This design comes from an exercise in tuning for small area on the open sky130 flow, not from production work. At most, simulation tests tie the RTL to the original design; equivalence was not proved. The series may have gaps, and a smaller design here may also do less where the tests do not look. The RTL of runs 3, 4 and 10 was laid out without a check of its function.

## flow/config.mk

```make
export PLATFORM = sky130hd
export DESIGN_NAME = sphincs_randomizer_R
export DESIGN_NICKNAME = sphincs_randomizer_R
export VERILOG_FILES = /design/flow/design.v
export SDC_FILE = /design/flow/constraint.sdc
export NUM_CORES = 4
export LEC_CHECK = 0
export CAP_MARGIN = 20
export CORE_MARGIN = 2
export CORE_UTILIZATION = 40
export SLEW_MARGIN = 20
```

## flow/constraint.sdc

```tcl
create_clock -name core_clock -period 10.0 [get_ports {CLK}]
set_input_delay 2.0000 -clock core_clock [delete_from_list [all_inputs] [get_ports {CLK}]]
set_output_delay 2.0000 -clock core_clock [all_outputs]
set_load 0.01 [all_outputs]
```

## flow/design.v

```verilog
`timescale 1ns / 1ps
module RTL_crypto_hashblocks_sha256(
												input wire 			CLK,
                                    input	wire			RST,
                                    input	wire			start_in,
                                    input	wire	[511:0]	message_in,
                                    input	wire	[255:0]	digest_in,
                                    output	reg		[255:0]	digest_out,
                                    output	reg            	valid_out
);
    reg  [6:0] 		round_reg;
    reg				round_add;
    reg [511:0] 	message_reg;	
    wire [31:0] 	W0_wr, W1_wr, W2_wr, W3_wr, W4_wr, W5_wr, W6_wr, W7_wr, W8_wr, W9_wr, W10_wr, W11_wr, W12_wr, W13_wr, W14_wr, W15_wr, W16_wr;
    wire [31:0] 	a_wr, b_wr, c_wr, d_wr, e_wr, f_wr, g_wr, h_wr, a_new_wr, e_new_wr;
    reg [255:0] 	digest_reg;	
    reg [255:0] 	digest_init_reg;
    wire [31:0] 	sigma0_wr;
	wire [31:0] 	sigma1_wr;
	wire [31:0] 	SIGMA0_wr;
	wire [31:0] 	SIGMA1_wr;
	wire [31:0]  	Ch_wr;
	wire [31:0]  	Maj_wr;
    reg	 [31:0]		K_reg;
    always @ (posedge CLK)
    begin 
        if(RST == 1'b0) begin
            round_reg 			<= 7'b0;
            round_add			<= 1'b0;
        end
        else begin
            if(start_in) begin
                round_add			<= 1'b1;
                round_reg 			<= round_reg + 1'b1;
            end
            else if (round_reg == 7'd65) begin
                round_reg  		<= 7'b0;
                round_add		<= 1'b0;
            end
            else begin
                round_add			<= round_add;
                round_reg 			<= round_reg + round_add;
            end
        end
	end
	assign W0_wr  = (start_in) ? message_in[511:480] : message_reg[511:480];
	assign W1_wr  = (start_in) ? message_in[479:448] : message_reg[479:448];
	assign W2_wr  = (start_in) ? message_in[447:416] : message_reg[447:416];
	assign W3_wr  = (start_in) ? message_in[415:384] : message_reg[415:384];
	assign W4_wr  = (start_in) ? message_in[383:352] : message_reg[383:352];
	assign W5_wr  = (start_in) ? message_in[351:320] : message_reg[351:320];
	assign W6_wr  = (start_in) ? message_in[319:288] : message_reg[319:288];
	assign W7_wr  = (start_in) ? message_in[287:256] : message_reg[287:256];
	assign W8_wr  = (start_in) ? message_in[255:224] : message_reg[255:224];
	assign W9_wr  = (start_in) ? message_in[223:192] : message_reg[223:192];
	assign W10_wr = (start_in) ? message_in[191:160] : message_reg[191:160];
	assign W11_wr = (start_in) ? message_in[159:128] : message_reg[159:128];
	assign W12_wr = (start_in) ? message_in[127:96 ] : message_reg[127:96 ];
	assign W13_wr = (start_in) ? message_in[95:64  ] : message_reg[95:64  ];
	assign W14_wr = (start_in) ? message_in[63:32  ] : message_reg[63:32  ];
	assign W15_wr = (start_in) ? message_in[31:0   ] : message_reg[31:0   ];
    assign sigma0_wr = {W1_wr[6:0],W1_wr[31:7],W1_wr[6:0],W1_wr[31:7]}^{W1_wr[17:0],W1_wr[31:18],W1_wr[17:0],W1_wr[31:18]}^{3'b000,W1_wr[31:3],3'b000,W1_wr[31:3]};
	assign sigma1_wr = {W14_wr[16:0],W14_wr[31:17],W14_wr[16:0],W14_wr[31:17]}^{W14_wr[18:0],W14_wr[31:19],W14_wr[18:0],W14_wr[31:19]}^{10'b0000000000,W14_wr[31:10],10'b0000000000,W14_wr[31:10]};
	assign W16_wr = sigma0_wr + sigma1_wr + W0_wr + W9_wr; 
   always @(posedge CLK or negedge RST) 
	begin
		if(RST == 1'b0) begin
			message_reg 	<= 512'b0;
		end
		else begin
			message_reg <= {W1_wr, W2_wr, W3_wr, W4_wr, W5_wr, W6_wr, W7_wr, W8_wr, W9_wr, W10_wr, W11_wr, W12_wr, W13_wr, W14_wr, W15_wr, W16_wr};
		end
	end
    assign a_wr = (start_in) ? digest_in[255:224] : digest_reg[255:224];
	assign b_wr = (start_in) ? digest_in[223:192] : digest_reg[223:192];
	assign c_wr = (start_in) ? digest_in[191:160] : digest_reg[191:160];
	assign d_wr = (start_in) ? digest_in[159:128] : digest_reg[159:128];
	assign e_wr = (start_in) ? digest_in[127:96 ] : digest_reg[127:96 ];
	assign f_wr = (start_in) ? digest_in[95:64  ] : digest_reg[95:64  ];
	assign g_wr = (start_in) ? digest_in[63:32  ] : digest_reg[63:32  ];
	assign h_wr = (start_in) ? digest_in[31:0   ] : digest_reg[31:0   ];
    assign SIGMA1_wr 	= {e_wr[5:0],e_wr[31:6]} ^ {e_wr[10:0], e_wr[31:11]} ^ {e_wr[24:0], e_wr[31:25]};
	assign SIGMA0_wr 	= {a_wr[1:0], a_wr[31:2]} ^ {a_wr[12:0], a_wr[31:13]} ^ {a_wr[21:0], a_wr[31:22]};
	assign Ch_wr   	 	= (e_wr & f_wr) ^ ((~e_wr) & g_wr);
	assign Maj_wr	 	= (a_wr & b_wr) ^ (a_wr & c_wr) ^ (b_wr & c_wr);
	assign a_new_wr 		= SIGMA0_wr + Maj_wr + K_reg + W0_wr + h_wr + SIGMA1_wr + Ch_wr;
	assign e_new_wr 		= K_reg + W0_wr + h_wr + SIGMA1_wr + Ch_wr + d_wr;
    always @(posedge CLK or negedge RST)	
	begin
		if(RST == 1'b0) begin
			digest_reg			<= 256'h0;
			digest_init_reg	    <= 256'h0;
			digest_out			<= 256'h0;
			valid_out			<= 1'b0;
		end
		else begin
			digest_reg		<= {a_new_wr,a_wr,b_wr,c_wr,e_new_wr,e_wr,f_wr,g_wr};
			if(start_in) begin								
				digest_init_reg	    <= digest_in;
				digest_out			<= 256'h0;
				valid_out			<= 1'b0;
			end
			else if(round_reg == 7'd64) begin
				digest_out[255:224] <= digest_init_reg[255:224] + digest_reg[255:224];
				digest_out[223:192] <= digest_init_reg[223:192] + digest_reg[223:192];
				digest_out[191:160] <= digest_init_reg[191:160] + digest_reg[191:160];
				digest_out[159:128] <= digest_init_reg[159:128] + digest_reg[159:128];
				digest_out[127:96] 	<= digest_init_reg[127:96]  + digest_reg[127:96];
				digest_out[95:64] 	<= digest_init_reg[95:64]   + digest_reg[95:64];  
				digest_out[63:32]	<= digest_init_reg[63:32]   + digest_reg[63:32];  
				digest_out[31:0] 	<= digest_init_reg[31:0]    + digest_reg[31:0];   
				valid_out			<= 1'b1;
			end
			else begin				
				digest_init_reg	    <= digest_init_reg;				
				digest_out			<= digest_out;
				valid_out			<= 1'b0;
			end
		end
	end
    always @*
    begin
        case(round_reg)
            7'd00: K_reg <= 32'h428a2f98;
            7'd01: K_reg <= 32'h71374491;
            7'd02: K_reg <= 32'hb5c0fbcf;
            7'd03: K_reg <= 32'he9b5dba5;
            7'd04: K_reg <= 32'h3956c25b;
            7'd05: K_reg <= 32'h59f111f1;
            7'd06: K_reg <= 32'h923f82a4;
            7'd07: K_reg <= 32'hab1c5ed5;
            7'd08: K_reg <= 32'hd807aa98;
            7'd09: K_reg <= 32'h12835b01;
            7'd10: K_reg <= 32'h243185be;
            7'd11: K_reg <= 32'h550c7dc3;
            7'd12: K_reg <= 32'h72be5d74;
            7'd13: K_reg <= 32'h80deb1fe;
            7'd14: K_reg <= 32'h9bdc06a7;
            7'd15: K_reg <= 32'hc19bf174;
            7'd16: K_reg <= 32'he49b69c1;
            7'd17: K_reg <= 32'hefbe4786;
            7'd18: K_reg <= 32'h0fc19dc6;
            7'd19: K_reg <= 32'h240ca1cc;
            7'd20: K_reg <= 32'h2de92c6f;
            7'd21: K_reg <= 32'h4a7484aa;
            7'd22: K_reg <= 32'h5cb0a9dc;
            7'd23: K_reg <= 32'h76f988da;
            7'd24: K_reg <= 32'h983e5152;
            7'd25: K_reg <= 32'ha831c66d;
            7'd26: K_reg <= 32'hb00327c8;
            7'd27: K_reg <= 32'hbf597fc7;
            7'd28: K_reg <= 32'hc6e00bf3;
            7'd29: K_reg <= 32'hd5a79147;
            7'd30: K_reg <= 32'h06ca6351;
            7'd31: K_reg <= 32'h14292967;
            7'd32: K_reg <= 32'h27b70a85;
            7'd33: K_reg <= 32'h2e1b2138;
            7'd34: K_reg <= 32'h4d2c6dfc;
            7'd35: K_reg <= 32'h53380d13;
            7'd36: K_reg <= 32'h650a7354;
            7'd37: K_reg <= 32'h766a0abb;
            7'd38: K_reg <= 32'h81c2c92e;
            7'd39: K_reg <= 32'h92722c85;
            7'd40: K_reg <= 32'ha2bfe8a1;
            7'd41: K_reg <= 32'ha81a664b;
            7'd42: K_reg <= 32'hc24b8b70;
            7'd43: K_reg <= 32'hc76c51a3;
            7'd44: K_reg <= 32'hd192e819;
            7'd45: K_reg <= 32'hd6990624;
            7'd46: K_reg <= 32'hf40e3585;
            7'd47: K_reg <= 32'h106aa070;
            7'd48: K_reg <= 32'h19a4c116;
            7'd49: K_reg <= 32'h1e376c08;
            7'd50: K_reg <= 32'h2748774c;
            7'd51: K_reg <= 32'h34b0bcb5;
            7'd52: K_reg <= 32'h391c0cb3;
            7'd53: K_reg <= 32'h4ed8aa4a;
            7'd54: K_reg <= 32'h5b9cca4f;
            7'd55: K_reg <= 32'h682e6ff3;
            7'd56: K_reg <= 32'h748f82ee;
            7'd57: K_reg <= 32'h78a5636f;
            7'd58: K_reg <= 32'h84c87814;
            7'd59: K_reg <= 32'h8cc70208;
            7'd60: K_reg <= 32'h90befffa;
            7'd61: K_reg <= 32'ha4506ceb;
            7'd62: K_reg <= 32'hbef9a3f7;
            7'd63: K_reg <= 32'hc67178f2;
            default: K_reg <= 32'b0;
        endcase
    end
endmodule
`timescale 1ns/1ps
module sphincs_randomizer_R (
  input  wire         CLK,
  input  wire         RST,         
  input  wire         start,       
  input  wire [127:0] sk_prf,      
  input  wire [127:0] optrand,     
  input  wire [263:0] msg,         
  output reg  [127:0] R,           
  output reg          valid        
);
  localparam [255:0] SHA256_IV = {
    32'h6a09e667, 32'hbb67ae85, 32'h3c6ef372, 32'ha54ff53a,
    32'h510e527f, 32'h9b05688c, 32'h1f83d9ab, 32'h5be0cd19
  };
  localparam [511:0] IPAD64 = {64{8'h36}};
  localparam [511:0] OPAD64 = {64{8'h5c}};
  wire [511:0] Kp = {sk_prf, 384'b0};
  wire [511:0] inner_blk0 = Kp ^ IPAD64;
  wire [511:0] outer_blk0 = Kp ^ OPAD64;
  localparam [63:0] INNER_LEN_BITS = 64'd904;  
  wire [511:0] inner_blk1 = {optrand, msg, 8'h80, 48'h00_0000_0000_00, 64'h0000_0000_0000_0388};
  localparam [63:0] OUTER_LEN_BITS = 64'd768;  
  reg  [511:0] outer_blk1;
  reg         core_start;
  reg  [511:0] core_msg;
  reg  [255:0] core_digest_in;
  wire [255:0] core_digest_out;
  wire        core_valid_out;
  RTL_crypto_hashblocks_sha256 core (
    .CLK(CLK),
    .RST(RST),
    .start_in(core_start),
    .message_in(core_msg),
    .digest_in(core_digest_in),
    .digest_out(core_digest_out),
    .valid_out(core_valid_out)
  );
  localparam S_IDLE    = 4'd0;
  localparam S_I0_P    = 4'd1;   
  localparam S_I0_W    = 4'd2;   
  localparam S_I1_P    = 4'd3;   
  localparam S_I1_W    = 4'd4;   
  localparam S_O0_P    = 4'd5;   
  localparam S_O0_W    = 4'd6;   
  localparam S_O1_P    = 4'd7;   
  localparam S_O1_W    = 4'd8;   
  localparam S_DONE    = 4'd9;
  reg [3:0] state, state_n;
  reg [255:0] inner_digest;
  reg [255:0] outer_mid;
  always @* begin
    outer_blk1 = {inner_digest, 8'h80, 184'h0, 64'h0000_0000_0000_0300};
  end
  always @(posedge CLK or negedge RST) begin
    if (RST == 1'b0) begin
      state <= S_IDLE;
      inner_digest <= 256'b0;
      outer_mid    <= 256'b0;
      R            <= 128'b0;
      valid        <= 1'b0;
    end else begin
      state <= state_n;
      if (state == S_I1_W && core_valid_out) begin
        inner_digest <= core_digest_out;
      end
      if (state == S_O0_W && core_valid_out) begin
        outer_mid <= core_digest_out;
      end
      if (state == S_O1_W && core_valid_out) begin
        R     <= core_digest_out[255:128];
        valid <= 1'b1;
      end else begin
        valid <= 1'b0;
      end
    end
  end
  always @* begin
    state_n        = state;
    core_start     = 1'b0;
    core_msg       = 512'b0;
    core_digest_in = 256'b0;
    case (state)
      S_IDLE: begin
        if (start) begin
          core_start     = 1'b1;
          core_msg       = inner_blk0;
          core_digest_in = SHA256_IV;
          state_n        = S_I0_W;
        end
      end
      S_I0_W: begin
        if (core_valid_out) begin
          state_n        = S_I1_P;
        end
      end
      S_I1_P: begin
        core_start     = 1'b1;
        core_msg       = inner_blk1;
        core_digest_in = core_digest_out;  
        state_n        = S_I1_W;
      end
      S_I1_W: begin
        if (core_valid_out) begin
          state_n = S_O0_P;
        end
      end
      S_O0_P: begin
        core_start     = 1'b1;
        core_msg       = outer_blk0;
        core_digest_in = SHA256_IV;
        state_n        = S_O0_W;
      end
      S_O0_W: begin
        if (core_valid_out) begin
          state_n = S_O1_P;
        end
      end
      S_O1_P: begin
        core_start     = 1'b1;
        core_msg       = outer_blk1;       
        core_digest_in = core_digest_out;  
        state_n        = S_O1_W;
      end
      S_O1_W: begin
        if (core_valid_out) begin
          state_n = S_DONE;
        end
      end
      S_DONE: begin
        if (start) begin
          core_start     = 1'b1;
          core_msg       = inner_blk0;
          core_digest_in = SHA256_IV;
          state_n        = S_I0_W;
        end
      end
      default: begin
        state_n = S_IDLE;
      end
    endcase
  end
endmodule
```

## flow/run.sh

```bash
#!/bin/bash
# synth_recipe.tcl (not shown) runs the flow's synth.tcl, then flattens the netlist and writes it again
# the make line also repeats each setting of config.mk as NAME=value (left out here)
make -C /OpenROAD-flow-scripts/flow DESIGN_CONFIG=/design/flow/config.mk WORK_HOME=/design/flow/orfs CLKGATE_MAP_FILE= SYNTH_SCRIPT=/design/flow/synth_recipe.tcl finish
```

**Run 1: signal wires on met1**

(1 px per µm) Supply wires on this layer in grey.
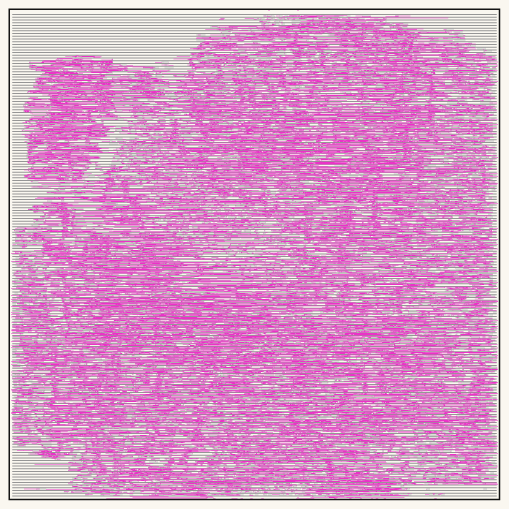
longest straight run: 170 µm
share of all routed wire: 40%

**Run 1: cell area per tile**

24 x 24 tiles, from dark blue (low) to red (high), 0 to 100% covered.
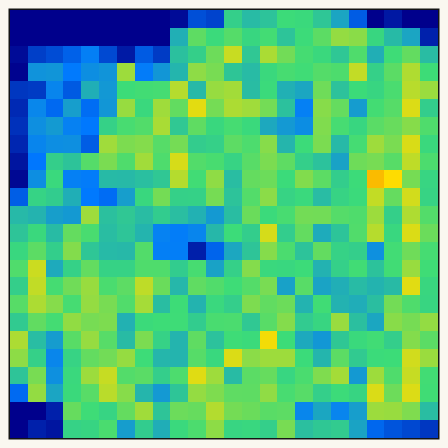
emptiest ninth of the die: top left
tiles over 75% full: 0.20%
fullest tile: 79%
nearly empty tiles: 4.5%
mean over tiles: 45%

**Run 1: metal 4**

(1 px per µm) Supply wires on this layer in grey.
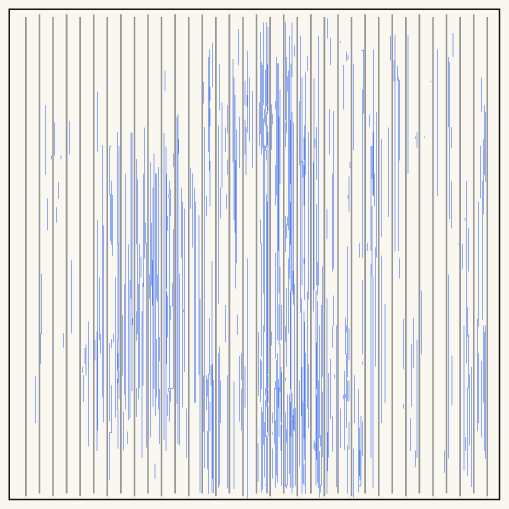
wire length on this layer: 33.5 mm
nets with wire on the layer: 308
longest straight run: 341 µm

**Run 1: finished layout with every layer on**

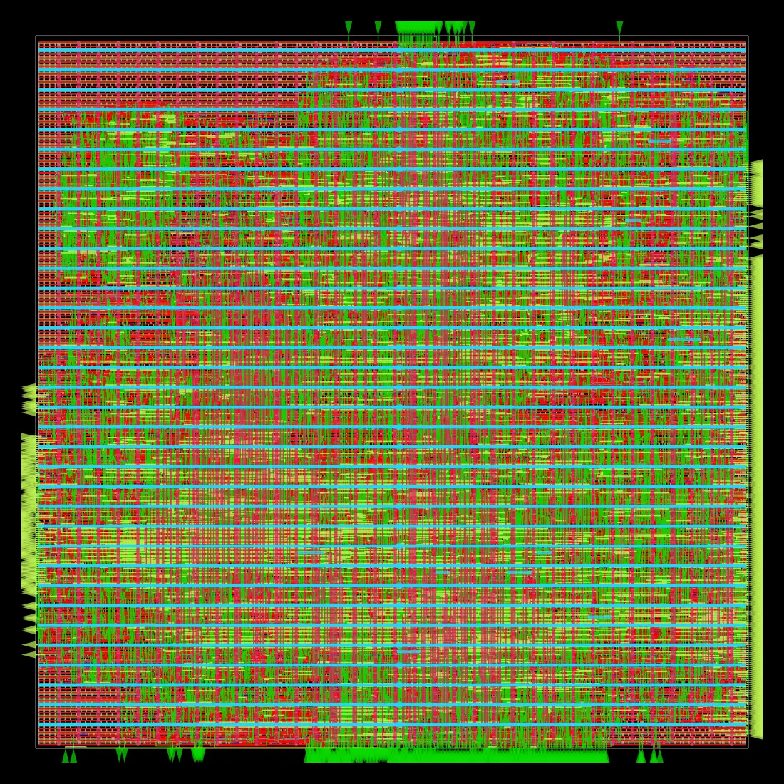
# rows: 177
Post-Layout Cell Count: 13300
die area: 239000 µm²
die height: 489 µm
fin util: 0.481

==> summary.md, run 1 <==
| Metric | Value |
|---|---|
| Status | finished clean |
| Post-place setup slack | 0.571 ns |
| CTS Hold Buffers Added | 0 |
| Hold Path End | core.message_reg[57] |
| Top_reg_cell synth | dfrtp_1 |
| Multi-input logic portion of the cell area | 0.422 |
| CTS buffer count | 193 |
| CLK BUF | 263 |
| Critical Path Start Type | input port |
| RSZ-0062 raised after global routing | false |
| Worst R2R End | core.digest_reg[251] |
| Critical Path Stages | 26 |
| Inserted Diodes | 44 |
| Placement-stage cell area | 105000 µm² |
| Via density | 6.05 |
| Period utilisation layout | 0.870 |
| Area delta synth->final | 19.3% |
| HP Start | core.message_reg[25] |
| Ys async rst share | 0.977 |
| Number of H-tree levels | 4 |
| Post-synthesis cell type count | 94 |
| Port bufs | 651 |
| Start of the worst register-to-register path | state[3] |
| Hold_ws | 0.437 ns |
| Hold Path Class | reg -> reg |
| Number of DRC markers in iteration 0 | 10700 |
| Ports | 652 |
| Worst EP required | 10.81 ns |
| Die width | 489 µm |
| Routability Congestion | 1.02 |
| Clock buf/inv share | 0.0599 |
| Drt drc | 0 |
| Max Freq | 115 MHz |
| Drt wl/cell | 34.9 µm |
| Core area | 233000 µm² |
| Most common cell in the netlist | nand2_1 |
| WL met2 | 194 mm |
| Comb_multi_in | 6548 |
| GR peak layer | met2 |
| Synth area leader | dfrtp_1 |
| Post-synth EDFFs | 0 |
| Rel. slew slack | 0.149 |
| Critical Path Fanout Max | 13 |
| Top Layer Used | met5 |
| Share of cells above drive strength 1 | 0.0952 |
| Seq. cell area | 42600 µm² |
| Vias in the first global route | 78200 |
| Final worst slack | 1.30 ns |
| Max-cap violations | 0 |
| Commonest non-fill, non-tap cell in the layout | nand2_1 |
| Largest buffer count on any clock path | 3 |
| Well Taps | 3132 |
| Post-Syn Instances | 9374 |
| Non-Clock Buffer Area Fraction | 0.0828 |
| Placed Cells | 12900 |
| CP endpoint | core.digest_reg[251] |
| Synth Area in Adders | 0.123 |
| CP Class | in -> reg |
| Seq/Total Area, Yosys | 0.453 |
| Met1 wire length | 188 mm |
| Footprint of the multi-input gates | 47300 µm² |
| Crit-path leading delay family | adder cells |
| Seq/total area | 0.380 |
| Yosys top cell area share | 0.445 |
| Crit-path slowest cell | xnor2_1 |
| Crit end category | register |
| Total Wirelength | 466 mm |
| WL met3 | 49.7 mm |
| Area-dominant class | multi-input combinational cells |
| Post-route cell area | 112000 µm² |
| DR vias | 80800 |
| Slew @ Worst Pin | 1.28 ns |
| Worst stage delay on the critical path | 0.63 ns |
| Hold Path Depth | 2 |
| Final Hold Vio Count | 0 |
| Clock skew | 0.0684 ns |
| All-Layer GR Usage | 0.384 |
| Initial Util | 0.403 |
**Run 1: nets reached from selected ports**

(1 px per µm)
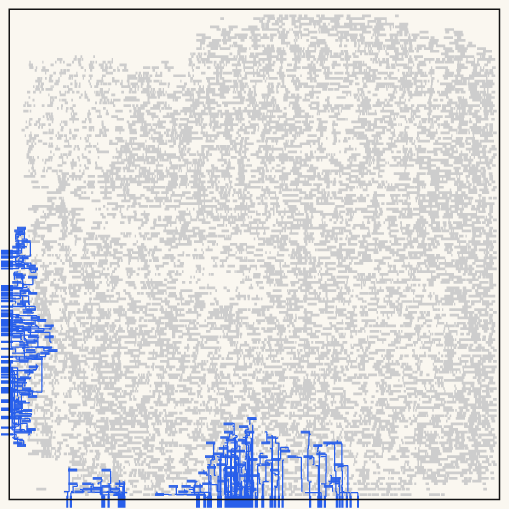

## Run 2: files that changed since run 1, shown whole
==> flow/design.v <==
`timescale 1ns / 1ps
`timescale 1ns/1ps
module sphincs_randomizer_R (
  input  wire         CLK,
  input  wire         RST,
  input  wire         start,
  input  wire [127:0] sk_prf,
  input  wire [127:0] optrand,
  input  wire [263:0] msg,
  output wire [127:0] R,
  output reg          valid
);
  reg [127:0] ra;
  reg [127:0] re;
  reg [511:0] rw;
  reg [255:0] rc;
  reg [3:0] step;
  reg [6:0] cnt;
  reg       busy;
  wire p = cnt[0];
  function [15:0] rot16;    
    input [31:0] x;
    input integer n;
    reg [63:0] xx;
    begin
      xx = {x, x} >> n;
      rot16 = xx[15:0];
    end
  endfunction
  function [31:0] kword;
    input [5:0] t;
    begin
      case (t)
        6'd00: kword = 32'h428a2f98; 6'd01: kword = 32'h71374491;
        6'd02: kword = 32'hb5c0fbcf; 6'd03: kword = 32'he9b5dba5;
        6'd04: kword = 32'h3956c25b; 6'd05: kword = 32'h59f111f1;
        6'd06: kword = 32'h923f82a4; 6'd07: kword = 32'hab1c5ed5;
        6'd08: kword = 32'hd807aa98; 6'd09: kword = 32'h12835b01;
        6'd10: kword = 32'h243185be; 6'd11: kword = 32'h550c7dc3;
        6'd12: kword = 32'h72be5d74; 6'd13: kword = 32'h80deb1fe;
        6'd14: kword = 32'h9bdc06a7; 6'd15: kword = 32'hc19bf174;
        6'd16: kword = 32'he49b69c1; 6'd17: kword = 32'hefbe4786;
        6'd18: kword = 32'h0fc19dc6; 6'd19: kword = 32'h240ca1cc;
        6'd20: kword = 32'h2de92c6f; 6'd21: kword = 32'h4a7484aa;
        6'd22: kword = 32'h5cb0a9dc; 6'd23: kword = 32'h76f988da;
        6'd24: kword = 32'h983e5152; 6'd25: kword = 32'ha831c66d;
        6'd26: kword = 32'hb00327c8; 6'd27: kword = 32'hbf597fc7;
        6'd28: kword = 32'hc6e00bf3; 6'd29: kword = 32'hd5a79147;
        6'd30: kword = 32'h06ca6351; 6'd31: kword = 32'h14292967;
        6'd32: kword = 32'h27b70a85; 6'd33: kword = 32'h2e1b2138;
        6'd34: kword = 32'h4d2c6dfc; 6'd35: kword = 32'h53380d13;
        6'd36: kword = 32'h650a7354; 6'd37: kword = 32'h766a0abb;
        6'd38: kword = 32'h81c2c92e; 6'd39: kword = 32'h92722c85;
        6'd40: kword = 32'ha2bfe8a1; 6'd41: kword = 32'ha81a664b;
        6'd42: kword = 32'hc24b8b70; 6'd43: kword = 32'hc76c51a3;
        6'd44: kword = 32'hd192e819; 6'd45: kword = 32'hd6990624;
        6'd46: kword = 32'hf40e3585; 6'd47: kword = 32'h106aa070;
        6'd48: kword = 32'h19a4c116; 6'd49: kword = 32'h1e376c08;
        6'd50: kword = 32'h2748774c; 6'd51: kword = 32'h34b0bcb5;
        6'd52: kword = 32'h391c0cb3; 6'd53: kword = 32'h4ed8aa4a;
        6'd54: kword = 32'h5b9cca4f; 6'd55: kword = 32'h682e6ff3;
        6'd56: kword = 32'h748f82ee; 6'd57: kword = 32'h78a5636f;
        6'd58: kword = 32'h84c87814; 6'd59: kword = 32'h8cc70208;
        6'd60: kword = 32'h90befffa; 6'd61: kword = 32'ha4506ceb;
        6'd62: kword = 32'hbef9a3f7; default: kword = 32'hc67178f2;
      endcase
    end
  endfunction
  function [15:0] ivdig;
    input [3:0] pos;
    reg [31:0] w;
    begin
      case (pos[3:1])
        3'd0: w = 32'h5be0cd19; 3'd1: w = 32'h1f83d9ab;
        3'd2: w = 32'h9b05688c; 3'd3: w = 32'h510e527f;
        3'd4: w = 32'ha54ff53a; 3'd5: w = 32'h3c6ef372;
        3'd6: w = 32'hbb67ae85; default: w = 32'h6a09e667;
      endcase
      ivdig = pos[0] ? w[31:16] : w[15:0];
    end
  endfunction
  wire is_round = step[0] & (step[2:0] != 3'd7);
  wire is_ff    = (step[1:0] == 2'd2) | (step[2:0] == 3'd7);
  wire rm       = busy & is_round;
  wire last     = is_round ? (cnt == 7'd127) : (cnt[3:0] == 4'd15);
  wire        wrap2  = is_round ? (cnt[6:1] == 6'd63) : (cnt[3:1] == 3'd7);
  wire [3:0]  step2  = wrap2 ? step + 4'd1 : step;
  wire        busy2  = busy & ~(wrap2 & (step == 4'd15));
  wire [6:0]  cnt2   = wrap2 ? {6'd0, cnt[0]} : cnt + 7'd2;
  wire        p2     = cnt2[0];
  wire [5:0]  t2     = cnt2[6:1];
  wire        round2 = step2[0] & (step2[2:0] != 3'd7);
  wire        fi2    = (step2[1:0] == 2'd2);
  wire        fc2    = (step2[2:0] == 3'd7);
  wire [15:0] ad = ra[111:96], bd = ra[79:64], cd = ra[47:32], dd = ra[15:0];
  wire [15:0] ed = re[111:96], fd = re[79:64], gd = re[47:32], hd = re[15:0];
  wire [31:0] av = {p ? ra[95:80] : ra[127:112], ad};
  wire [31:0] ev = {p ? re[95:80] : re[127:112], ed};
  wire [15:0] S0d = rot16(av, 2) ^ rot16(av, 13) ^ rot16(av, 22);
  wire [15:0] S1d = rot16(ev, 6) ^ rot16(ev, 11) ^ rot16(ev, 25);
  wire [15:0] Chd = (ed & fd) ^ (~ed & gd);
  wire [15:0] Mjd = (ad & bd) | (ad & cd) | (bd & cd);
  wire [31:0] kw  = kword(cnt[6:1]);
  wire [15:0] Kd  = rm ? (p ? kw[31:16] : kw[15:0]) : 16'd0;
  wire [15:0] Wd  = rw[495:480];
  wire [15:0] hg  = hd  & {16{rm}};
  wire [15:0] Chg = Chd & {16{rm}};
  wire [15:0] S1g = S1d & {16{rm}};
  wire [31:0] v0 = {p ? rw[31:16]   : rw[63:48],   rw[47:32]};    
  wire [31:0] v1 = {p ? rw[447:432] : rw[479:464], rw[463:448]};  
  wire [15:0] s0d = rot16(v0, 7) ^ rot16(v0, 18) ^ (v0[18:3] & (p ? 16'h1fff : 16'hffff));
  wire [15:0] s1d = rot16(v1, 17) ^ rot16(v1, 19) ^ (v1[25:10] & (p ? 16'h003f : 16'hffff));
  wire [15:0] w15 = rw[15:0];      
  wire [15:0] w6  = rw[303:288];   
  reg  [11:0] cf;    
  wire [15:0] s1 = hg ^ Kd ^ Wd;
  wire [15:0] m1 = (hg & Kd) | (hg & Wd) | (Kd & Wd);
  wire [15:0] c1 = {m1[14:0], cf[0]};
  wire [15:0] s2 = s1 ^ c1 ^ Chg;
  wire [15:0] m2 = (s1 & c1) | (s1 & Chg) | (c1 & Chg);
  wire [15:0] c2 = {m2[14:0], cf[1]};
  wire [15:0] s3 = s2 ^ c2 ^ S1g;
  wire [15:0] m3 = (s2 & c2) | (s2 & S1g) | (c2 & S1g);
  wire [15:0] c3 = {m3[14:0], cf[2]};
  wire [15:0] s4e = s3 ^ c3 ^ dd;
  wire [15:0] m4e = (s3 & c3) | (s3 & dd) | (c3 & dd);
  wire [15:0] c4e = {m4e[14:0], cf[3]};
  wire [15:0] s4a = s3 ^ c3 ^ S0d;
  wire [15:0] m4a = (s3 & c3) | (s3 & S0d) | (c3 & S0d);
  wire [15:0] c4a = {m4a[14:0], cf[5]};
  wire [15:0] s5a = s4a ^ c4a ^ Mjd;
  wire [15:0] m5a = (s4a & c4a) | (s4a & Mjd) | (c4a & Mjd);
  wire [15:0] c5a = {m5a[14:0], cf[6]};
  wire [15:0] s1s = s1d ^ w6 ^ s0d;
  wire [15:0] m1s = (s1d & w6) | (s1d & s0d) | (w6 & s0d);
  wire [15:0] c1s = {m1s[14:0], cf[8]};
  wire [15:0] s2s = s1s ^ c1s ^ w15;
  wire [15:0] m2s = (s1s & c1s) | (s1s & w15) | (c1s & w15);
  wire [15:0] c2s = {m2s[14:0], cf[9]};
  reg [15:0] e_new, a_new, w_new;
  reg [16:0] ce, ca, cs;
  integer i;
  always @* begin
    ce[0] = cf[4]; ca[0] = cf[7]; cs[0] = cf[10];
    for (i = 0; i < 16; i = i + 1) begin
      e_new[i]  = s4e[i] ^ c4e[i] ^ ce[i];
      ce[i+1]   = (s4e[i] & c4e[i]) | (s4e[i] & ce[i]) | (c4e[i] & ce[i]);
      a_new[i]  = s5a[i] ^ c5a[i] ^ ca[i];
      ca[i+1]   = (s5a[i] & c5a[i]) | (s5a[i] & ca[i]) | (c5a[i] & ca[i]);
      w_new[i]  = s2s[i] ^ c2s[i] ^ cs[i];
      cs[i+1]   = (s2s[i] & c2s[i]) | (s2s[i] & cs[i]) | (c2s[i] & cs[i]);
    end
  end
  wire [11:0] cout = {1'b0, cs[16], m2s[15], m1s[15], ca[16], m5a[15], m4a[15],
                      ce[16], m4e[15], m3[15], m2[15], m1[15]};
  wire [511:0] key_blk = {sk_prf, 384'd0};
  wire [511:0] in1_blk = {optrand, msg, 8'h80, 48'h0, 64'h388};
  reg [15:0] mdig;
  reg [31:0] mw;
  always @* begin
    mdig = 16'd0;
    mw   = 32'd0;
    if (!step2[1]) begin
      mw = key_blk[511 - 32*t2[3:0] -: 32] ^ (step2[3] ? {4{8'h5c}} : {4{8'h36}});
      mdig = p2 ? mw[31:16] : mw[15:0];
    end else if (!step2[3]) begin
      mw = in1_blk[511 - 32*t2[3:0] -: 32];
      mdig = p2 ? mw[31:16] : mw[15:0];
    end else begin
      if (t2[3] == 1'b0) begin
        case (t2[1:0])
          2'd0: mdig = rc[15:0];
          2'd1: mdig = rc[207:192];
          2'd2: mdig = rc[143:128];
          default: mdig = rc[79:64];
        endcase
      end else if (t2[3:0] == 4'd8)
        mdig = p2 ? 16'h8000 : 16'h0000;
      else if (t2[3:0] == 4'd15)
        mdig = p2 ? 16'h0000 : 16'h0300;
      else
        mdig = 16'd0;
    end
  end
  reg [15:0] w_in;
  always @* begin
    if (!busy2)
      w_in = 16'd0;
    else if (round2)
      w_in = (t2[5:4] != 2'd0) ? w_new : mdig;
    else if (fi2)
      w_in = ivdig(cnt2[3:0] + 4'd8);
    else if (fc2)
      w_in = rc[175:160];
    else
      w_in = 16'd0;
  end
  wire [15:0] a_in = is_round ? a_new : (is_ff ? hd : ivdig(cnt[3:0]));
  wire [15:0] e_in = e_new;
  wire [15:0] c_in = (!is_round && !is_ff) ? hd : rc[15:0];
  always @(posedge CLK) begin
    ra <= {a_in, ra[127:16]};
    re <= {e_in, re[127:16]};
    rw <= {w_in, rw[511:16]};
    rc <= {c_in, rc[255:16]};
    cf <= p ? 12'd0 : cout;
  end
  always @(posedge CLK or negedge RST) begin
    if (!RST) begin
      step  <= 4'd0;
      cnt   <= 7'd0;
      busy  <= 1'b0;
      valid <= 1'b0;
    end else begin
      valid <= 1'b0;
      if (busy) begin
        if (last) begin
          cnt  <= 7'd0;
          step <= step + 4'd1;
          if (step == 4'd15) begin
            busy  <= 1'b0;
            valid <= 1'b1;
          end
        end else
          cnt <= cnt + 7'd1;
      end else begin
        cnt <= cnt + 7'd1;
        if (start) begin
          busy <= 1'b1;
          step <= 4'd0;
          cnt  <= 7'd0;
        end
      end
    end
  end
  assign R = ra;
endmodule
**Run 2: nets reached from selected ports**

(2 px per µm)
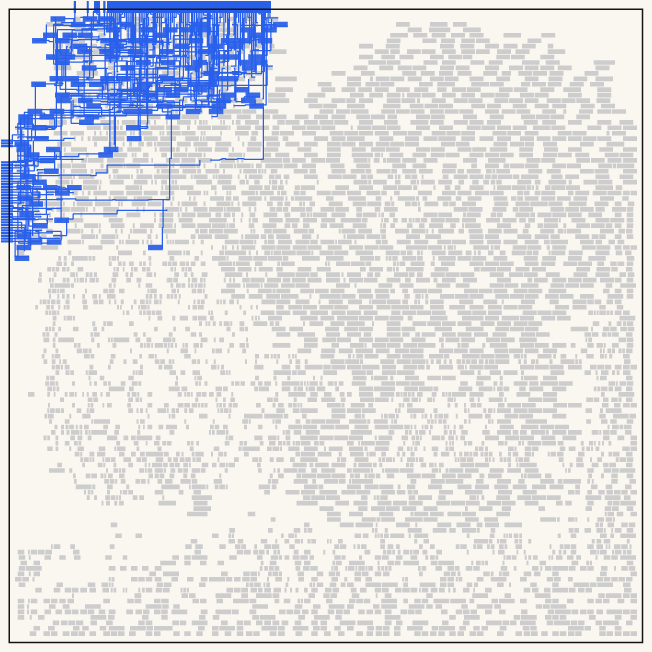
[blue] R | bits: 128 | direction: output | edge: 95 top, 33 left | end cells: 128 | wire: 7510 µm

**Run 2: finished layout with every layer on**

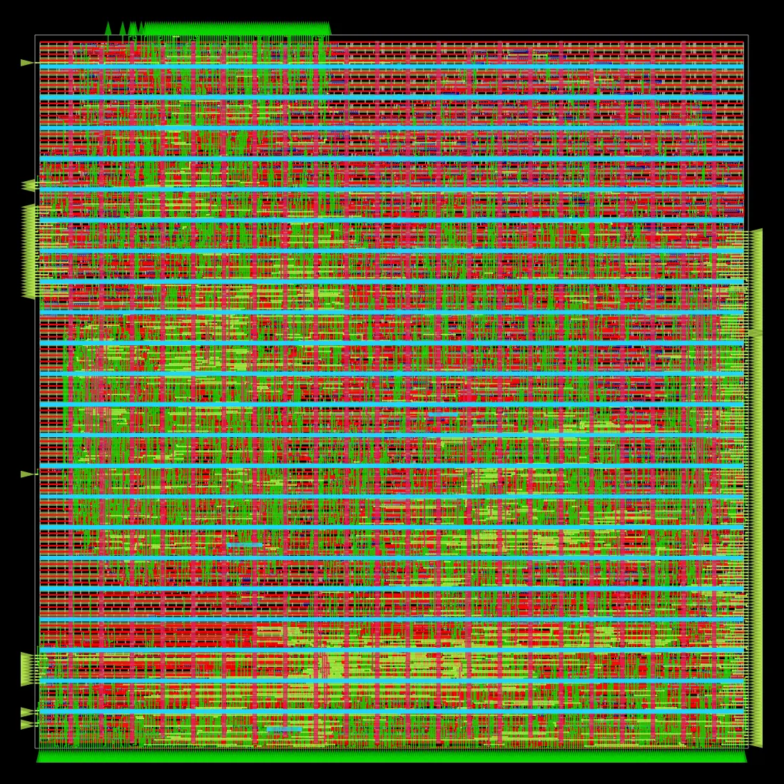
die width: 316 µm
Total Wirelength: 153 mm

==> run 2 against run 1 <==
Synthesized cell count decreased by 64%. Global-route usage is 8.2 points lower. Die area decreased by 58%. Final cell count shrank 59%. Routed wire length down 67%. Worst setup slack got worse by 1.1 ns. Critical endpoint is now ra[127].
==> summary.md, run 2 <==
| Metric | Value |
|---|---|
| Number of DRC markers in iteration 0 | 3381 (was 10700) |
| Drt wl/cell | 28.2 µm (was 34.9 µm) |
| Hold Path End | rc[221] (was core.message_reg[57]) |
| # rows | 114 (was 177) |
| Top Layer Used | met5 (unchanged) |
| Hold Path Class | reg -> reg (unchanged) |
| Hold Path Depth | 0 (was 2) |
| Post-route cell area | 51100 µm² (was 112000 µm²) |
| Post-synthesis cell type count | 78 (was 94) |
| Rel. slew slack | 0.237 (was 0.149) |
| Number of H-tree levels | 3 (was 4) |
| Routability Congestion | 0.999 (was 1.02) |
| Hold_ws | 0.286 ns (was 0.437 ns) |
| Crit end category | register (unchanged) |
| Footprint of the multi-input gates | 16500 µm² (was 47300 µm²) |
| Share of cells above drive strength 1 | 0.133 (was 0.0952) |
| Placed Cells | 5255 (was 12900) |
| Non-Clock Buffer Area Fraction | 0.151 (was 0.0828) |
| Core area | 96600 µm² (was 233000 µm²) |
| Worst R2R End | ra[127] (was core.digest_reg[251]) |
| Well Taps | 1276 (was 3132) |
| Area-dominant class | registers (was multi-input combinational cells) |
| Placement-stage cell area | 47400 µm² (was 105000 µm²) |
| Grt met2 use | 0.461 (was 0.547) |
| Commonest non-fill, non-tap cell in the layout | dfxtp_1 (was nand2_1) |
| WL met3 | 15.4 mm (was 49.7 mm) |
| Critical Path Fanout Max | 4 (was 13) |
| Fin util | 0.529 (was 0.481) |
| Crit-path leading delay family | adder cells (unchanged) |
| Start of the worst register-to-register path | cnt[2] (was state[3]) |
| Largest buffer count on any clock path | 3 (unchanged) |
| Drt drc | 0 (unchanged) |
| Seq/total area | 0.412 (was 0.380) |
| Critical Path Start Type | register (was input port) |
| Final Hold Vio Count | 0 (unchanged) |
| Inverters | 172 (was 589) |
| Max Freq | 102 MHz (was 115 MHz) |
| Yosys top cell area share | 0.532 (was 0.445) |
| Clock skew | 0.0506 ns (was 0.0684 ns) |
| Status | finished clean (unchanged) |
| Post-synth EDFFs | 0 (unchanged) |
| Port bufs | 651 (unchanged) |
| WL met2 | 67.3 mm (was 194 mm) |
| Vias in the first global route | 28900 (was 78200) |
| Ys async rst share | 0.0124 (was 0.977) |
| Met1 wire length | 66.6 mm (was 188 mm) |
| GR peak layer | met2 (unchanged) |
| Synth Area in Adders | 0.102 (was 0.123) |
| All-Layer GR Usage | 0.302 (was 0.384) |
| RSZ-0062 raised after global routing | true (was false) |
| CTS Hold Buffers Added | 0 (unchanged) |
| DR vias | 29600 (was 80800) |
| Max-cap violations | 0 (unchanged) |
| Crit-path slowest cell | mux4_2 (was xnor2_1) |
| Post-cts sizing count | 14 (was 0) |
| Inserted Diodes | 4 (was 44) |
| Seq/Total Area, Yosys | 0.541 (was 0.453) |
| Ports | 652 (unchanged) |
| Period utilisation layout | 0.981 (was 0.870) |
| Initial Util | 0.403 (about the same) |
| Post-Layout Cell Count | 5441 (was 13300) |
| Multi-input logic portion of the cell area | 0.323 (was 0.422) |
| Slew @ Worst Pin | 1.12 ns (was 1.28 ns) |
| CTS buffer count | 95 (was 193) |
| Post-place setup slack | -0.129 ns (was 0.571 ns) |
| Top_reg_cell synth | dfxtp_1 (was dfrtp_1) |
| Worst stage delay on the critical path | 0.53 ns (was 0.63 ns) |
| Die area | 99800 µm² (was 239000 µm²) |
| HP Start | rc[237] (was core.message_reg[25]) |
| Post-Syn Instances | 3388 (was 9374) |
| Most common cell in the netlist | dfxtp_1 (was nand2_1) |
| Worst EP required | 10.54 ns (was 10.81 ns) |
| CP Class | reg -> reg (was in -> reg) |
| Clock buf/inv share | 0.0695 (was 0.0599) |
| CP endpoint | ra[127] (was core.digest_reg[251]) |
| Critical Path Start | cnt[2] (was start) |
| Area delta synth->final | 31.3% (was 19.3%) |
| Seq. cell area | 21100 µm² (was 42600 µm²) |
| Final worst slack | 0.187 ns (was 1.30 ns) |
| Critical Path Stages | 36 (was 26) |
| CLK BUF | 121 (was 263) |
| Via density | 5.44 (was 6.05) |
| Simple-gate share of the synthesized area | 0.0747 (was 0.117) |
| Synth area leader | dfxtp_1 (was dfrtp_1) |
| Comb_multi_in | 1960 (was 6548) |
| Register-to-Register Setup Slack | 0.19 ns (was 1.42 ns) |
| Setup TNS | 0 ns (unchanged) |
## Run 3: what changed since run 2
--- a/flow/design.v
+++ b/flow/design.v
@@ -157,42 +157,42 @@
   wire [511:0] in1_blk = {optrand, msg, 8'h80, 48'h0, 64'h388};
-  reg [15:0] mdig;
-  reg [31:0] mw;
+  wire        kb    = ~step2[1];               
+  wire        b1    = step2[1] & ~step2[3];    
+  wire        b3    = step2[1] &  step2[3];    
+  wire        msgph = busy2 & round2 & (t2[5:4] == 2'd0);
+  wire [4:0]  j2    = {~t2[3:0], p2};          
+  reg  [31:0] dj;
+  integer k;
   always @* begin
-    mdig = 16'd0;
-    mw   = 32'd0;
-    if (!step2[1]) begin
-      mw = key_blk[511 - 32*t2[3:0] -: 32] ^ (step2[3] ? {4{8'h5c}} : {4{8'h36}});
-      mdig = p2 ? mw[31:16] : mw[15:0];
-    end else if (!step2[3]) begin
-      mw = in1_blk[511 - 32*t2[3:0] -: 32];
-      mdig = p2 ? mw[31:16] : mw[15:0];
-    end else begin
-      if (t2[3] == 1'b0) begin
-        case (t2[1:0])
-          2'd0: mdig = rc[15:0];
-          2'd1: mdig = rc[207:192];
-          2'd2: mdig = rc[143:128];
-          default: mdig = rc[79:64];
-        endcase
-      end else if (t2[3:0] == 4'd8)
-        mdig = p2 ? 16'h8000 : 16'h0000;
-      else if (t2[3:0] == 4'd15)
-        mdig = p2 ? 16'h0000 : 16'h0300;
-      else
-        mdig = 16'd0;
-    end
-  end
-  reg [15:0] w_in;
+    for (k = 0; k < 32; k = k + 1)
+      dj[k] = msgph & (j2 == k);
+  end
+  reg [15:0] acc;
+  reg [15:0] cst;
   always @* begin
-    if (!busy2)
-      w_in = 16'd0;
-    else if (round2)
-      w_in = (t2[5:4] != 2'd0) ? w_new : mdig;
-    else if (fi2)
-      w_in = ivdig(cnt2[3:0] + 4'd8);
-    else if (fc2)
-      w_in = rc[175:160];
-    else
-      w_in = 16'd0;
-  end
+    acc = 16'd0;
+    for (k = 24; k < 32; k = k + 1)
+      acc = acc | ({16{dj[k] & kb}} & key_blk[16*k +: 16]);
+    for (k = 7; k < 32; k = k + 1)
+      acc = acc | ({16{dj[k] & b1}} & in1_blk[16*k +: 16] & (k == 7 ? 16'hff00 : 16'hffff));
+    acc = acc | ({16{msgph & b3 & ~t2[3] & (t2[1:0] == 2'd0)}} & rc[15:0]);
+    acc = acc | ({16{msgph & b3 & ~t2[3] & (t2[1:0] == 2'd1)}} & rc[207:192]);
+    acc = acc | ({16{msgph & b3 & ~t2[3] & (t2[1:0] == 2'd2)}} & rc[143:128]);
+    acc = acc | ({16{msgph & b3 & ~t2[3] & (t2[1:0] == 2'd3)}} & rc[79:64]);
+    acc = acc | ({16{busy2 & fc2}} & rc[175:160]);
+    acc = acc | ({16{busy2 & round2 & (t2[5:4] != 2'd0)}} & w_new);
+    cst = 16'd0;
+    if (msgph & kb)
+      cst = step2[3] ? 16'h5c5c : 16'h3636;
+    else if (msgph & b1 & (j2 == 5'd7))
+      cst = 16'h0080;
+    else if (msgph & b1 & (j2 == 5'd0))
+      cst = 16'h0388;
+    else if (msgph & b3 & (t2[3:0] == 4'd8) & p2)
+      cst = 16'h8000;
+    else if (msgph & b3 & (t2[3:0] == 4'd15) & ~p2)
+      cst = 16'h0300;
+    else if (busy2 & fi2)
+      cst = ivdig(cnt2[3:0] + 4'd8);
+  end
+  wire [15:0] w_in = acc ^ cst;
   wire [15:0] a_in = is_round ? a_new : (is_ff ? hd : ivdig(cnt[3:0]));
--- a/flow/config.mk
+++ b/flow/config.mk
@@ -7,5 +7,6 @@
 export LEC_CHECK = 0
-export CAP_MARGIN = 20
+export CAP_MARGIN = 0
 export CORE_MARGIN = 2
-export CORE_UTILIZATION = 40
-export SLEW_MARGIN = 20
+export CORE_UTILIZATION = 60
+export CTS_BUF_LIST = sky130_fd_sc_hd__clkbuf_4 sky130_fd_sc_hd__clkbuf_8
+export SLEW_MARGIN = 0
==> run 3 against run 2 <==
The run now fails in 5_1_grt. Area after synthesis shrank 3.1%. Synthesized cell count shrank 0.27%.
==> summary.md, run 3 <==
| Metric | Value |
|---|---|
| Die height | 255 µm (was 316 µm) |
| GR peak layer | met2 |
| Most instantiated cells after synthesis | dfxtp_1 (1035), nand2_1 (230), inv_1 (221) (was dfxtp_1 (1035), nand2_1 (263), a21oi_1 (180)) |
| Main combinational cell family by area after synthesis | compound AO/OA/AOI/OAI gates (unchanged) |
| Syn avg cell area | 11.2 µm² (was 11.5 µm²) |
| Clock root cell | clkbuf_8 (was clkbuf_16) |
| Grt met2 use | 0.875 |
| Seq cells post-synth | 1048 (unchanged) |
| Pin count of the biggest net entering global routing | 112 |
| Synth area leader | dfxtp_1 (unchanged) |
| Post-synthesis cell type count | 90 (was 78) |
| Simple-gate share of the synthesized area | 0.0800 (was 0.0747) |
| Post-place setup slack | -0.283 ns (was -0.129 ns) |
| All-Layer GR Usage | 0.721 |
| Post-synth EDFFs | 0 (unchanged) |
| Synth Area in Adders | 0.104 (was 0.102) |
| Yosys top cell area share | 0.549 (was 0.532) |
| Routability Congestion | 1.13 (was 0.999) |
| Setup bufs post-CTS | 3 (was 2) |
| Tool Error | [ERROR GRT-0116] Global routing finished with congestion. Check the congestion regions in the DRC Viewer. |
| Placed Cells | 4831 (was 5255) |
| Post-Syn Instances | 3379 (was 3388) |
| Post-detailed-placement half-perimeter wirelength | 135 mm (was 120 mm) |
| Met1 Use GR | 0.710 |
| Mux cell area share after synthesis | 0.0264 (was 0.0866) |
| Most common cell in the netlist | dfxtp_1 (unchanged) |
| CTS Hold Buffers Added | 0 (unchanged) |
| Ports | 652 (unchanged) |
| Top_reg_cell synth | dfxtp_1 (unchanged) |
| First-pass GRT wire length | 324 mm |
| Placement-stage cell area | 46000 µm² (was 47400 µm²) |
| Number of H-tree levels | 4 (was 3) |
| Synth warnings | 1 (unchanged) |
| Xor/xnor cell area share of the yosys netlist | 0.0427 (was 0.0396) |
| # rows | 91 (was 114) |
| Port bufs | 651 (unchanged) |
| Die width | 255 µm (was 316 µm) |
| Failing step | 5_1_grt |
| Largest buffer count on any clock path | 3 (unchanged) |
| Post-synthesis compound-gate area fraction | 0.145 (was 0.116) |
| TritonCTS Sinks | 1048 (unchanged) |
| CTS buffer count | 151 (was 95) |
| Post-cts sizing count | 32 (was 14) |
| Met3 global-route usage | 0.612 |
| Ys async rst share | 0.0124 (unchanged) |
| Area contributors post-synth | dfxtp_1 (55%), fa_1 (9.3%), xnor2_1 (2.6%) (was dfxtp_1 (53%), fa_1 (9.1%), mux4_2 (4.8%)) |
| Vias in the first global route | 41000 |
| Mapped cell area | 37700 µm² (was 38900 µm²) |
| Initial Util | 0.609 (was 0.403) |
| Congestion Overflow GR | 109 |
| Seq/Total Area, Yosys | 0.558 (was 0.541) |
| Status | aborted with a tool error (was finished clean) |
## Run 4: what changed since run 3
==> flow/flow/run.sh (new file) <==
#!/bin/bash
export BUFFER_PORTS_ARGS="-buffer_cell sky130_fd_sc_hd__buf_1"
export CTS_ARGS="-sink_clustering_enable -repair_clock_nets -dont_use_dummy_load -sink_clustering_size 12 -sink_clustering_max_diameter 40 -buf_list {sky130_fd_sc_hd__clkbuf_4 sky130_fd_sc_hd__clkbuf_8}"
export RECOVER_POWER=100
bash standard.sh > standard.log 2>&1
==> flow/standard.sh (new file) <==
#!/bin/bash
# synth_recipe.tcl (not shown) runs the flow's synth.tcl, then flattens the netlist and writes it again
# the make line also repeats each setting of config.mk as NAME=value (left out here)
make -C /OpenROAD-flow-scripts/flow DESIGN_CONFIG=/design/flow/config.mk WORK_HOME=/design/flow/orfs CLKGATE_MAP_FILE= SYNTH_SCRIPT=/design/flow/synth_recipe.tcl "${@:-finish}"
--- a/flow/config.mk
+++ b/flow/config.mk
@@ -9,4 +9,3 @@
 export CORE_MARGIN = 2
-export CORE_UTILIZATION = 60
-export CTS_BUF_LIST = sky130_fd_sc_hd__clkbuf_4 sky130_fd_sc_hd__clkbuf_8
+export CORE_UTILIZATION = 45
 export SLEW_MARGIN = 0
removed: flow/run.sh
**Run 4: cell area per tile**

(1 px per µm) 29 x 29 tiles, from dark blue (low) to red (high), 0 to 100% covered.
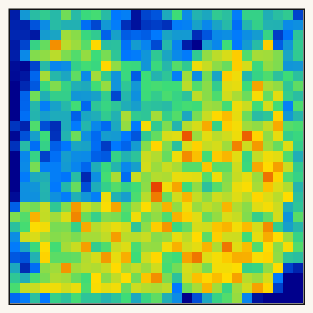
nearly empty tiles: 2.4%
tiles over 75% full: 9.9%
mean over tiles: 50%
fullest tile: 92%

==> run 4 against run 3 <==
Now fails the layout checks on slew limit. Area after synthesis stayed put. Synthesized cell count unchanged.
==> summary.md, run 4 <==
| Metric | Value |
|---|---|
| Area-dominant class | registers |
| Fin util | 0.531 |
| Inverters | 226 |
| GR peak layer | met2 |
| Clock buf/inv share | 0.0355 |
| Worst EP required | 10.53 ns |
| Post-detailed-placement half-perimeter wirelength | 129 mm (was 135 mm) |
| Total Wirelength | 161 mm |
| Post-Layout Cell Count | 5247 |
| Rel. slew slack | -0.0176 |
| CP endpoint | ra[127] |
| First-pass GRT wire length | 218 mm |
| Max-cap violations | 0 |
| Drt wl/cell | 30.7 µm |
| Seq/Total Area, Yosys | 0.558 (unchanged) |
| Hold Path Class | reg -> reg |
| Synth area leader | dfxtp_1 (unchanged) |
| CTS buffer count | 114 (was 151) |
| Top Layer Used | met5 |
| Grt met2 use | 0.518 |
| Met3 global-route usage | 0.133 |
| Setup bufs post-CTS | 4 (was 3) |
| Period utilisation layout | 0.990 |
| Clock skew | 0.140 ns |
| Well Taps | 1080 |
| TritonCTS Sinks | 1048 (unchanged) |
| Synth Area in Adders | 0.104 (unchanged) |
| Slew @ Worst Pin | 1.53 ns |
| Seq cells post-synth | 1048 (unchanged) |
| WL met2 | 66.5 mm |
| Max-slew violation count | 1 |
| Ys async rst share | 0.0124 (unchanged) |
| Mux cell area share after synthesis | 0.0264 (unchanged) |
| Met1 wire length | 66.9 mm |
| Worst stage delay on the critical path | 0.53 ns |
| Die height | 293 µm (was 255 µm) |
| Die width | 293 µm (was 255 µm) |
| Xor/xnor cell area share of the yosys netlist | 0.0427 (unchanged) |
| Die area | 86100 µm² |
| Post-route cell area | 44200 µm² |
| RSZ-0062 raised after global routing | true |
| Post-synthesis cell type count | 90 (unchanged) |
| Status | finished with violations (was aborted with a tool error) |
| Post-synthesis compound-gate area fraction | 0.145 (unchanged) |
| Clock root cell | clkbuf_8 (unchanged) |
| Port bufs | 651 (unchanged) |
| Final Hold Vio Count | 0 |
| Main combinational cell family by area after synthesis | compound AO/OA/AOI/OAI gates (unchanged) |
| Comb_multi_in | 1913 |
| Post-Syn Instances | 3379 (unchanged) |
| Pin count of the biggest net entering global routing | 67 |
| Area contributors post-synth | dfxtp_1 (55%), fa_1 (9.3%), xnor2_1 (2.6%) (unchanged) |
| WL met3 | 18.6 mm |
| Syn avg cell area | 11.2 µm² (unchanged) |
| Non-Clock Buffer Area Fraction | 0.0908 |
| Setup TNS | 0 ns |
| Post-place setup slack | -0.198 ns (was -0.283 ns) |
| Final worst slack | 0.104 ns |
| Most common cell in the netlist | dfxtp_1 (unchanged) |
| # rows | 106 (was 91) |
| Crit end category | register |
| Commonest non-fill, non-tap cell in the layout | dfxtp_1 |
| Layout violations | slew limit |
| Ports | 652 (unchanged) |
| Routability Congestion | 1.03 (was 1.13) |
| CP Class | reg -> reg |
| Inserted Diodes | 15 |
| Critical Path Stages | 40 |
| Register-to-Register Setup Slack | 0.10 ns |
| Start of the worst register-to-register path | cnt[2] |
| Drt drc | 0 |
| Seq/total area | 0.476 |
| DR vias | 30500 |
| Seq. cell area | 21100 µm² |
| Number of DRC markers in iteration 0 | 3728 |
| Most instantiated cells after synthesis | dfxtp_1 (1035), nand2_1 (230), inv_1 (221) (unchanged) |
| Multi-input logic portion of the cell area | 0.346 |
| Post-cts sizing count | 9 (was 32) |
| All-Layer GR Usage | 0.363 |
| Mapped cell area | 37700 µm² (unchanged) |
| Hold Path End | rc[79] |
| Top_reg_cell synth | dfxtp_1 (unchanged) |
| HP Start | rc[95] |
| Initial Util | 0.453 (was 0.609) |
| CTS Hold Buffers Added | 0 (unchanged) |
**Run 4: metal 4**

(2 px per µm) Supply wires on this layer in grey.
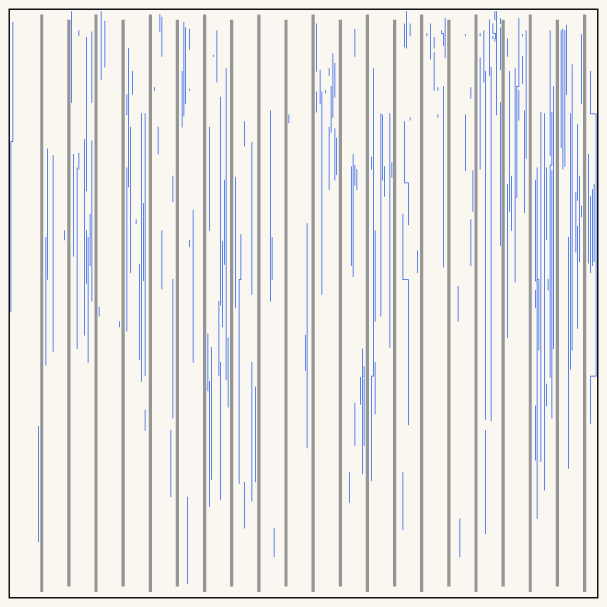
longest straight run: 188 µm
nets with wire on the layer: 139

**Run 4: finished layout with every layer on**

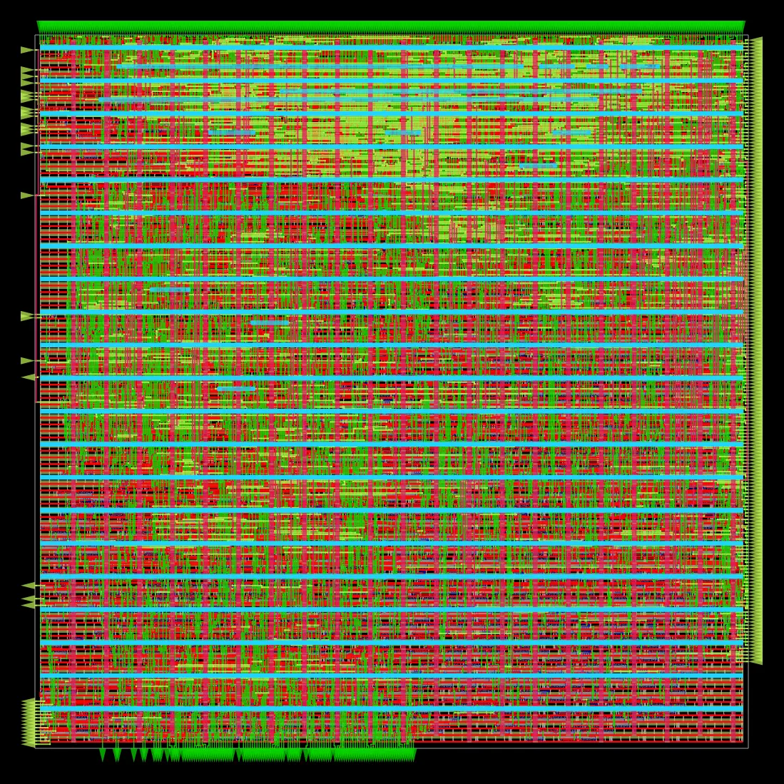

## Run 5: what changed since run 4
--- a/flow/design.v
+++ b/flow/design.v
@@ -115,10 +115,10 @@
   reg  [11:0] cf;    
-  wire [15:0] s1 = hg ^ Kd ^ Wd;
-  wire [15:0] m1 = (hg & Kd) | (hg & Wd) | (Kd & Wd);
+  wire [15:0] s1 = hg ^ Wd ^ Chg;
+  wire [15:0] m1 = (hg & Wd) | (hg & Chg) | (Wd & Chg);
   wire [15:0] c1 = {m1[14:0], cf[0]};
-  wire [15:0] s2 = s1 ^ c1 ^ Chg;
-  wire [15:0] m2 = (s1 & c1) | (s1 & Chg) | (c1 & Chg);
+  wire [15:0] s2 = s1 ^ c1 ^ S1g;
+  wire [15:0] m2 = (s1 & c1) | (s1 & S1g) | (c1 & S1g);
   wire [15:0] c2 = {m2[14:0], cf[1]};
-  wire [15:0] s3 = s2 ^ c2 ^ S1g;
-  wire [15:0] m3 = (s2 & c2) | (s2 & S1g) | (c2 & S1g);
+  wire [15:0] s3 = s2 ^ c2 ^ Kd;
+  wire [15:0] m3 = (s2 & c2) | (s2 & Kd) | (c2 & Kd);
   wire [15:0] c3 = {m3[14:0], cf[2]};
==> flow/flow/run.sh (replaced) <==
#!/bin/bash
# Own layout flow: the standard ORFS flow (standard.sh) with two changes
# that only affect how the layout is built:
#  - the port buffers that buffer_ports inserts on every input and output are
#    the smallest buffer cell (sky130_fd_sc_hd__buf_1) instead of the default
#    clkdlybuf4s50_1;
#  - clock tree synthesis uses clkbuf_4/clkbuf_8 with small sink clusters and
#    no dummy loads.
# Each tool's full output lands in the ORFS log folder; the make output is
# kept in standard.log.
export BUFFER_PORTS_ARGS="-buffer_cell sky130_fd_sc_hd__buf_1"
export CTS_ARGS="-sink_clustering_enable -repair_clock_nets -dont_use_dummy_load -sink_clustering_size 12 -sink_clustering_max_diameter 40 -buf_list {sky130_fd_sc_hd__clkbuf_4 sky130_fd_sc_hd__clkbuf_8}"
bash standard.sh > standard.log 2>&1
--- a/flow/config.mk
+++ b/flow/config.mk
@@ -7,5 +7,5 @@
 export LEC_CHECK = 0
-export CAP_MARGIN = 0
+export CAP_MARGIN = 20
 export CORE_MARGIN = 2
 export CORE_UTILIZATION = 45
-export SLEW_MARGIN = 0
+export SLEW_MARGIN = 20
**Run 5: finished layout with every layer on**

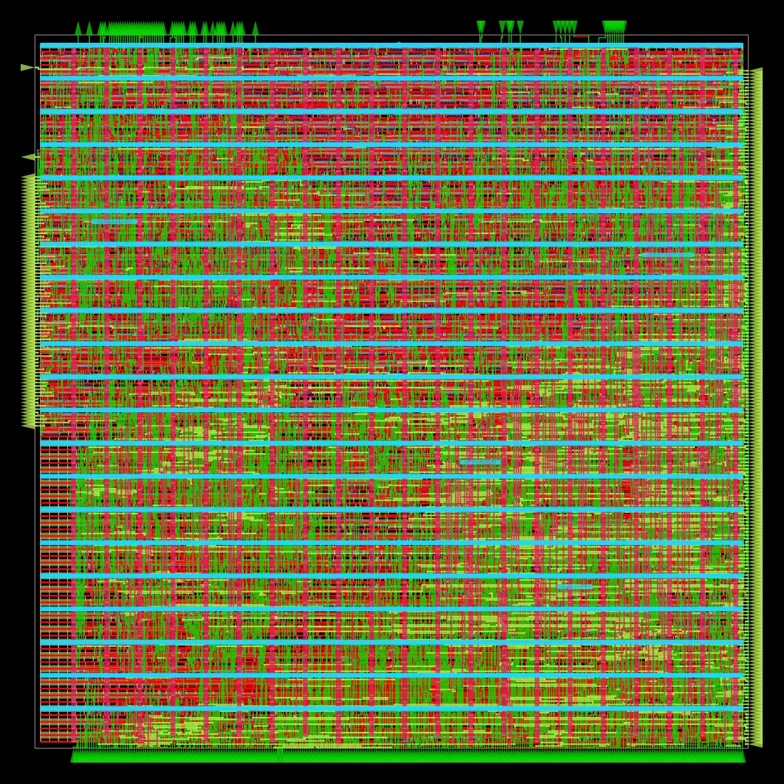
Ports: 652
# rows: 105

==> run 5 against run 4 <==
The run now finishes clean. Worst hold slack got worse by 0.030 ns. Highest routed layer unchanged. First-iteration DRC count increased by 3.1%. Synthesized cell count decreased by 1.7%. Via count about the same. Final cell count decreased by 1.7%. Global-route usage increased by 2.3 points. Sequential share of layout area increased by 0.63 points.
==> summary.md, run 5 <==
| Metric | Value |
|---|---|
| Worst path arrival time | 10.31 ns (was 10.43 ns) |
| Critical Path Fanout Max | 4 (was 3) |
| Post-detailed-placement half-perimeter wirelength | 134 mm (was 129 mm) |
| CP endpoint | re[127] (was ra[127]) |
| Critical Path Stages | 30 (was 40) |
| Fin util | 0.530 (was 0.531) |
| Vias in the first global route | 29600 (was 28600) |
| Number of DRC markers in iteration 0 | 3844 (was 3728) |
| Non-Clock Buffer Area Fraction | 0.0845 (was 0.0908) |
| Hold_ws | 0.227 ns (was 0.257 ns) |
| Die width | 292 µm (was 293 µm) |
| Share of cells above drive strength 1 | 0.0973 (was 0.111) |
| Hold Path End | rw[226] (was rc[79]) |
| Post-Layout Cell Count | 5159 (was 5247) |
| Routability Congestion | 1.03 (about the same) |
| Seq/total area | 0.483 (was 0.476) |
| Crit-path slowest cell | fa_1 (unchanged) |
| Inserted Diodes | 28 (was 15) |
| Synth area leader | dfxtp_1 (unchanged) |
| Multi-input logic portion of the cell area | 0.347 (was 0.346) |
| CLK BUF | 112 (was 114) |
| Area delta synth->final | 16.5% (was 17.2%) |
| Hold Path Depth | 0 (unchanged) |
| Mux cell area share after synthesis | 0.0238 (was 0.0264) |
| Clock skew | 0.154 ns (was 0.140 ns) |
| Setup TNS | 0 ns (unchanged) |
| Port bufs | 651 (unchanged) |
| Slew @ Worst Pin | 1.36 ns (was 1.53 ns) |
| Post-place setup slack | 0.0239 ns (was -0.198 ns) |
| Post-synth EDFFs | 0 (unchanged) |
| Most instantiated cells after synthesis | dfxtp_1 (1035), inv_1 (207), nand2_1 (206) (was dfxtp_1 (1035), nand2_1 (230), inv_1 (221)) |
| Drt drc | 0 (unchanged) |
| DR vias | 30500 (about the same) |
| Seq/Total Area, Yosys | 0.562 (was 0.558) |
| Post-synthesis cell type count | 90 (unchanged) |
| Drt wl/cell | 32.7 µm (was 30.7 µm) |
| Crit end category | register (unchanged) |
| Total Wirelength | 169 mm (was 161 mm) |
| Critical Path Start Type | register (unchanged) |
| Max-cap violations | 0 (unchanged) |
| Seq cells post-synth | 1048 (unchanged) |
| Pin count of the biggest net entering global routing | 60 (was 67) |
| Well Taps | 1070 (was 1080) |
| Ys async rst share | 0.0124 (unchanged) |
| Max Freq | 103 MHz (was 101 MHz) |
| Core area | 82200 µm² (was 83300 µm²) |
| Met3 global-route usage | 0.0849 (was 0.133) |
| Met1 Use GR | 0.505 (was 0.486) |
| Number of H-tree levels | 3 (unchanged) |
| First-pass GRT wire length | 230 mm (was 218 mm) |
| Post-synthesis compound-gate area fraction | 0.142 (was 0.145) |
| Grt met2 use | 0.588 (was 0.518) |
| Largest buffer count on any clock path | 3 (unchanged) |
| TritonCTS Sinks | 1048 (unchanged) |
| Final Hold Vio Count | 0 (unchanged) |
| Simple-gate share of the synthesized area | 0.0836 (was 0.0800) |
| Clock buf/inv share | 0.0353 (was 0.0355) |
| Status | finished clean (was finished with violations) |
| Register-to-Register Setup Slack | 0.26 ns (was 0.10 ns) |
| Start of the worst register-to-register path | step[1] (was cnt[2]) |
| Most common cell in the netlist | dfxtp_1 (unchanged) |
| Clock root cell | clkbuf_8 (unchanged) |
| Via density | 5.90 (was 5.81) |
| Xor/xnor cell area share of the yosys netlist | 0.0430 (was 0.0427) |
| Top Layer Used | met5 (unchanged) |
| Worst R2R End | re[127] (was ra[127]) |
| CTS Hold Buffers Added | 0 (unchanged) |
| Syn avg cell area | 11.3 µm² (was 11.2 µm²) |
| Mapped cell area | 37400 µm² (was 37700 µm²) |
| Post-Syn Instances | 3322 (was 3379) |
| Setup bufs post-CTS | 0 (was 4) |
| Rel. slew slack | 0.0946 (was -0.0176) |
| Period utilisation layout | 0.974 (was 0.990) |
| Max-slew violation count | 0 (was 1) |
| Comb_multi_in | 1880 (was 1913) |
| GR peak layer | met2 (unchanged) |
| Inverters | 213 (was 226) |
| Commonest non-fill, non-tap cell in the layout | dfxtp_1 (unchanged) |
| Congestion Overflow GR | 0 (unchanged) |
| All-Layer GR Usage | 0.386 (was 0.363) |
| Seq. cell area | 21100 µm² (about the same) |
| Top_reg_cell synth | dfxtp_1 (unchanged) |
| CP Class | reg -> reg (unchanged) |
| Die height | 292 µm (was 293 µm) |
| Post-cts sizing count | 0 (was 9) |
| HP Start | rw[242] (was rc[95]) |
| Critical Path Start | step[1] (was cnt[2]) |
| Area-dominant class | registers (unchanged) |
| Worst EP required | 10.57 ns (was 10.53 ns) |
| WL met2 | 73.9 mm (was 66.5 mm) |
| Main combinational cell family by area after synthesis | compound AO/OA/AOI/OAI gates (unchanged) |
| Met1 wire length | 68.4 mm (was 66.9 mm) |
| Area contributors post-synth | dfxtp_1 (55%), fa_1 (9.4%), xnor2_1 (2.7%) (was dfxtp_1 (55%), fa_1 (9.3%), xnor2_1 (2.6%)) |
**Run 5: cell area per tile**

(1 px per µm) 29 x 29 tiles, from dark blue (low) to red (high), 0 to 100% covered.
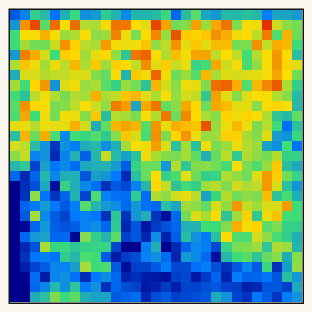
mean over tiles: 49%
emptiest ninth of the die: bottom middle
fullest tile: 95%
tiles over 75% full: 14%

**Run 5: nets reached from selected ports**

(2 px per µm)
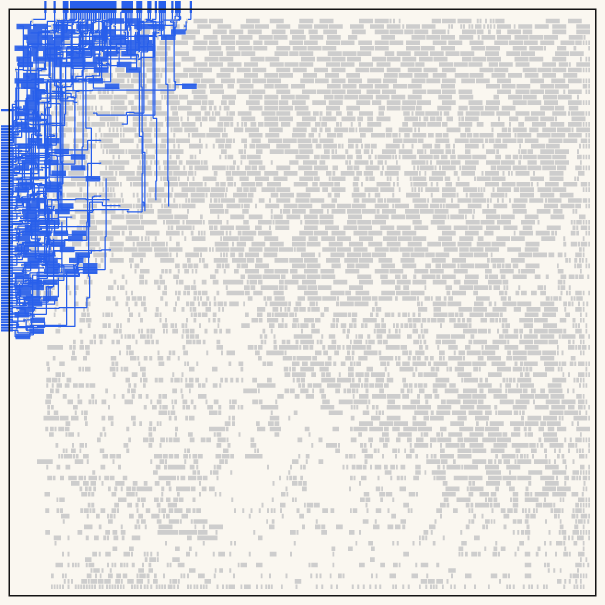

## Run 6: what changed since run 5
--- a/flow/design.v
+++ b/flow/design.v
@@ -19,2 +19,3 @@
   reg       busy;
+  reg       rmr;      
   wire p = cnt[0];
@@ -81,5 +82,8 @@
   endfunction
-  wire is_round = step[0] & (step[2:0] != 3'd7);
+  function rnd;
+    input [3:0] s;
+    begin rnd = s[0] & (s[2:0] != 3'd7); end
+  endfunction
+  wire is_round = rnd(step);
   wire is_ff    = (step[1:0] == 2'd2) | (step[2:0] == 3'd7);
-  wire rm       = busy & is_round;
   wire last     = is_round ? (cnt == 7'd127) : (cnt[3:0] == 4'd15);
@@ -102,8 +106,8 @@
   wire [15:0] Mjd = (ad & bd) | (ad & cd) | (bd & cd);
-  wire [31:0] kw  = kword(cnt[6:1]);
-  wire [15:0] Kd  = rm ? (p ? kw[31:16] : kw[15:0]) : 16'd0;
+  wire [31:0] kw  = kword(t2);
+  wire [15:0] Kx  = (busy2 & round2) ? (p2 ? kw[31:16] : kw[15:0]) : 16'd0;
   wire [15:0] Wd  = rw[495:480];
-  wire [15:0] hg  = hd  & {16{rm}};
-  wire [15:0] Chg = Chd & {16{rm}};
-  wire [15:0] S1g = S1d & {16{rm}};
+  wire [15:0] hg  = hd  & {16{rmr}};
+  wire [15:0] Chg = Chd & {16{rmr}};
+  wire [15:0] S1g = S1d & {16{rmr}};
   wire [31:0] v0 = {p ? rw[31:16]   : rw[63:48],   rw[47:32]};    
@@ -118,8 +122,5 @@
   wire [15:0] c1 = {m1[14:0], cf[0]};
-  wire [15:0] s2 = s1 ^ c1 ^ S1g;
-  wire [15:0] m2 = (s1 & c1) | (s1 & S1g) | (c1 & S1g);
-  wire [15:0] c2 = {m2[14:0], cf[1]};
-  wire [15:0] s3 = s2 ^ c2 ^ Kd;
-  wire [15:0] m3 = (s2 & c2) | (s2 & Kd) | (c2 & Kd);
-  wire [15:0] c3 = {m3[14:0], cf[2]};
+  wire [15:0] s3 = s1 ^ c1 ^ S1g;
+  wire [15:0] m3 = (s1 & c1) | (s1 & S1g) | (c1 & S1g);
+  wire [15:0] c3 = {m3[14:0], cf[1]};
   wire [15:0] s4e = s3 ^ c3 ^ dd;
@@ -140,6 +141,7 @@
   reg [15:0] e_new, a_new, w_new;
-  reg [16:0] ce, ca, cs;
+  reg [15:0] gk;
+  reg [16:0] ce, ca, cs, ck;
   integer i;
   always @* begin
-    ce[0] = cf[4]; ca[0] = cf[7]; cs[0] = cf[10];
+    ce[0] = cf[4]; ca[0] = cf[7]; cs[0] = cf[10]; ck[0] = cf[2];
     for (i = 0; i < 16; i = i + 1) begin
@@ -151,2 +153,4 @@
       cs[i+1]   = (s2s[i] & c2s[i]) | (s2s[i] & cs[i]) | (c2s[i] & cs[i]);
+      gk[i]     = re[32+i] ^ Kx[i] ^ ck[i];
+      ck[i+1]   = (re[32+i] & Kx[i]) | (re[32+i] & ck[i]) | (Kx[i] & ck[i]);
     end
@@ -154,3 +158,3 @@
   wire [11:0] cout = {1'b0, cs[16], m2s[15], m1s[15], ca[16], m5a[15], m4a[15],
-                      ce[16], m4e[15], m3[15], m2[15], m1[15]};
+                      ce[16], m4e[15], ck[16], m3[15], m1[15]};
   wire [511:0] key_blk = {sk_prf, 384'd0};
@@ -168,16 +172,31 @@
   end
-  reg [15:0] acc;
+  localparam NSRC = 8 + 25 + 4 + 1 + 1;
+  reg  [NSRC-1:0]    msel;
+  wire [16*NSRC-1:0] mdat;
+  genvar g;
+  generate
+    for (g = 0; g < 8; g = g + 1) begin : g_key
+      assign mdat[16*g +: 16] = key_blk[16*(g+24) +: 16];
+    end
+    for (g = 0; g < 25; g = g + 1) begin : g_in1
+      assign mdat[16*(g+8) +: 16] = in1_blk[16*(g+7) +: 16] & (g == 0 ? 16'hff00 : 16'hffff);
+    end
+  endgenerate
+  assign mdat[16*33 +: 16] = rc[15:0];
+  assign mdat[16*34 +: 16] = rc[207:192];
+  assign mdat[16*35 +: 16] = rc[143:128];
+  assign mdat[16*36 +: 16] = rc[79:64];
+  assign mdat[16*37 +: 16] = rc[175:160];
+  assign mdat[16*38 +: 16] = w_new;
+  always @* begin
+    for (k = 0; k < 8; k = k + 1)  msel[k]     = dj[k+24] & kb;
+    for (k = 0; k < 25; k = k + 1) msel[k+8]   = dj[k+7] & b1;
+    for (k = 0; k < 4; k = k + 1)  msel[k+33]  = msgph & b3 & ~t2[3] & (t2[1:0] == k);
+    msel[37] = busy2 & fc2;
+    msel[38] = busy2 & round2 & (t2[5:4] != 2'd0);
+  end
+  wire [15:0] acc;
+  sel_andor #(.N(NSRC)) u_msg (.sel(msel), .dat(mdat), .y(acc));
   reg [15:0] cst;
   always @* begin
-    acc = 16'd0;
-    for (k = 24; k < 32; k = k + 1)
-      acc = acc | ({16{dj[k] & kb}} & key_blk[16*k +: 16]);
-    for (k = 7; k < 32; k = k + 1)
-      acc = acc | ({16{dj[k] & b1}} & in1_blk[16*k +: 16] & (k == 7 ? 16'hff00 : 16'hffff));
-    acc = acc | ({16{msgph & b3 & ~t2[3] & (t2[1:0] == 2'd0)}} & rc[15:0]);
-    acc = acc | ({16{msgph & b3 & ~t2[3] & (t2[1:0] == 2'd1)}} & rc[207:192]);
-    acc = acc | ({16{msgph & b3 & ~t2[3] & (t2[1:0] == 2'd2)}} & rc[143:128]);
-    acc = acc | ({16{msgph & b3 & ~t2[3] & (t2[1:0] == 2'd3)}} & rc[79:64]);
-    acc = acc | ({16{busy2 & fc2}} & rc[175:160]);
-    acc = acc | ({16{busy2 & round2 & (t2[5:4] != 2'd0)}} & w_new);
     cst = 16'd0;
@@ -202,3 +221,3 @@
     ra <= {a_in, ra[127:16]};
-    re <= {e_in, re[127:16]};
+    re <= {e_in, re[127:48], gk, re[31:16]};
     rw <= {w_in, rw[511:16]};
@@ -213,2 +232,3 @@
       valid <= 1'b0;
+      rmr   <= 1'b0;
     end else begin
@@ -219,2 +239,3 @@
           step <= step + 4'd1;
+          rmr  <= rnd(step + 4'd1);
           if (step == 4'd15) begin
@@ -237 +258,13 @@
 endmodule
+module sel_andor #(parameter N = 2) (
+  input  wire [N-1:0]    sel,
+  input  wire [16*N-1:0] dat,
+  output reg  [15:0]     y
+);
+  integer i;
+  always @* begin
+    y = 16'd0;
+    for (i = 0; i < N; i = i + 1)
+      y = y | ({16{sel[i]}} & dat[16*i +: 16]);
+  end
+endmodule
--- a/flow/flow/run.sh
+++ b/flow/flow/run.sh
@@ -6,3 +6,3 @@
 #    clkdlybuf4s50_1;
-#  - clock tree synthesis uses clkbuf_4/clkbuf_8 with small sink clusters and
+#  - clock tree synthesis uses clkbuf_4 with small sink clusters and
 #    no dummy loads.
@@ -11,3 +11,3 @@
 export BUFFER_PORTS_ARGS="-buffer_cell sky130_fd_sc_hd__buf_1"
-export CTS_ARGS="-sink_clustering_enable -repair_clock_nets -dont_use_dummy_load -sink_clustering_size 12 -sink_clustering_max_diameter 40 -buf_list {sky130_fd_sc_hd__clkbuf_4 sky130_fd_sc_hd__clkbuf_8}"
+export CTS_ARGS="-sink_clustering_enable -repair_clock_nets -dont_use_dummy_load -sink_clustering_size 10 -sink_clustering_max_diameter 40 -buf_list {sky130_fd_sc_hd__clkbuf_4}"
 bash standard.sh > standard.log 2>&1
--- a/flow/config.mk
+++ b/flow/config.mk
@@ -7,5 +7,8 @@
 export LEC_CHECK = 0
-export CAP_MARGIN = 20
+export CAP_MARGIN = 5
 export CORE_MARGIN = 2
 export CORE_UTILIZATION = 45
-export SLEW_MARGIN = 20
+export GPL_TIMING_DRIVEN = 0
+export SETUP_SLACK_MARGIN = 0.2
+export SLEW_MARGIN = 5
+export SYNTH_HIERARCHICAL = 1
**Run 6: nets reached from selected ports**

(2 px per µm)
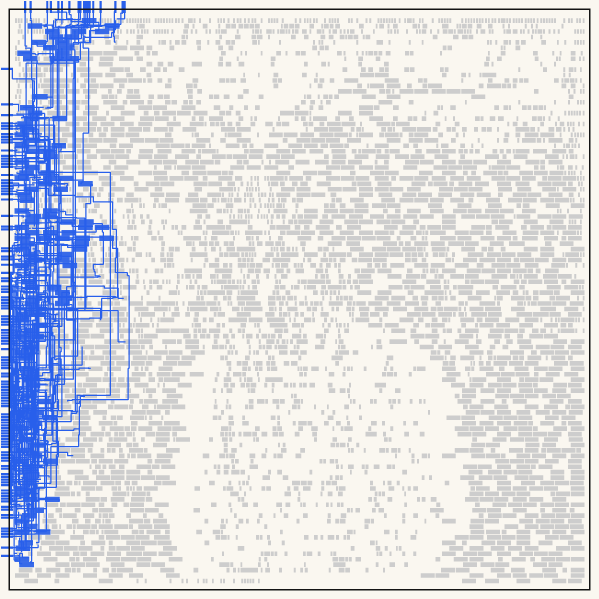
port bufs: 651

==> run 6 against run 5 <==
Now fails the layout checks on capacitance limit, slew limit. Clock skew down 0.010 ns. Final area down 2.3%. Highest routed layer unchanged. Non-clock buffer count up 70. Register-to-register slack better by 0.07 ns. Final cell count down 3.5%. Sequential cell count up 1. Die area down 2.0%.
==> summary.md, run 6 <==
| Metric | Value |
|---|---|
| Status | finished with violations (was finished clean) |
| Layout violations | capacitance limit, slew limit |
| Setup TNS | 0 ns (unchanged) |
| Critical Path Start | cnt[0] (was step[1]) |
| Die area | 83800 µm² (was 85500 µm²) |
| Seq/Total Area, Yosys | 0.574 (was 0.562) |
| CP endpoint | rw[511] (was re[127]) |
| Ys async rst share | 0.0133 (was 0.0124) |
| Clock buf/inv share | 0.0243 (was 0.0353) |
| Crit end category | register (unchanged) |
| Worst EP required | 10.89 ns (was 10.57 ns) |
| Inverters | 47 (was 213) |
| Seq. cell area | 21100 µm² (about the same) |
| Yosys top cell area share | 0.565 (was 0.553) |
| Worst stage delay on the critical path | 0.63 ns (was 0.56 ns) |
| Grt met2 use | 0.645 (was 0.588) |
| Area-dominant class | registers (unchanged) |
| Slew @ Worst Pin | 1.51 ns (was 1.36 ns) |
| Mux cell area share after synthesis | 0.0170 (was 0.0238) |
| Seq cells post-synth | 1049 (was 1048) |
| Rel. slew slack | -0.0102 (was 0.0946) |
| Vias in the first global route | 30000 (was 29600) |
| Hold Path Depth | 0 (unchanged) |
| Die height | 290 µm (was 292 µm) |
| Max-slew violation count | 8 (was 0) |
| Number of H-tree levels | 4 (was 3) |
| Register-to-Register Setup Slack | 0.33 ns (was 0.26 ns) |
| Hold Path Class | reg -> reg (unchanged) |
| Crit-path leading delay family | adder cells (unchanged) |
| Seq/total area | 0.494 (was 0.483) |
| Most common cell in the netlist | dfxtp_1 (unchanged) |
| TritonCTS Sinks | 1049 (was 1048) |
| Syn avg cell area | 12.0 µm² (was 11.3 µm²) |
| Clock root cell | clkbuf_4 (was clkbuf_8) |
| Share of cells above drive strength 1 | 0.107 (was 0.0973) |
| Final worst slack | 0.335 ns (was 0.261 ns) |
| Die width | 290 µm (was 292 µm) |
| Multi-input logic portion of the cell area | 0.351 (was 0.347) |
| Via density | 6.34 (was 5.90) |
| Start of the worst register-to-register path | cnt[0] (was step[1]) |
| Simple-gate share of the synthesized area | 0.0733 (was 0.0836) |
| CTS buffer count | 138 (was 112) |
| Inserted Diodes | 31 (was 28) |
| Hold_ws | 0.255 ns (was 0.227 ns) |
| First-pass GRT wire length | 256 mm (was 230 mm) |
| All-Layer GR Usage | 0.462 (was 0.386) |
| Max-cap violations | 2 (was 0) |
| Hold Path End | rc[202] (was rw[226]) |
| Main combinational cell family by area after synthesis | compound AO/OA/AOI/OAI gates (unchanged) |
| Fin util | 0.529 (was 0.530) |
| Largest buffer count on any clock path | 3 (unchanged) |
| Max Freq | 103 MHz (about the same) |
| Well Taps | 1060 (was 1070) |
| WL met2 | 80.2 mm (was 73.9 mm) |
| Footprint of the multi-input gates | 15000 µm² (was 15100 µm²) |
| CP Class | reg -> reg (unchanged) |
**Run 6: metal 4**

(2 px per µm) Supply wires on this layer in grey.
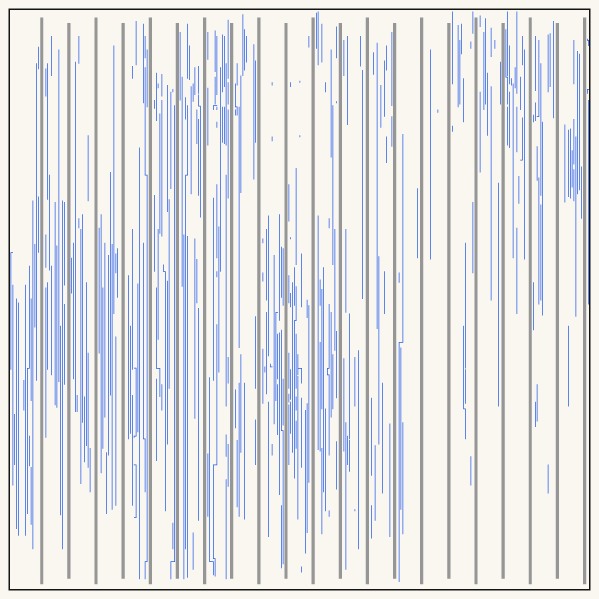
DR vias: 31600
Total Wirelength: 198 mm

**Run 6: finished layout with every layer on**

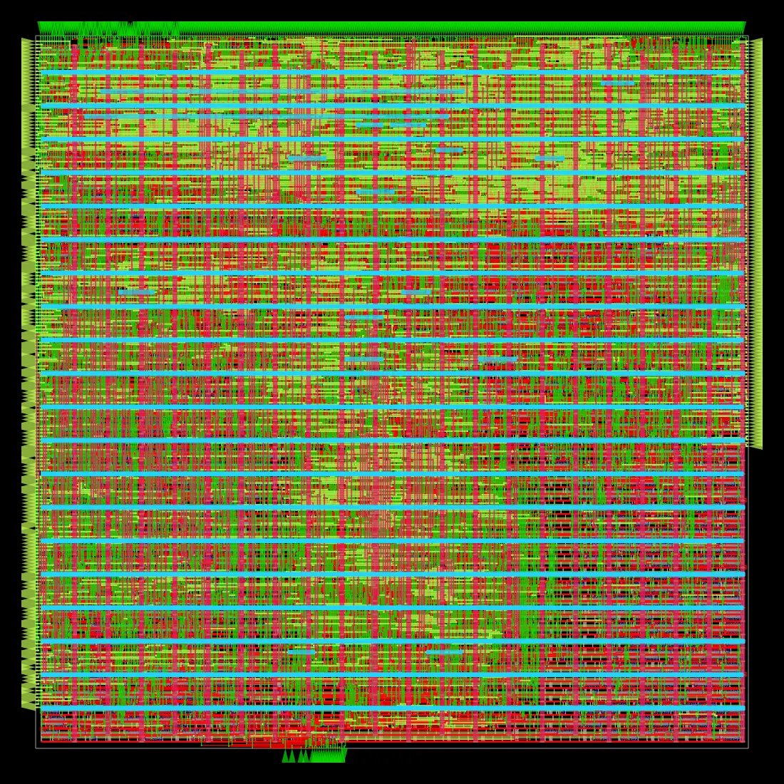

## Run 7: what changed since run 6
--- a/flow/config.mk
+++ b/flow/config.mk
@@ -7,8 +7,7 @@
 export LEC_CHECK = 0
-export CAP_MARGIN = 5
+export CAP_MARGIN = 20
 export CORE_MARGIN = 2
 export CORE_UTILIZATION = 45
-export GPL_TIMING_DRIVEN = 0
 export SETUP_SLACK_MARGIN = 0.2
-export SLEW_MARGIN = 5
+export SLEW_MARGIN = 20
 export SYNTH_HIERARCHICAL = 1
**Run 7: finished layout with every layer on**

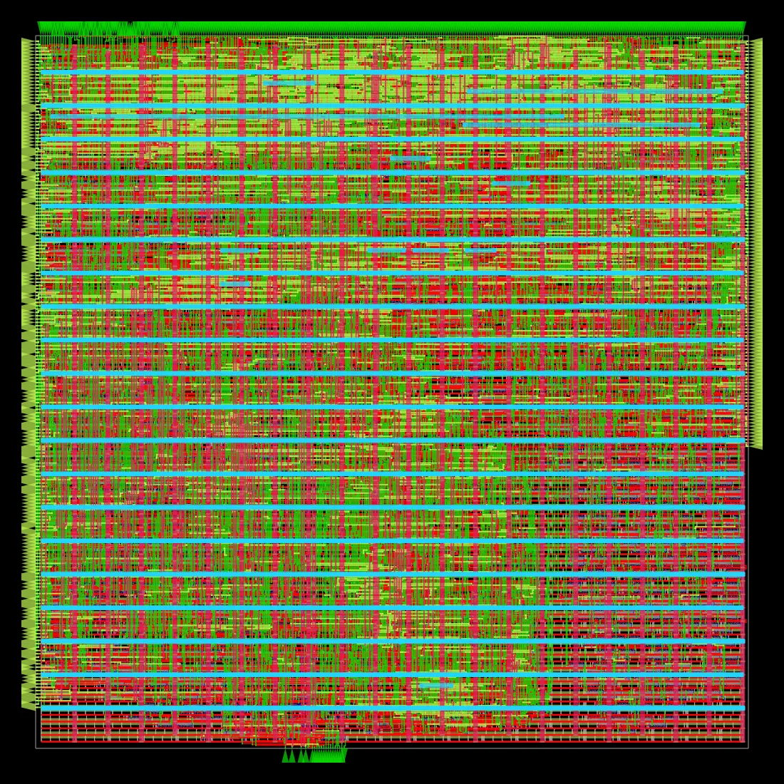
post-route cell area: 42600 µm²
Total Wirelength: 182 mm
die width: 290 µm
die height: 290 µm
# rows: 104

**Run 7: cell area per tile**

(1 px per µm) 29 x 29 tiles, from dark blue (low) to red (high), 0 to 100% covered.
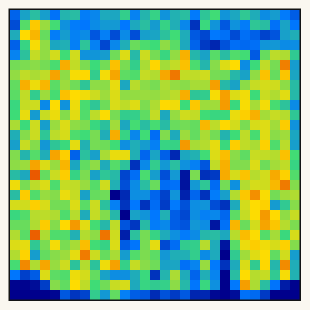
core area: 80700 µm²
fin util: 0.528

==> run 7 against run 6 <==
The run now finishes clean. Clock-buffer cell count decreased by 1. Final area fell by 0.14%. Worst hold slack worse by 0.0067 ns. Fmax increased by 0.76%. Via count decreased by 3.1%. Utilization fell by 0.076 points. Critical path type unchanged. Largest cell class unchanged.
==> summary.md, run 7 <==
| Metric | Value |
|---|---|
| Top Layer Used | met5 (unchanged) |
| WL met3 | 23.7 mm (was 29.1 mm) |
| Yosys top cell area share | 0.565 (unchanged) |
| Worst EP required | 10.91 ns (was 10.89 ns) |
| Critical Path Start Type | register (unchanged) |
| Post-detailed-placement half-perimeter wirelength | 146 mm (was 157 mm) |
| Crit-path slowest cell | or4_4 (unchanged) |
| Seq cells post-synth | 1049 (unchanged) |
| RSZ-0062 raised after global routing | true (unchanged) |
| Met3 global-route usage | 0.178 (was 0.238) |
| Share of cells above drive strength 1 | 0.125 (was 0.107) |
| Worst R2R End | rw[511] (unchanged) |
| Simple-gate share of the synthesized area | 0.0733 (unchanged) |
| Seq. cell area | 21100 µm² (about the same) |
| Placed Cells | 4779 (was 4789) |
| Slew @ Worst Pin | 1.26 ns (was 1.51 ns) |
| Hold_ws | 0.248 ns (was 0.255 ns) |
| Post-synthesis compound-gate area fraction | 0.149 (unchanged) |
| Clock root cell | clkbuf_4 (unchanged) |
| Post-Syn Instances | 3070 (unchanged) |
| Max-slew violation count | 0 (was 8) |
| Commonest non-fill, non-tap cell in the layout | dfxtp_1 (unchanged) |
| Mux cell area share after synthesis | 0.0170 (unchanged) |
| Area contributors post-synth | dfxtp_1 (56%), fa_1 (9.6%), a22oi_1 (4.1%) (unchanged) |
| Post-cts sizing count | 13 (was 172) |
| Number of DRC markers in iteration 0 | 4062 (was 4412) |
| Ys async rst share | 0.0133 (unchanged) |
| Inverters | 47 (unchanged) |
| CTS buffer count | 137 (was 138) |
| Critical Path Fanout Max | 4 (was 10) |
| Met1 wire length | 67.9 mm (was 72.5 mm) |
| Syn avg cell area | 12.0 µm² (unchanged) |
| Critical Path Stages | 26 (was 29) |
| Max Freq | 104 MHz (was 103 MHz) |
| Synth area leader | dfxtp_1 (unchanged) |
| All-Layer GR Usage | 0.428 (was 0.462) |
| Drt drc | 0 (unchanged) |
| Inserted Diodes | 36 (was 31) |
| Synth warnings | 8 (unchanged) |
| Post-synth EDFFs | 0 (unchanged) |
| Congestion Overflow GR | 0 (unchanged) |
| Hold Path Class | reg -> reg (unchanged) |
| Comb_multi_in | 1778 (unchanged) |
| CLK BUF | 137 (was 138) |
| Mapped cell area | 36700 µm² (unchanged) |
| Status | finished clean (was finished with violations) |
| WL met2 | 76.6 mm (was 80.2 mm) |
| Hold Path Depth | 0 (unchanged) |
| Top_reg_cell synth | dfxtp_1 (unchanged) |
| Met1 Use GR | 0.522 (was 0.551) |
| Area delta synth->final | 16.0% (was 16.2%) |
| Via density | 6.17 (was 6.34) |
| Most common cell in the netlist | dfxtp_1 (unchanged) |
| Grt met2 use | 0.615 (was 0.645) |
| DR vias | 30600 (was 31600) |
| Port bufs | 651 (unchanged) |
| CTS Hold Buffers Added | 0 (unchanged) |
| Max-cap violations | 0 (was 2) |
| Die area | 83800 µm² (unchanged) |
| Post-synthesis cell type count | 96 (unchanged) |
| Setup bufs post-CTS | 2 (was 20) |
**Run 7: metal 4**

(2 px per µm) Supply wires on this layer in grey.
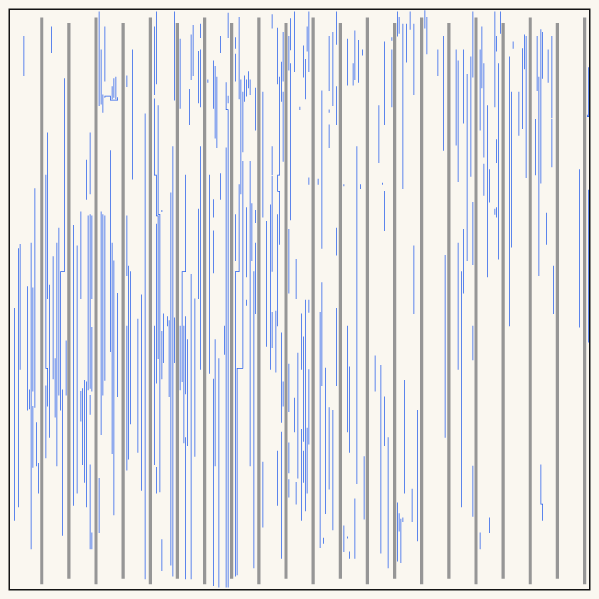

## Run 8: what changed since run 7
--- a/flow/config.mk
+++ b/flow/config.mk
@@ -9,3 +9,3 @@
 export CORE_MARGIN = 2
-export CORE_UTILIZATION = 45
+export CORE_UTILIZATION = 55
 export SETUP_SLACK_MARGIN = 0.2
**Run 8: metal 4**

(2 px per µm) Supply wires on this layer in grey.
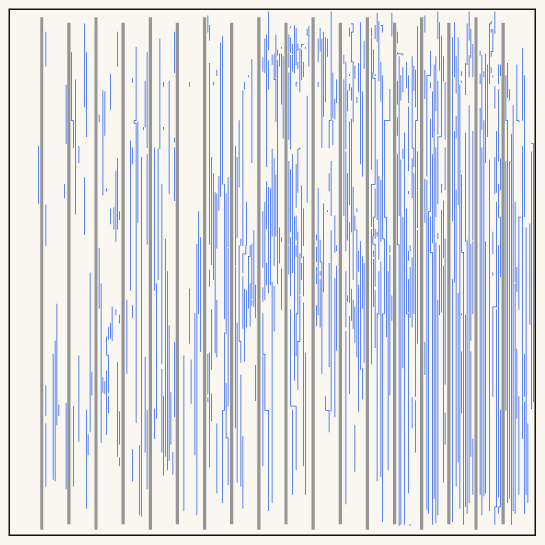
Total Wirelength: 188 mm
DR vias: 32100

==> run 8 against run 7 <==
Register-to-register slack got worse by 0.04 ns. Routed wire length increased by 3.2%. Area after synthesis unchanged. Via count increased by 5.0%. Still clean on timing, DRC and antenna. First-iteration DRC count increased by 40%. Synthesized cell count unchanged. Fmax decreased by 0.42%.
==> summary.md, run 8 <==
| Metric | Value |
|---|---|
| Status | finished clean (unchanged) |
| Grt met2 use | 0.751 (was 0.615) |
| Via density | 6.76 (was 6.17) |
| Clock root cell | clkbuf_4 (unchanged) |
| Mux cell area share after synthesis | 0.0170 (unchanged) |
| Critical Path Stages | 25 (was 26) |
| Hold Path Depth | 0 (unchanged) |
| Most instantiated cells after synthesis | dfxtp_1 (1035), a22oi_1 (199), fa_1 (176) (unchanged) |
| Post-route cell area | 42200 µm² (was 42600 µm²) |
| Met1 wire length | 60.3 mm (was 67.9 mm) |
| Hold Path Class | reg -> reg (unchanged) |
| Drt drc | 0 (unchanged) |
| Post-synthesis cell type count | 96 (unchanged) |
| Period utilisation layout | 0.963 (was 0.959) |
| Share of cells above drive strength 1 | 0.122 (was 0.125) |
| Post-detailed-placement half-perimeter wirelength | 144 mm (was 146 mm) |
| Max-cap violations | 0 (unchanged) |
| Commonest non-fill, non-tap cell in the layout | dfxtp_1 (unchanged) |
| Initial Util | 0.557 (was 0.455) |
| TritonCTS Sinks | 1049 (unchanged) |
| Seq cells post-synth | 1049 (unchanged) |
| Top_reg_cell synth | dfxtp_1 (unchanged) |
| Top Layer Used | met5 (unchanged) |
| Critical Path Start Type | register (unchanged) |
| Worst EP required | 10.91 ns (about the same) |
| Simple-gate share of the synthesized area | 0.0733 (unchanged) |
| Routability Congestion | 1.14 (was 1.06) |
| Post-place setup slack | -0.0707 ns (was 0.00116 ns) |
| Setup bufs post-CTS | 1 (was 2) |
| Pin count of the biggest net entering global routing | 53 (was 51) |
| Crit-path slowest cell | fa_1 (was or4_4) |
| Syn avg cell area | 12.0 µm² (unchanged) |
| Synth Area in Adders | 0.111 (unchanged) |
| Critical Path Start | cnt[0] (unchanged) |
| Main combinational cell family by area after synthesis | compound AO/OA/AOI/OAI gates (unchanged) |
| Placed Cells | 4561 (was 4779) |
| Number of DRC markers in iteration 0 | 5695 (was 4062) |
| Yosys top cell area share | 0.565 (unchanged) |
| Mapped cell area | 36700 µm² (unchanged) |
| Multi-input logic portion of the cell area | 0.353 (was 0.350) |
| Critical Path Fanout Max | 3 (was 4) |
| Most common cell in the netlist | dfxtp_1 (unchanged) |
| Area-dominant class | registers (unchanged) |
| Drt wl/cell | 39.6 µm (was 36.8 µm) |
| Post-cts sizing count | 22 (was 13) |
| Seq. cell area | 21100 µm² (about the same) |
| WL met3 | 30.6 mm (was 23.7 mm) |
| Final Hold Vio Count | 0 (unchanged) |
| Inserted Diodes | 35 (was 36) |
| Comb_multi_in | 1778 (unchanged) |
| Vias in the first global route | 31000 (was 29200) |
| Ys async rst share | 0.0133 (unchanged) |
| Register-to-Register Setup Slack | 0.37 ns (was 0.41 ns) |
| Port bufs | 651 (unchanged) |
| Non-Clock Buffer Area Fraction | 0.0917 (was 0.0937) |
| Congestion Overflow GR | 0 (unchanged) |
| All-Layer GR Usage | 0.533 (was 0.428) |
| CTS Hold Buffers Added | 0 (unchanged) |
| Die width | 262 µm (was 290 µm) |
| Met1 Use GR | 0.595 (was 0.522) |
| CLK BUF | 137 (unchanged) |
| Inverters | 47 (unchanged) |
| Worst R2R End | cf[4] (was rw[511]) |
| Die area | 68800 µm² (was 83800 µm²) |
| WL met2 | 76.5 mm (was 76.6 mm) |
| Max-slew violation count | 0 (unchanged) |
| CP endpoint | cf[4] (was rw[511]) |
| Synth warnings | 8 (unchanged) |
| Seq/total area | 0.499 (was 0.495) |
| Slew @ Worst Pin | 1.34 ns (was 1.26 ns) |
| Synth area leader | dfxtp_1 (unchanged) |
| Worst stage delay on the critical path | 0.59 ns (was 0.56 ns) |
| CP Class | reg -> reg (unchanged) |
| Final worst slack | 0.368 ns (was 0.408 ns) |
| Start of the worst register-to-register path | cnt[0] (unchanged) |
**Run 8: nets reached from selected ports**

(2 px per µm)
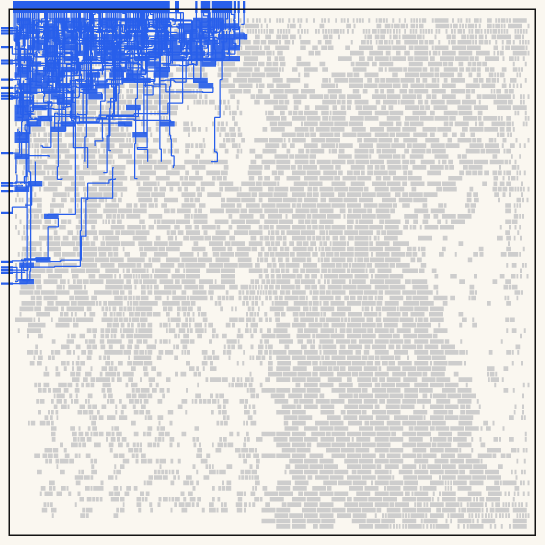

**Run 8: cell area per tile**

(1.5 px per µm) 26 x 26 tiles, from dark blue (low) to red (high), 0 to 100% covered.
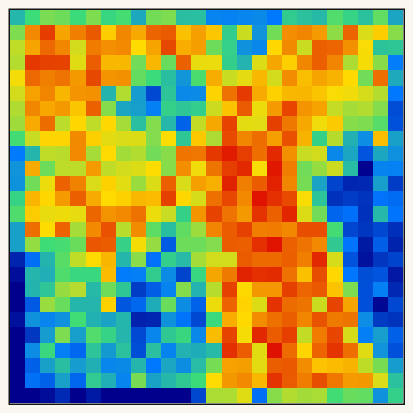

## Run 9: what changed since run 8
--- a/flow/design.v
+++ b/flow/design.v
@@ -199,2 +199,4 @@
   sel_andor #(.N(NSRC)) u_msg (.sel(msel), .dat(mdat), .y(acc));
+  wire        xf_now = ~is_round & ~is_ff;
+  wire [15:0] ivd    = ivdig(xf_now ? cnt[3:0] : cnt2[3:0] + 4'd8);
   reg [15:0] cst;
@@ -213,6 +215,6 @@
     else if (busy2 & fi2)
-      cst = ivdig(cnt2[3:0] + 4'd8);
+      cst = ivd;
   end
   wire [15:0] w_in = acc ^ cst;
-  wire [15:0] a_in = is_round ? a_new : (is_ff ? hd : ivdig(cnt[3:0]));
+  wire [15:0] a_in = is_round ? a_new : (is_ff ? hd : ivd);
   wire [15:0] e_in = e_new;
--- a/flow/config.mk
+++ b/flow/config.mk
@@ -9,3 +9,3 @@
 export CORE_MARGIN = 2
-export CORE_UTILIZATION = 55
+export CORE_UTILIZATION = 45
 export SETUP_SLACK_MARGIN = 0.2
**Run 9: cell area per tile**

(1 px per µm) 29 x 29 tiles, from dark blue (low) to red (high), 0 to 100% covered.
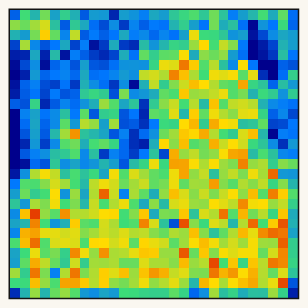
nearly empty tiles: 1.7%
tiles over 75% full: 12%
emptiest ninth of the die: top left
fullest tile: 93%

**Run 9: signal wires on met1**

(2 px per µm) Supply wires on this layer in grey.
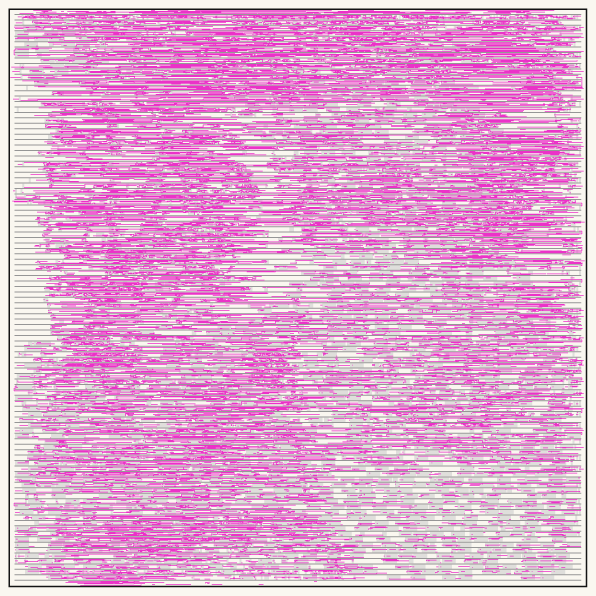
share of all routed wire: 39%
longest straight run: 132 µm
nets with wire on the layer: 4165
main direction: horizontal

==> run 9 against run 8 <==
Clock-buffer cell count shrank 1. Worst hold slack improved by 0.052 ns. Final cell count increased by 2.8%. Still clean. Sequential cell count unchanged. Highest routed layer unchanged. Die area is 20% higher. Non-clock buffer count increased by 26. Final area is essentially flat. Utilization shrank 11 points. First-iteration DRC count decreased by 26%.
==> summary.md, run 9 <==
| Metric | Value |
|---|---|
| Status | finished clean (unchanged) |
| All-Layer GR Usage | 0.426 (was 0.533) |
| Post-synthesis compound-gate area fraction | 0.145 (was 0.149) |
| Seq/Total Area, Yosys | 0.581 (was 0.574) |
| Area contributors post-synth | dfxtp_1 (57%), fa_1 (9.7%), a22oi_1 (4.1%) (was dfxtp_1 (56%), fa_1 (9.6%), a22oi_1 (4.1%)) |
| Syn avg cell area | 12.2 µm² (was 12.0 µm²) |
| Crit-path leading delay family | adder cells (unchanged) |
| Synth Area in Adders | 0.111 (about the same) |
| Core area | 80200 µm² (was 65900 µm²) |
| Slew @ Worst Pin | 1.16 ns (was 1.34 ns) |
| Footprint of the multi-input gates | 14500 µm² (was 14900 µm²) |
| DR vias | 29900 (was 32100) |
| Max-slew violation count | 0 (unchanged) |
| Fin util | 0.526 (was 0.641) |
| Worst path arrival time | 10.38 ns (was 10.54 ns) |
| Worst stage delay on the critical path | 0.52 ns (was 0.59 ns) |
| Hold Path End | rc[214] (was rw[378]) |
| First-pass GRT wire length | 236 mm (was 251 mm) |
| Inserted Diodes | 28 (was 35) |
| Via density | 6.13 (was 6.76) |
| CTS buffer count | 136 (was 137) |
| Post-place setup slack | -0.118 ns (was -0.0707 ns) |
| Drt drc | 0 (unchanged) |
| Post-Layout Cell Count | 4878 (was 4746) |
| Synth area leader | dfxtp_1 (unchanged) |
| Pin count of the biggest net entering global routing | 56 (was 53) |
| Synth warnings | 8 (unchanged) |
| TritonCTS Sinks | 1049 (unchanged) |
| Post-synthesis cell type count | 96 (unchanged) |
| CP endpoint | ra[127] (was cf[4]) |
| Register-to-Register Setup Slack | 0.49 ns (was 0.37 ns) |
| Seq. cell area | 21100 µm² (unchanged) |
| Final worst slack | 0.486 ns (was 0.368 ns) |
| Congestion Overflow GR | 0 (unchanged) |
| Number of DRC markers in iteration 0 | 4212 (was 5695) |
| Top_reg_cell synth | dfxtp_1 (unchanged) |
| Crit-path slowest cell | fa_1 (unchanged) |
| Port bufs | 651 (unchanged) |
| Non-Clock Buffer Area Fraction | 0.0968 (was 0.0917) |
| Max-cap violations | 0 (unchanged) |
| Critical Path Start | re[96] (was cnt[0]) |
| Vias in the first global route | 27900 (was 31000) |
| Placement-stage cell area | 41000 µm² (was 40800 µm²) |
| Well Taps | 1060 (was 864) |
| Start of the worst register-to-register path | re[96] (was cnt[0]) |
| Die height | 288 µm (was 262 µm) |
| Multi-input logic portion of the cell area | 0.343 (was 0.353) |
| HP Start | rc[230] (was rw[394]) |
| Xor/xnor cell area share of the yosys netlist | 0.0466 (was 0.0451) |
| Most instantiated cells after synthesis | dfxtp_1 (1035), a22oi_1 (196), fa_1 (176) (was dfxtp_1 (1035), a22oi_1 (199), fa_1 (176)) |
| CP Class | reg -> reg (unchanged) |
| CTS Hold Buffers Added | 0 (unchanged) |
| Period utilisation layout | 0.951 (was 0.963) |
| Number of H-tree levels | 4 (unchanged) |
| Commonest non-fill, non-tap cell in the layout | dfxtp_1 (unchanged) |
| Worst EP required | 10.87 ns (was 10.91 ns) |
| Max Freq | 105 MHz (was 104 MHz) |
| Die area | 82900 µm² (was 68800 µm²) |
| Initial Util | 0.452 (was 0.557) |
| Comb_multi_in | 1704 (was 1778) |
| Critical Path Fanout Max | 2 (was 3) |
| Final Hold Vio Count | 0 (unchanged) |
| Ports | 652 (unchanged) |
| Seq/total area | 0.499 (about the same) |
| Routability Congestion | 1.09 (was 1.14) |
| GR peak layer | met2 (unchanged) |
| Mapped cell area | 36300 µm² (was 36700 µm²) |
| Total Wirelength | 180 mm (was 188 mm) |
| Critical Path Start Type | register (unchanged) |
| # rows | 104 (was 94) |
| Drt wl/cell | 37.0 µm (was 39.6 µm) |
| Post-route cell area | 42200 µm² (about the same) |
**Run 9: nets reached from selected ports**

(2 px per µm)
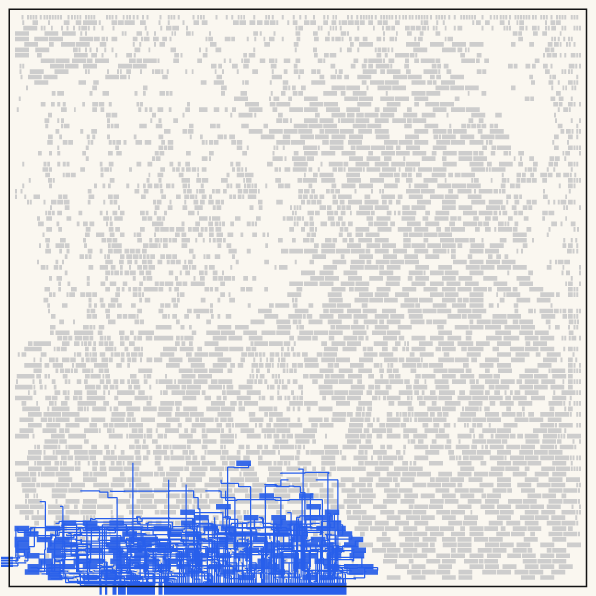

## Run 10: what changed since run 9
--- a/flow/design.v
+++ b/flow/design.v
@@ -143,2 +143,4 @@
   reg [16:0] ce, ca, cs, ck;
+  reg [16:8] ce0, ce1, ca0, ca1;    
+  reg [15:8] e0, e1, a0, a1;
   integer i;
@@ -147,2 +149,8 @@
     for (i = 0; i < 16; i = i + 1) begin
+      w_new[i]  = s2s[i] ^ c2s[i] ^ cs[i];
+      cs[i+1]   = (s2s[i] & c2s[i]) | (s2s[i] & cs[i]) | (c2s[i] & cs[i]);
+      gk[i]     = re[32+i] ^ Kx[i] ^ ck[i];
+      ck[i+1]   = (re[32+i] & Kx[i]) | (re[32+i] & ck[i]) | (Kx[i] & ck[i]);
+    end
+    for (i = 0; i < 8; i = i + 1) begin
       e_new[i]  = s4e[i] ^ c4e[i] ^ ce[i];
@@ -151,6 +159,20 @@
       ca[i+1]   = (s5a[i] & c5a[i]) | (s5a[i] & ca[i]) | (c5a[i] & ca[i]);
-      w_new[i]  = s2s[i] ^ c2s[i] ^ cs[i];
-      cs[i+1]   = (s2s[i] & c2s[i]) | (s2s[i] & cs[i]) | (c2s[i] & cs[i]);
-      gk[i]     = re[32+i] ^ Kx[i] ^ ck[i];
-      ck[i+1]   = (re[32+i] & Kx[i]) | (re[32+i] & ck[i]) | (Kx[i] & ck[i]);
+    end
+    ce0[8] = 1'b0; ce1[8] = 1'b1; ca0[8] = 1'b0; ca1[8] = 1'b1;
+    for (i = 8; i < 16; i = i + 1) begin
+      e0[i]     = s4e[i] ^ c4e[i] ^ ce0[i];
+      ce0[i+1]  = (s4e[i] & c4e[i]) | (s4e[i] & ce0[i]) | (c4e[i] & ce0[i]);
+      e1[i]     = s4e[i] ^ c4e[i] ^ ce1[i];
+      ce1[i+1]  = (s4e[i] & c4e[i]) | (s4e[i] & ce1[i]) | (c4e[i] & ce1[i]);
+      a0[i]     = s5a[i] ^ c5a[i] ^ ca0[i];
+      ca0[i+1]  = (s5a[i] & c5a[i]) | (s5a[i] & ca0[i]) | (c5a[i] & ca0[i]);
+      a1[i]     = s5a[i] ^ c5a[i] ^ ca1[i];
+      ca1[i+1]  = (s5a[i] & c5a[i]) | (s5a[i] & ca1[i]) | (c5a[i] & ca1[i]);
+    end
+    e_new[15:8] = ce[8] ? e1 : e0;
+    ce[16]      = ce[8] ? ce1[16] : ce0[16];
+    a_new[15:8] = ca[8] ? a1 : a0;
+    ca[16]      = ca[8] ? ca1[16] : ca0[16];
+    for (i = 9; i < 16; i = i + 1) begin
+      ce[i] = 1'b0; ca[i] = 1'b0;
     end
@@ -199,4 +221,2 @@
   sel_andor #(.N(NSRC)) u_msg (.sel(msel), .dat(mdat), .y(acc));
-  wire        xf_now = ~is_round & ~is_ff;
-  wire [15:0] ivd    = ivdig(xf_now ? cnt[3:0] : cnt2[3:0] + 4'd8);
   reg [15:0] cst;
@@ -215,6 +235,6 @@
     else if (busy2 & fi2)
-      cst = ivd;
+      cst = ivdig(cnt2[3:0] + 4'd8);
   end
   wire [15:0] w_in = acc ^ cst;
-  wire [15:0] a_in = is_round ? a_new : (is_ff ? hd : ivd);
+  wire [15:0] a_in = is_round ? a_new : (is_ff ? hd : ivdig(cnt[3:0]));
   wire [15:0] e_in = e_new;
**Run 10: nets reached from selected ports**

(2 px per µm)
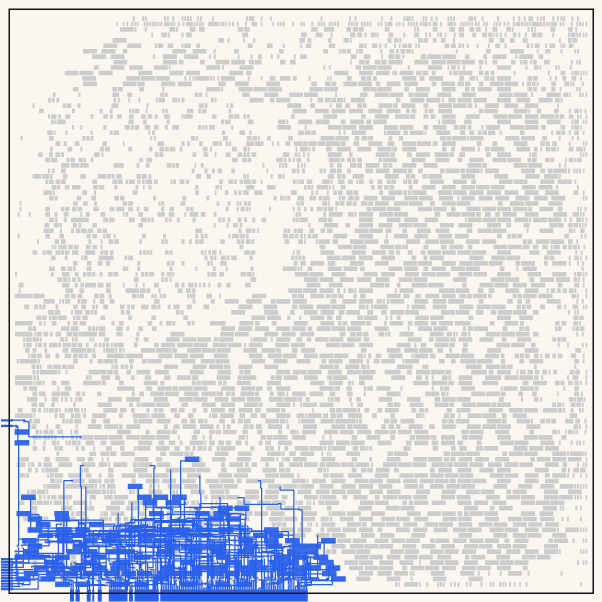

**Run 10: metal 4**

(2 px per µm) Supply wires on this layer in grey.
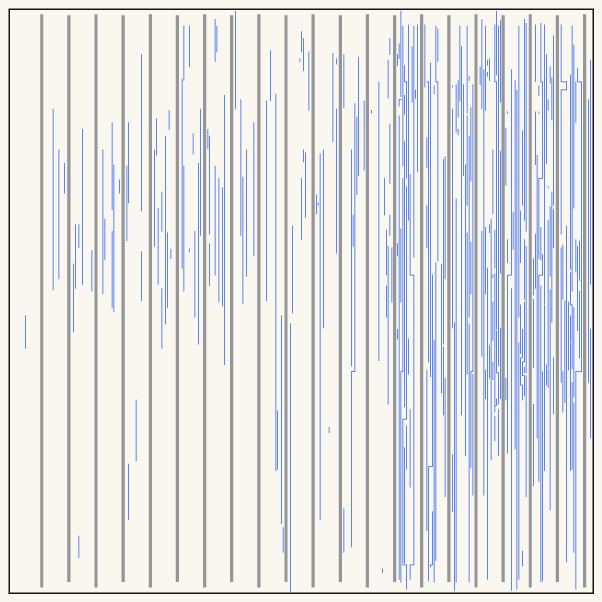
main direction: vertical
share of all routed wire: 8.5%
longest straight run: 250 µm
nets with wire on the layer: 202
wire length on this layer: 15500 µm

==> run 10 against run 9 <==
Clock-buffer cell count increased by 4. Worst setup slack got worse by 0.057 ns. Final cell count increased by 3.2%. Non-clock buffer count decreased by 40. Global-route usage decreased by 0.58 points. Area after synthesis increased by 2.4%. Utilization decreased by 0.40 points. Critical path type unchanged. Largest cell class unchanged. Highest routed layer unchanged.
==> summary.md, run 10 <==
| Metric | Value |
|---|---|
| Status | finished clean (unchanged) |
| RSZ-0062 raised after global routing | false (unchanged) |
| Rel. slew slack | 0.0962 (was 0.227) |
| DR vias | 30500 (was 29900) |
| Post-cts sizing count | 5 (was 10) |
| WL met2 | 76.3 mm (was 73.4 mm) |
| Initial Util | 0.454 (was 0.452) |
| HP Start | rw[496] (was rc[230]) |
| Xor/xnor cell area share of the yosys netlist | 0.0486 (was 0.0466) |
| Synth warnings | 8 (unchanged) |
| Clock skew | 0.133 ns (was 0.125 ns) |
| GR peak layer | met2 (unchanged) |
| Grt met2 use | 0.601 (was 0.580) |
| Post-Layout Cell Count | 5034 (was 4878) |
| All-Layer GR Usage | 0.420 (was 0.426) |
| Clock root cell | clkbuf_4 (unchanged) |
| Synth Area in Adders | 0.107 (was 0.111) |
| Critical Path Start | cnt[0] (was re[96]) |
| Area-dominant class | registers (unchanged) |
| Syn avg cell area | 11.7 µm² (was 12.2 µm²) |
| Most common cell in the netlist | dfxtp_1 (unchanged) |
| TritonCTS Sinks | 1049 (unchanged) |
| Worst stage delay on the critical path | 0.55 ns (was 0.52 ns) |
| Crit end category | register (unchanged) |
| Area contributors post-synth | dfxtp_1 (56%), fa_1 (8.6%), a22oi_1 (4.0%) (was dfxtp_1 (57%), fa_1 (9.7%), a22oi_1 (4.1%)) |
| CP Class | reg -> reg (unchanged) |
| Die area | 84800 µm² (was 82900 µm²) |
| Pin count of the biggest net entering global routing | 52 (was 56) |
| Multi-input logic portion of the cell area | 0.357 (was 0.343) |
| Fin util | 0.522 (was 0.526) |
| Die width | 291 µm (was 288 µm) |
| Core area | 81800 µm² (was 80200 µm²) |
| Seq/total area | 0.493 (was 0.499) |
| First-pass GRT wire length | 242 mm (was 236 mm) |
| Post-route cell area | 42800 µm² (was 42200 µm²) |
| Worst path arrival time | 10.48 ns (was 10.38 ns) |
| Critical Path Fanout Max | 5 (was 2) |
| Hold_ws | 0.222 ns (was 0.232 ns) |
| Seq cells post-synth | 1049 (unchanged) |
| Post-synthesis cell type count | 90 (was 96) |
| Mux cell area share after synthesis | 0.0185 (was 0.0161) |
| Critical Path Start Type | register (unchanged) |
| Mapped cell area | 37100 µm² (was 36300 µm²) |
| Hold Path Depth | 0 (unchanged) |
| Share of cells above drive strength 1 | 0.111 (was 0.129) |
| Placement-stage cell area | 41500 µm² (was 41000 µm²) |
| Setup bufs post-CTS | 0 (unchanged) |
| Die height | 291 µm (was 288 µm) |
| Hold Path End | rw[480] (was rc[214]) |
| CLK BUF | 140 (was 136) |
| Routability Congestion | 1.04 (was 1.09) |
| Max-slew violation count | 0 (unchanged) |
| Top Layer Used | met5 (unchanged) |
| Worst R2R End | rw[511] (was ra[127]) |
| Critical Path Stages | 28 (was 25) |
| Non-Clock Buffer Area Fraction | 0.0875 (was 0.0968) |
| Hold Path Class | reg -> reg (unchanged) |
| Yosys top cell area share | 0.558 (was 0.572) |
| Max Freq | 104 MHz (was 105 MHz) |
| Area delta synth->final | 15.2% (was 16.4%) |
| Final worst slack | 0.428 ns (was 0.486 ns) |
| Synth area leader | dfxtp_1 (unchanged) |
| Final Hold Vio Count | 0 (unchanged) |
| Total Wirelength | 182 mm (was 180 mm) |
| Simple-gate share of the synthesized area | 0.0779 (was 0.0717) |
| Placed Cells | 4849 (was 4714) |
| Start of the worst register-to-register path | cnt[0] (was re[96]) |
| Number of H-tree levels | 4 (unchanged) |
| Largest buffer count on any clock path | 3 (unchanged) |
| Post-place setup slack | 0.109 ns (was -0.118 ns) |
| Post-detailed-placement half-perimeter wirelength | 143 mm (was 140 mm) |
| Register-to-Register Setup Slack | 0.43 ns (was 0.49 ns) |
| CP endpoint | rw[511] (was ra[127]) |
| Footprint of the multi-input gates | 15300 µm² (was 14500 µm²) |
| Ports | 652 (unchanged) |
| WL met3 | 22.0 mm (was 24.6 mm) |
| Commonest non-fill, non-tap cell in the layout | dfxtp_1 (unchanged) |
| Met1 wire length | 68.0 mm (was 70.6 mm) |
| Via density | 6.07 (was 6.13) |
| CTS Hold Buffers Added | 0 (unchanged) |
| Inverters | 54 (was 39) |
| Crit-path leading delay family | adder cells (unchanged) |
| Main combinational cell family by area after synthesis | compound AO/OA/AOI/OAI gates (unchanged) |
| Inserted Diodes | 35 (was 28) |

==> layout pictures side by side <==
Cell area per tile.
image #1
(1 px per µm) 29 x 29 tiles, from dark blue (low) to red (high), 0 to 100% covered.
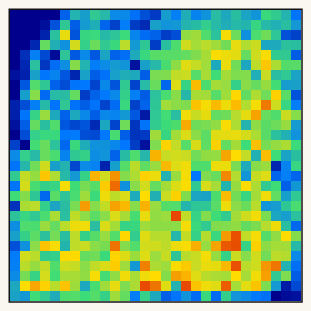
image #2
(1 px per µm) 29 x 29 tiles, from dark blue (low) to red (high), 0 to 100% covered.
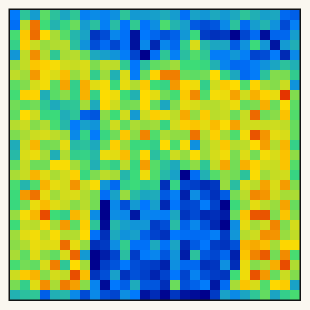
image #3
(1 px per µm) 32 x 32 tiles, from dark blue (low) to red (high), 0 to 100% covered.
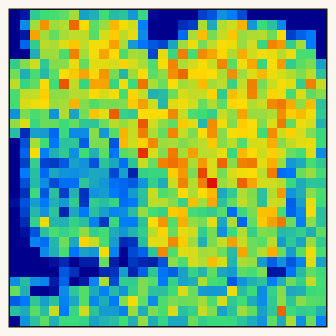
run 10: image #1
run 2: image #3
run 6: image #2
Of these, largest die: image #3


## Gallery

Signal wires on met1.
(2 px per µm) Supply wires on this layer in grey.
picture 1
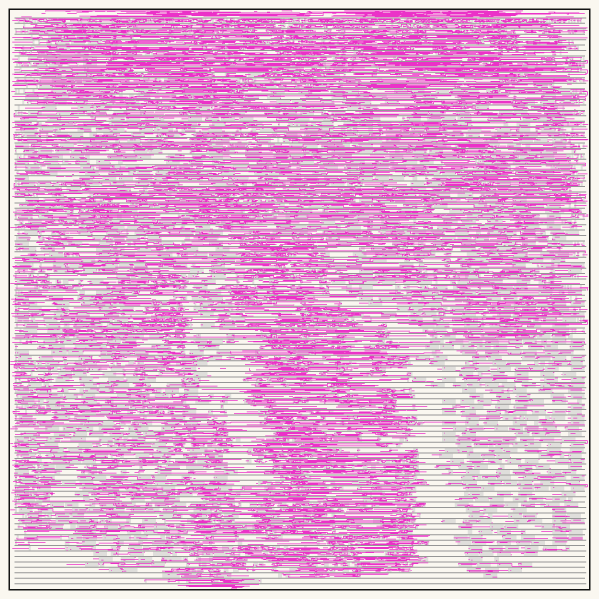
picture 2
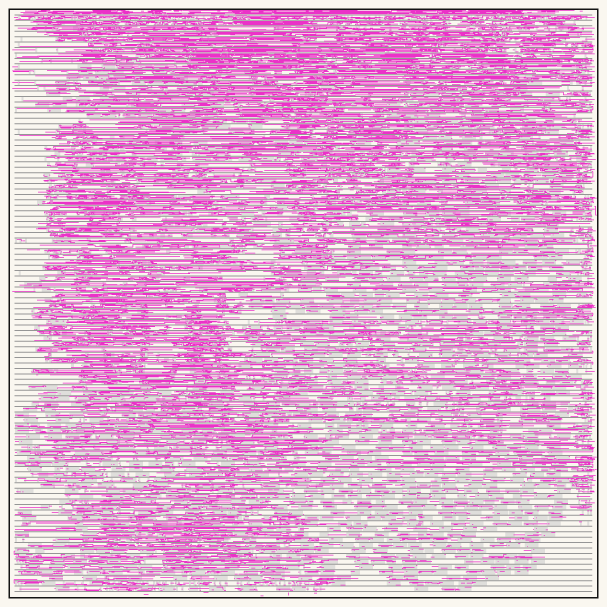
picture 3
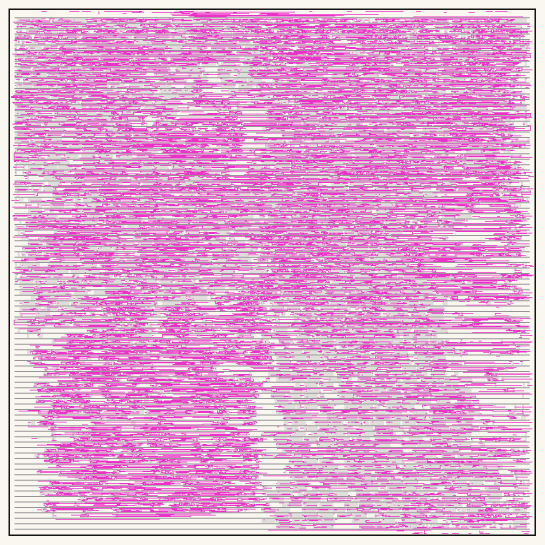
picture 4
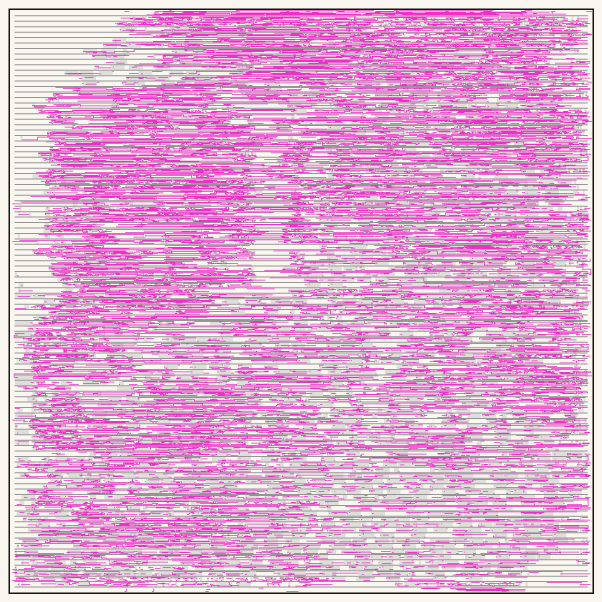
picture 5
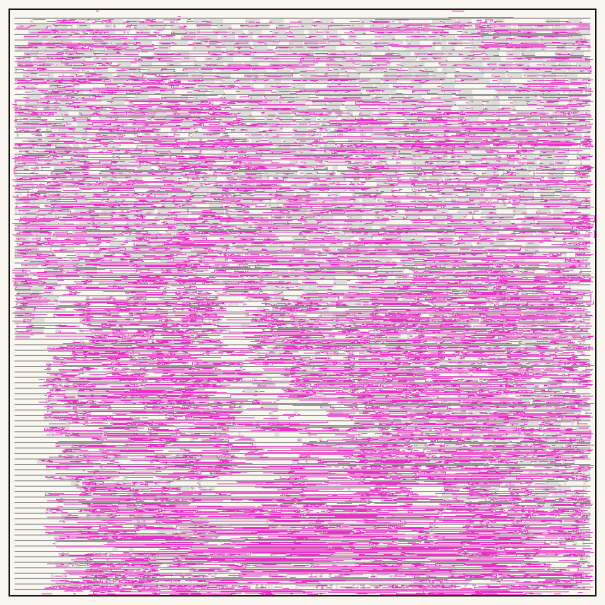
picture 6
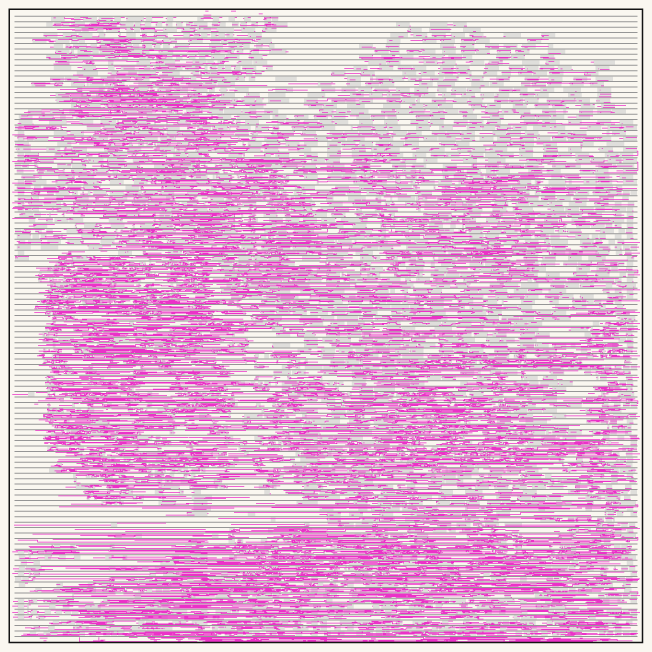
run 10: picture 4
run 8: picture 3
run 7: picture 1
run 2: picture 6
run 4: picture 2
run 5: picture 5
Of these, smallest die: picture 3
Of these, largest die: picture 6

[port drivers added, routing unchanged]
No port has a modelled driver above. Below, the same layouts with a new extraction and two added sets of constraints. Step 1: set_driving_cell puts a clkbuf_16 on CLK and a buf_2 on each other input, an assumption about the parent block. Step 2 moves the port delays by t, midway between the first and last clock arrival at a register: inputs arrive t later, outputs are due t later. That takes back most of the time a late clock gives input paths. Slacks: ideal / step 1 / step 2; pairs: ideal / step 1.
run | shift t [ns] | setup WS [ns] | worst hold slack (ns)
run 1 | 0.960 | 1.297 / 1.373 / 0.413 | 0.437 / 0.437 / 0.437
run 2 | 0.724 | 0.187 / 0.187 / 0.187 | 0.286 / 0.286 / 0.286
run 4 | 0.754 | 0.104 / 0.104 / 0.104 | 0.257 / 0.257 / 0.257
run 5 | 0.772 | 0.261 / 0.261 / 0.261 | 0.227 / 0.227 / 0.227
run 6 | 1.057 | 0.335 / 0.335 / 0.335 | 0.255 / 0.255 / 0.255
run 7 | 1.036 | 0.408 / 0.408 / 0.408 | 0.248 / 0.248 / 0.248
run 8 | 1.040 | 0.368 / 0.368 / 0.368 | 0.180 / 0.180 / 0.180
run 9 | 1.015 | 0.486 / 0.486 / 0.486 | 0.232 / 0.232 / 0.232
run 10 | 1.058 | 0.428 / 0.428 / 0.428 | 0.222 / 0.222 / 0.222
For run 1, which loses most, drivers alone change the setup slack by +0.076 ns; drivers and shift together by -0.884 ns.
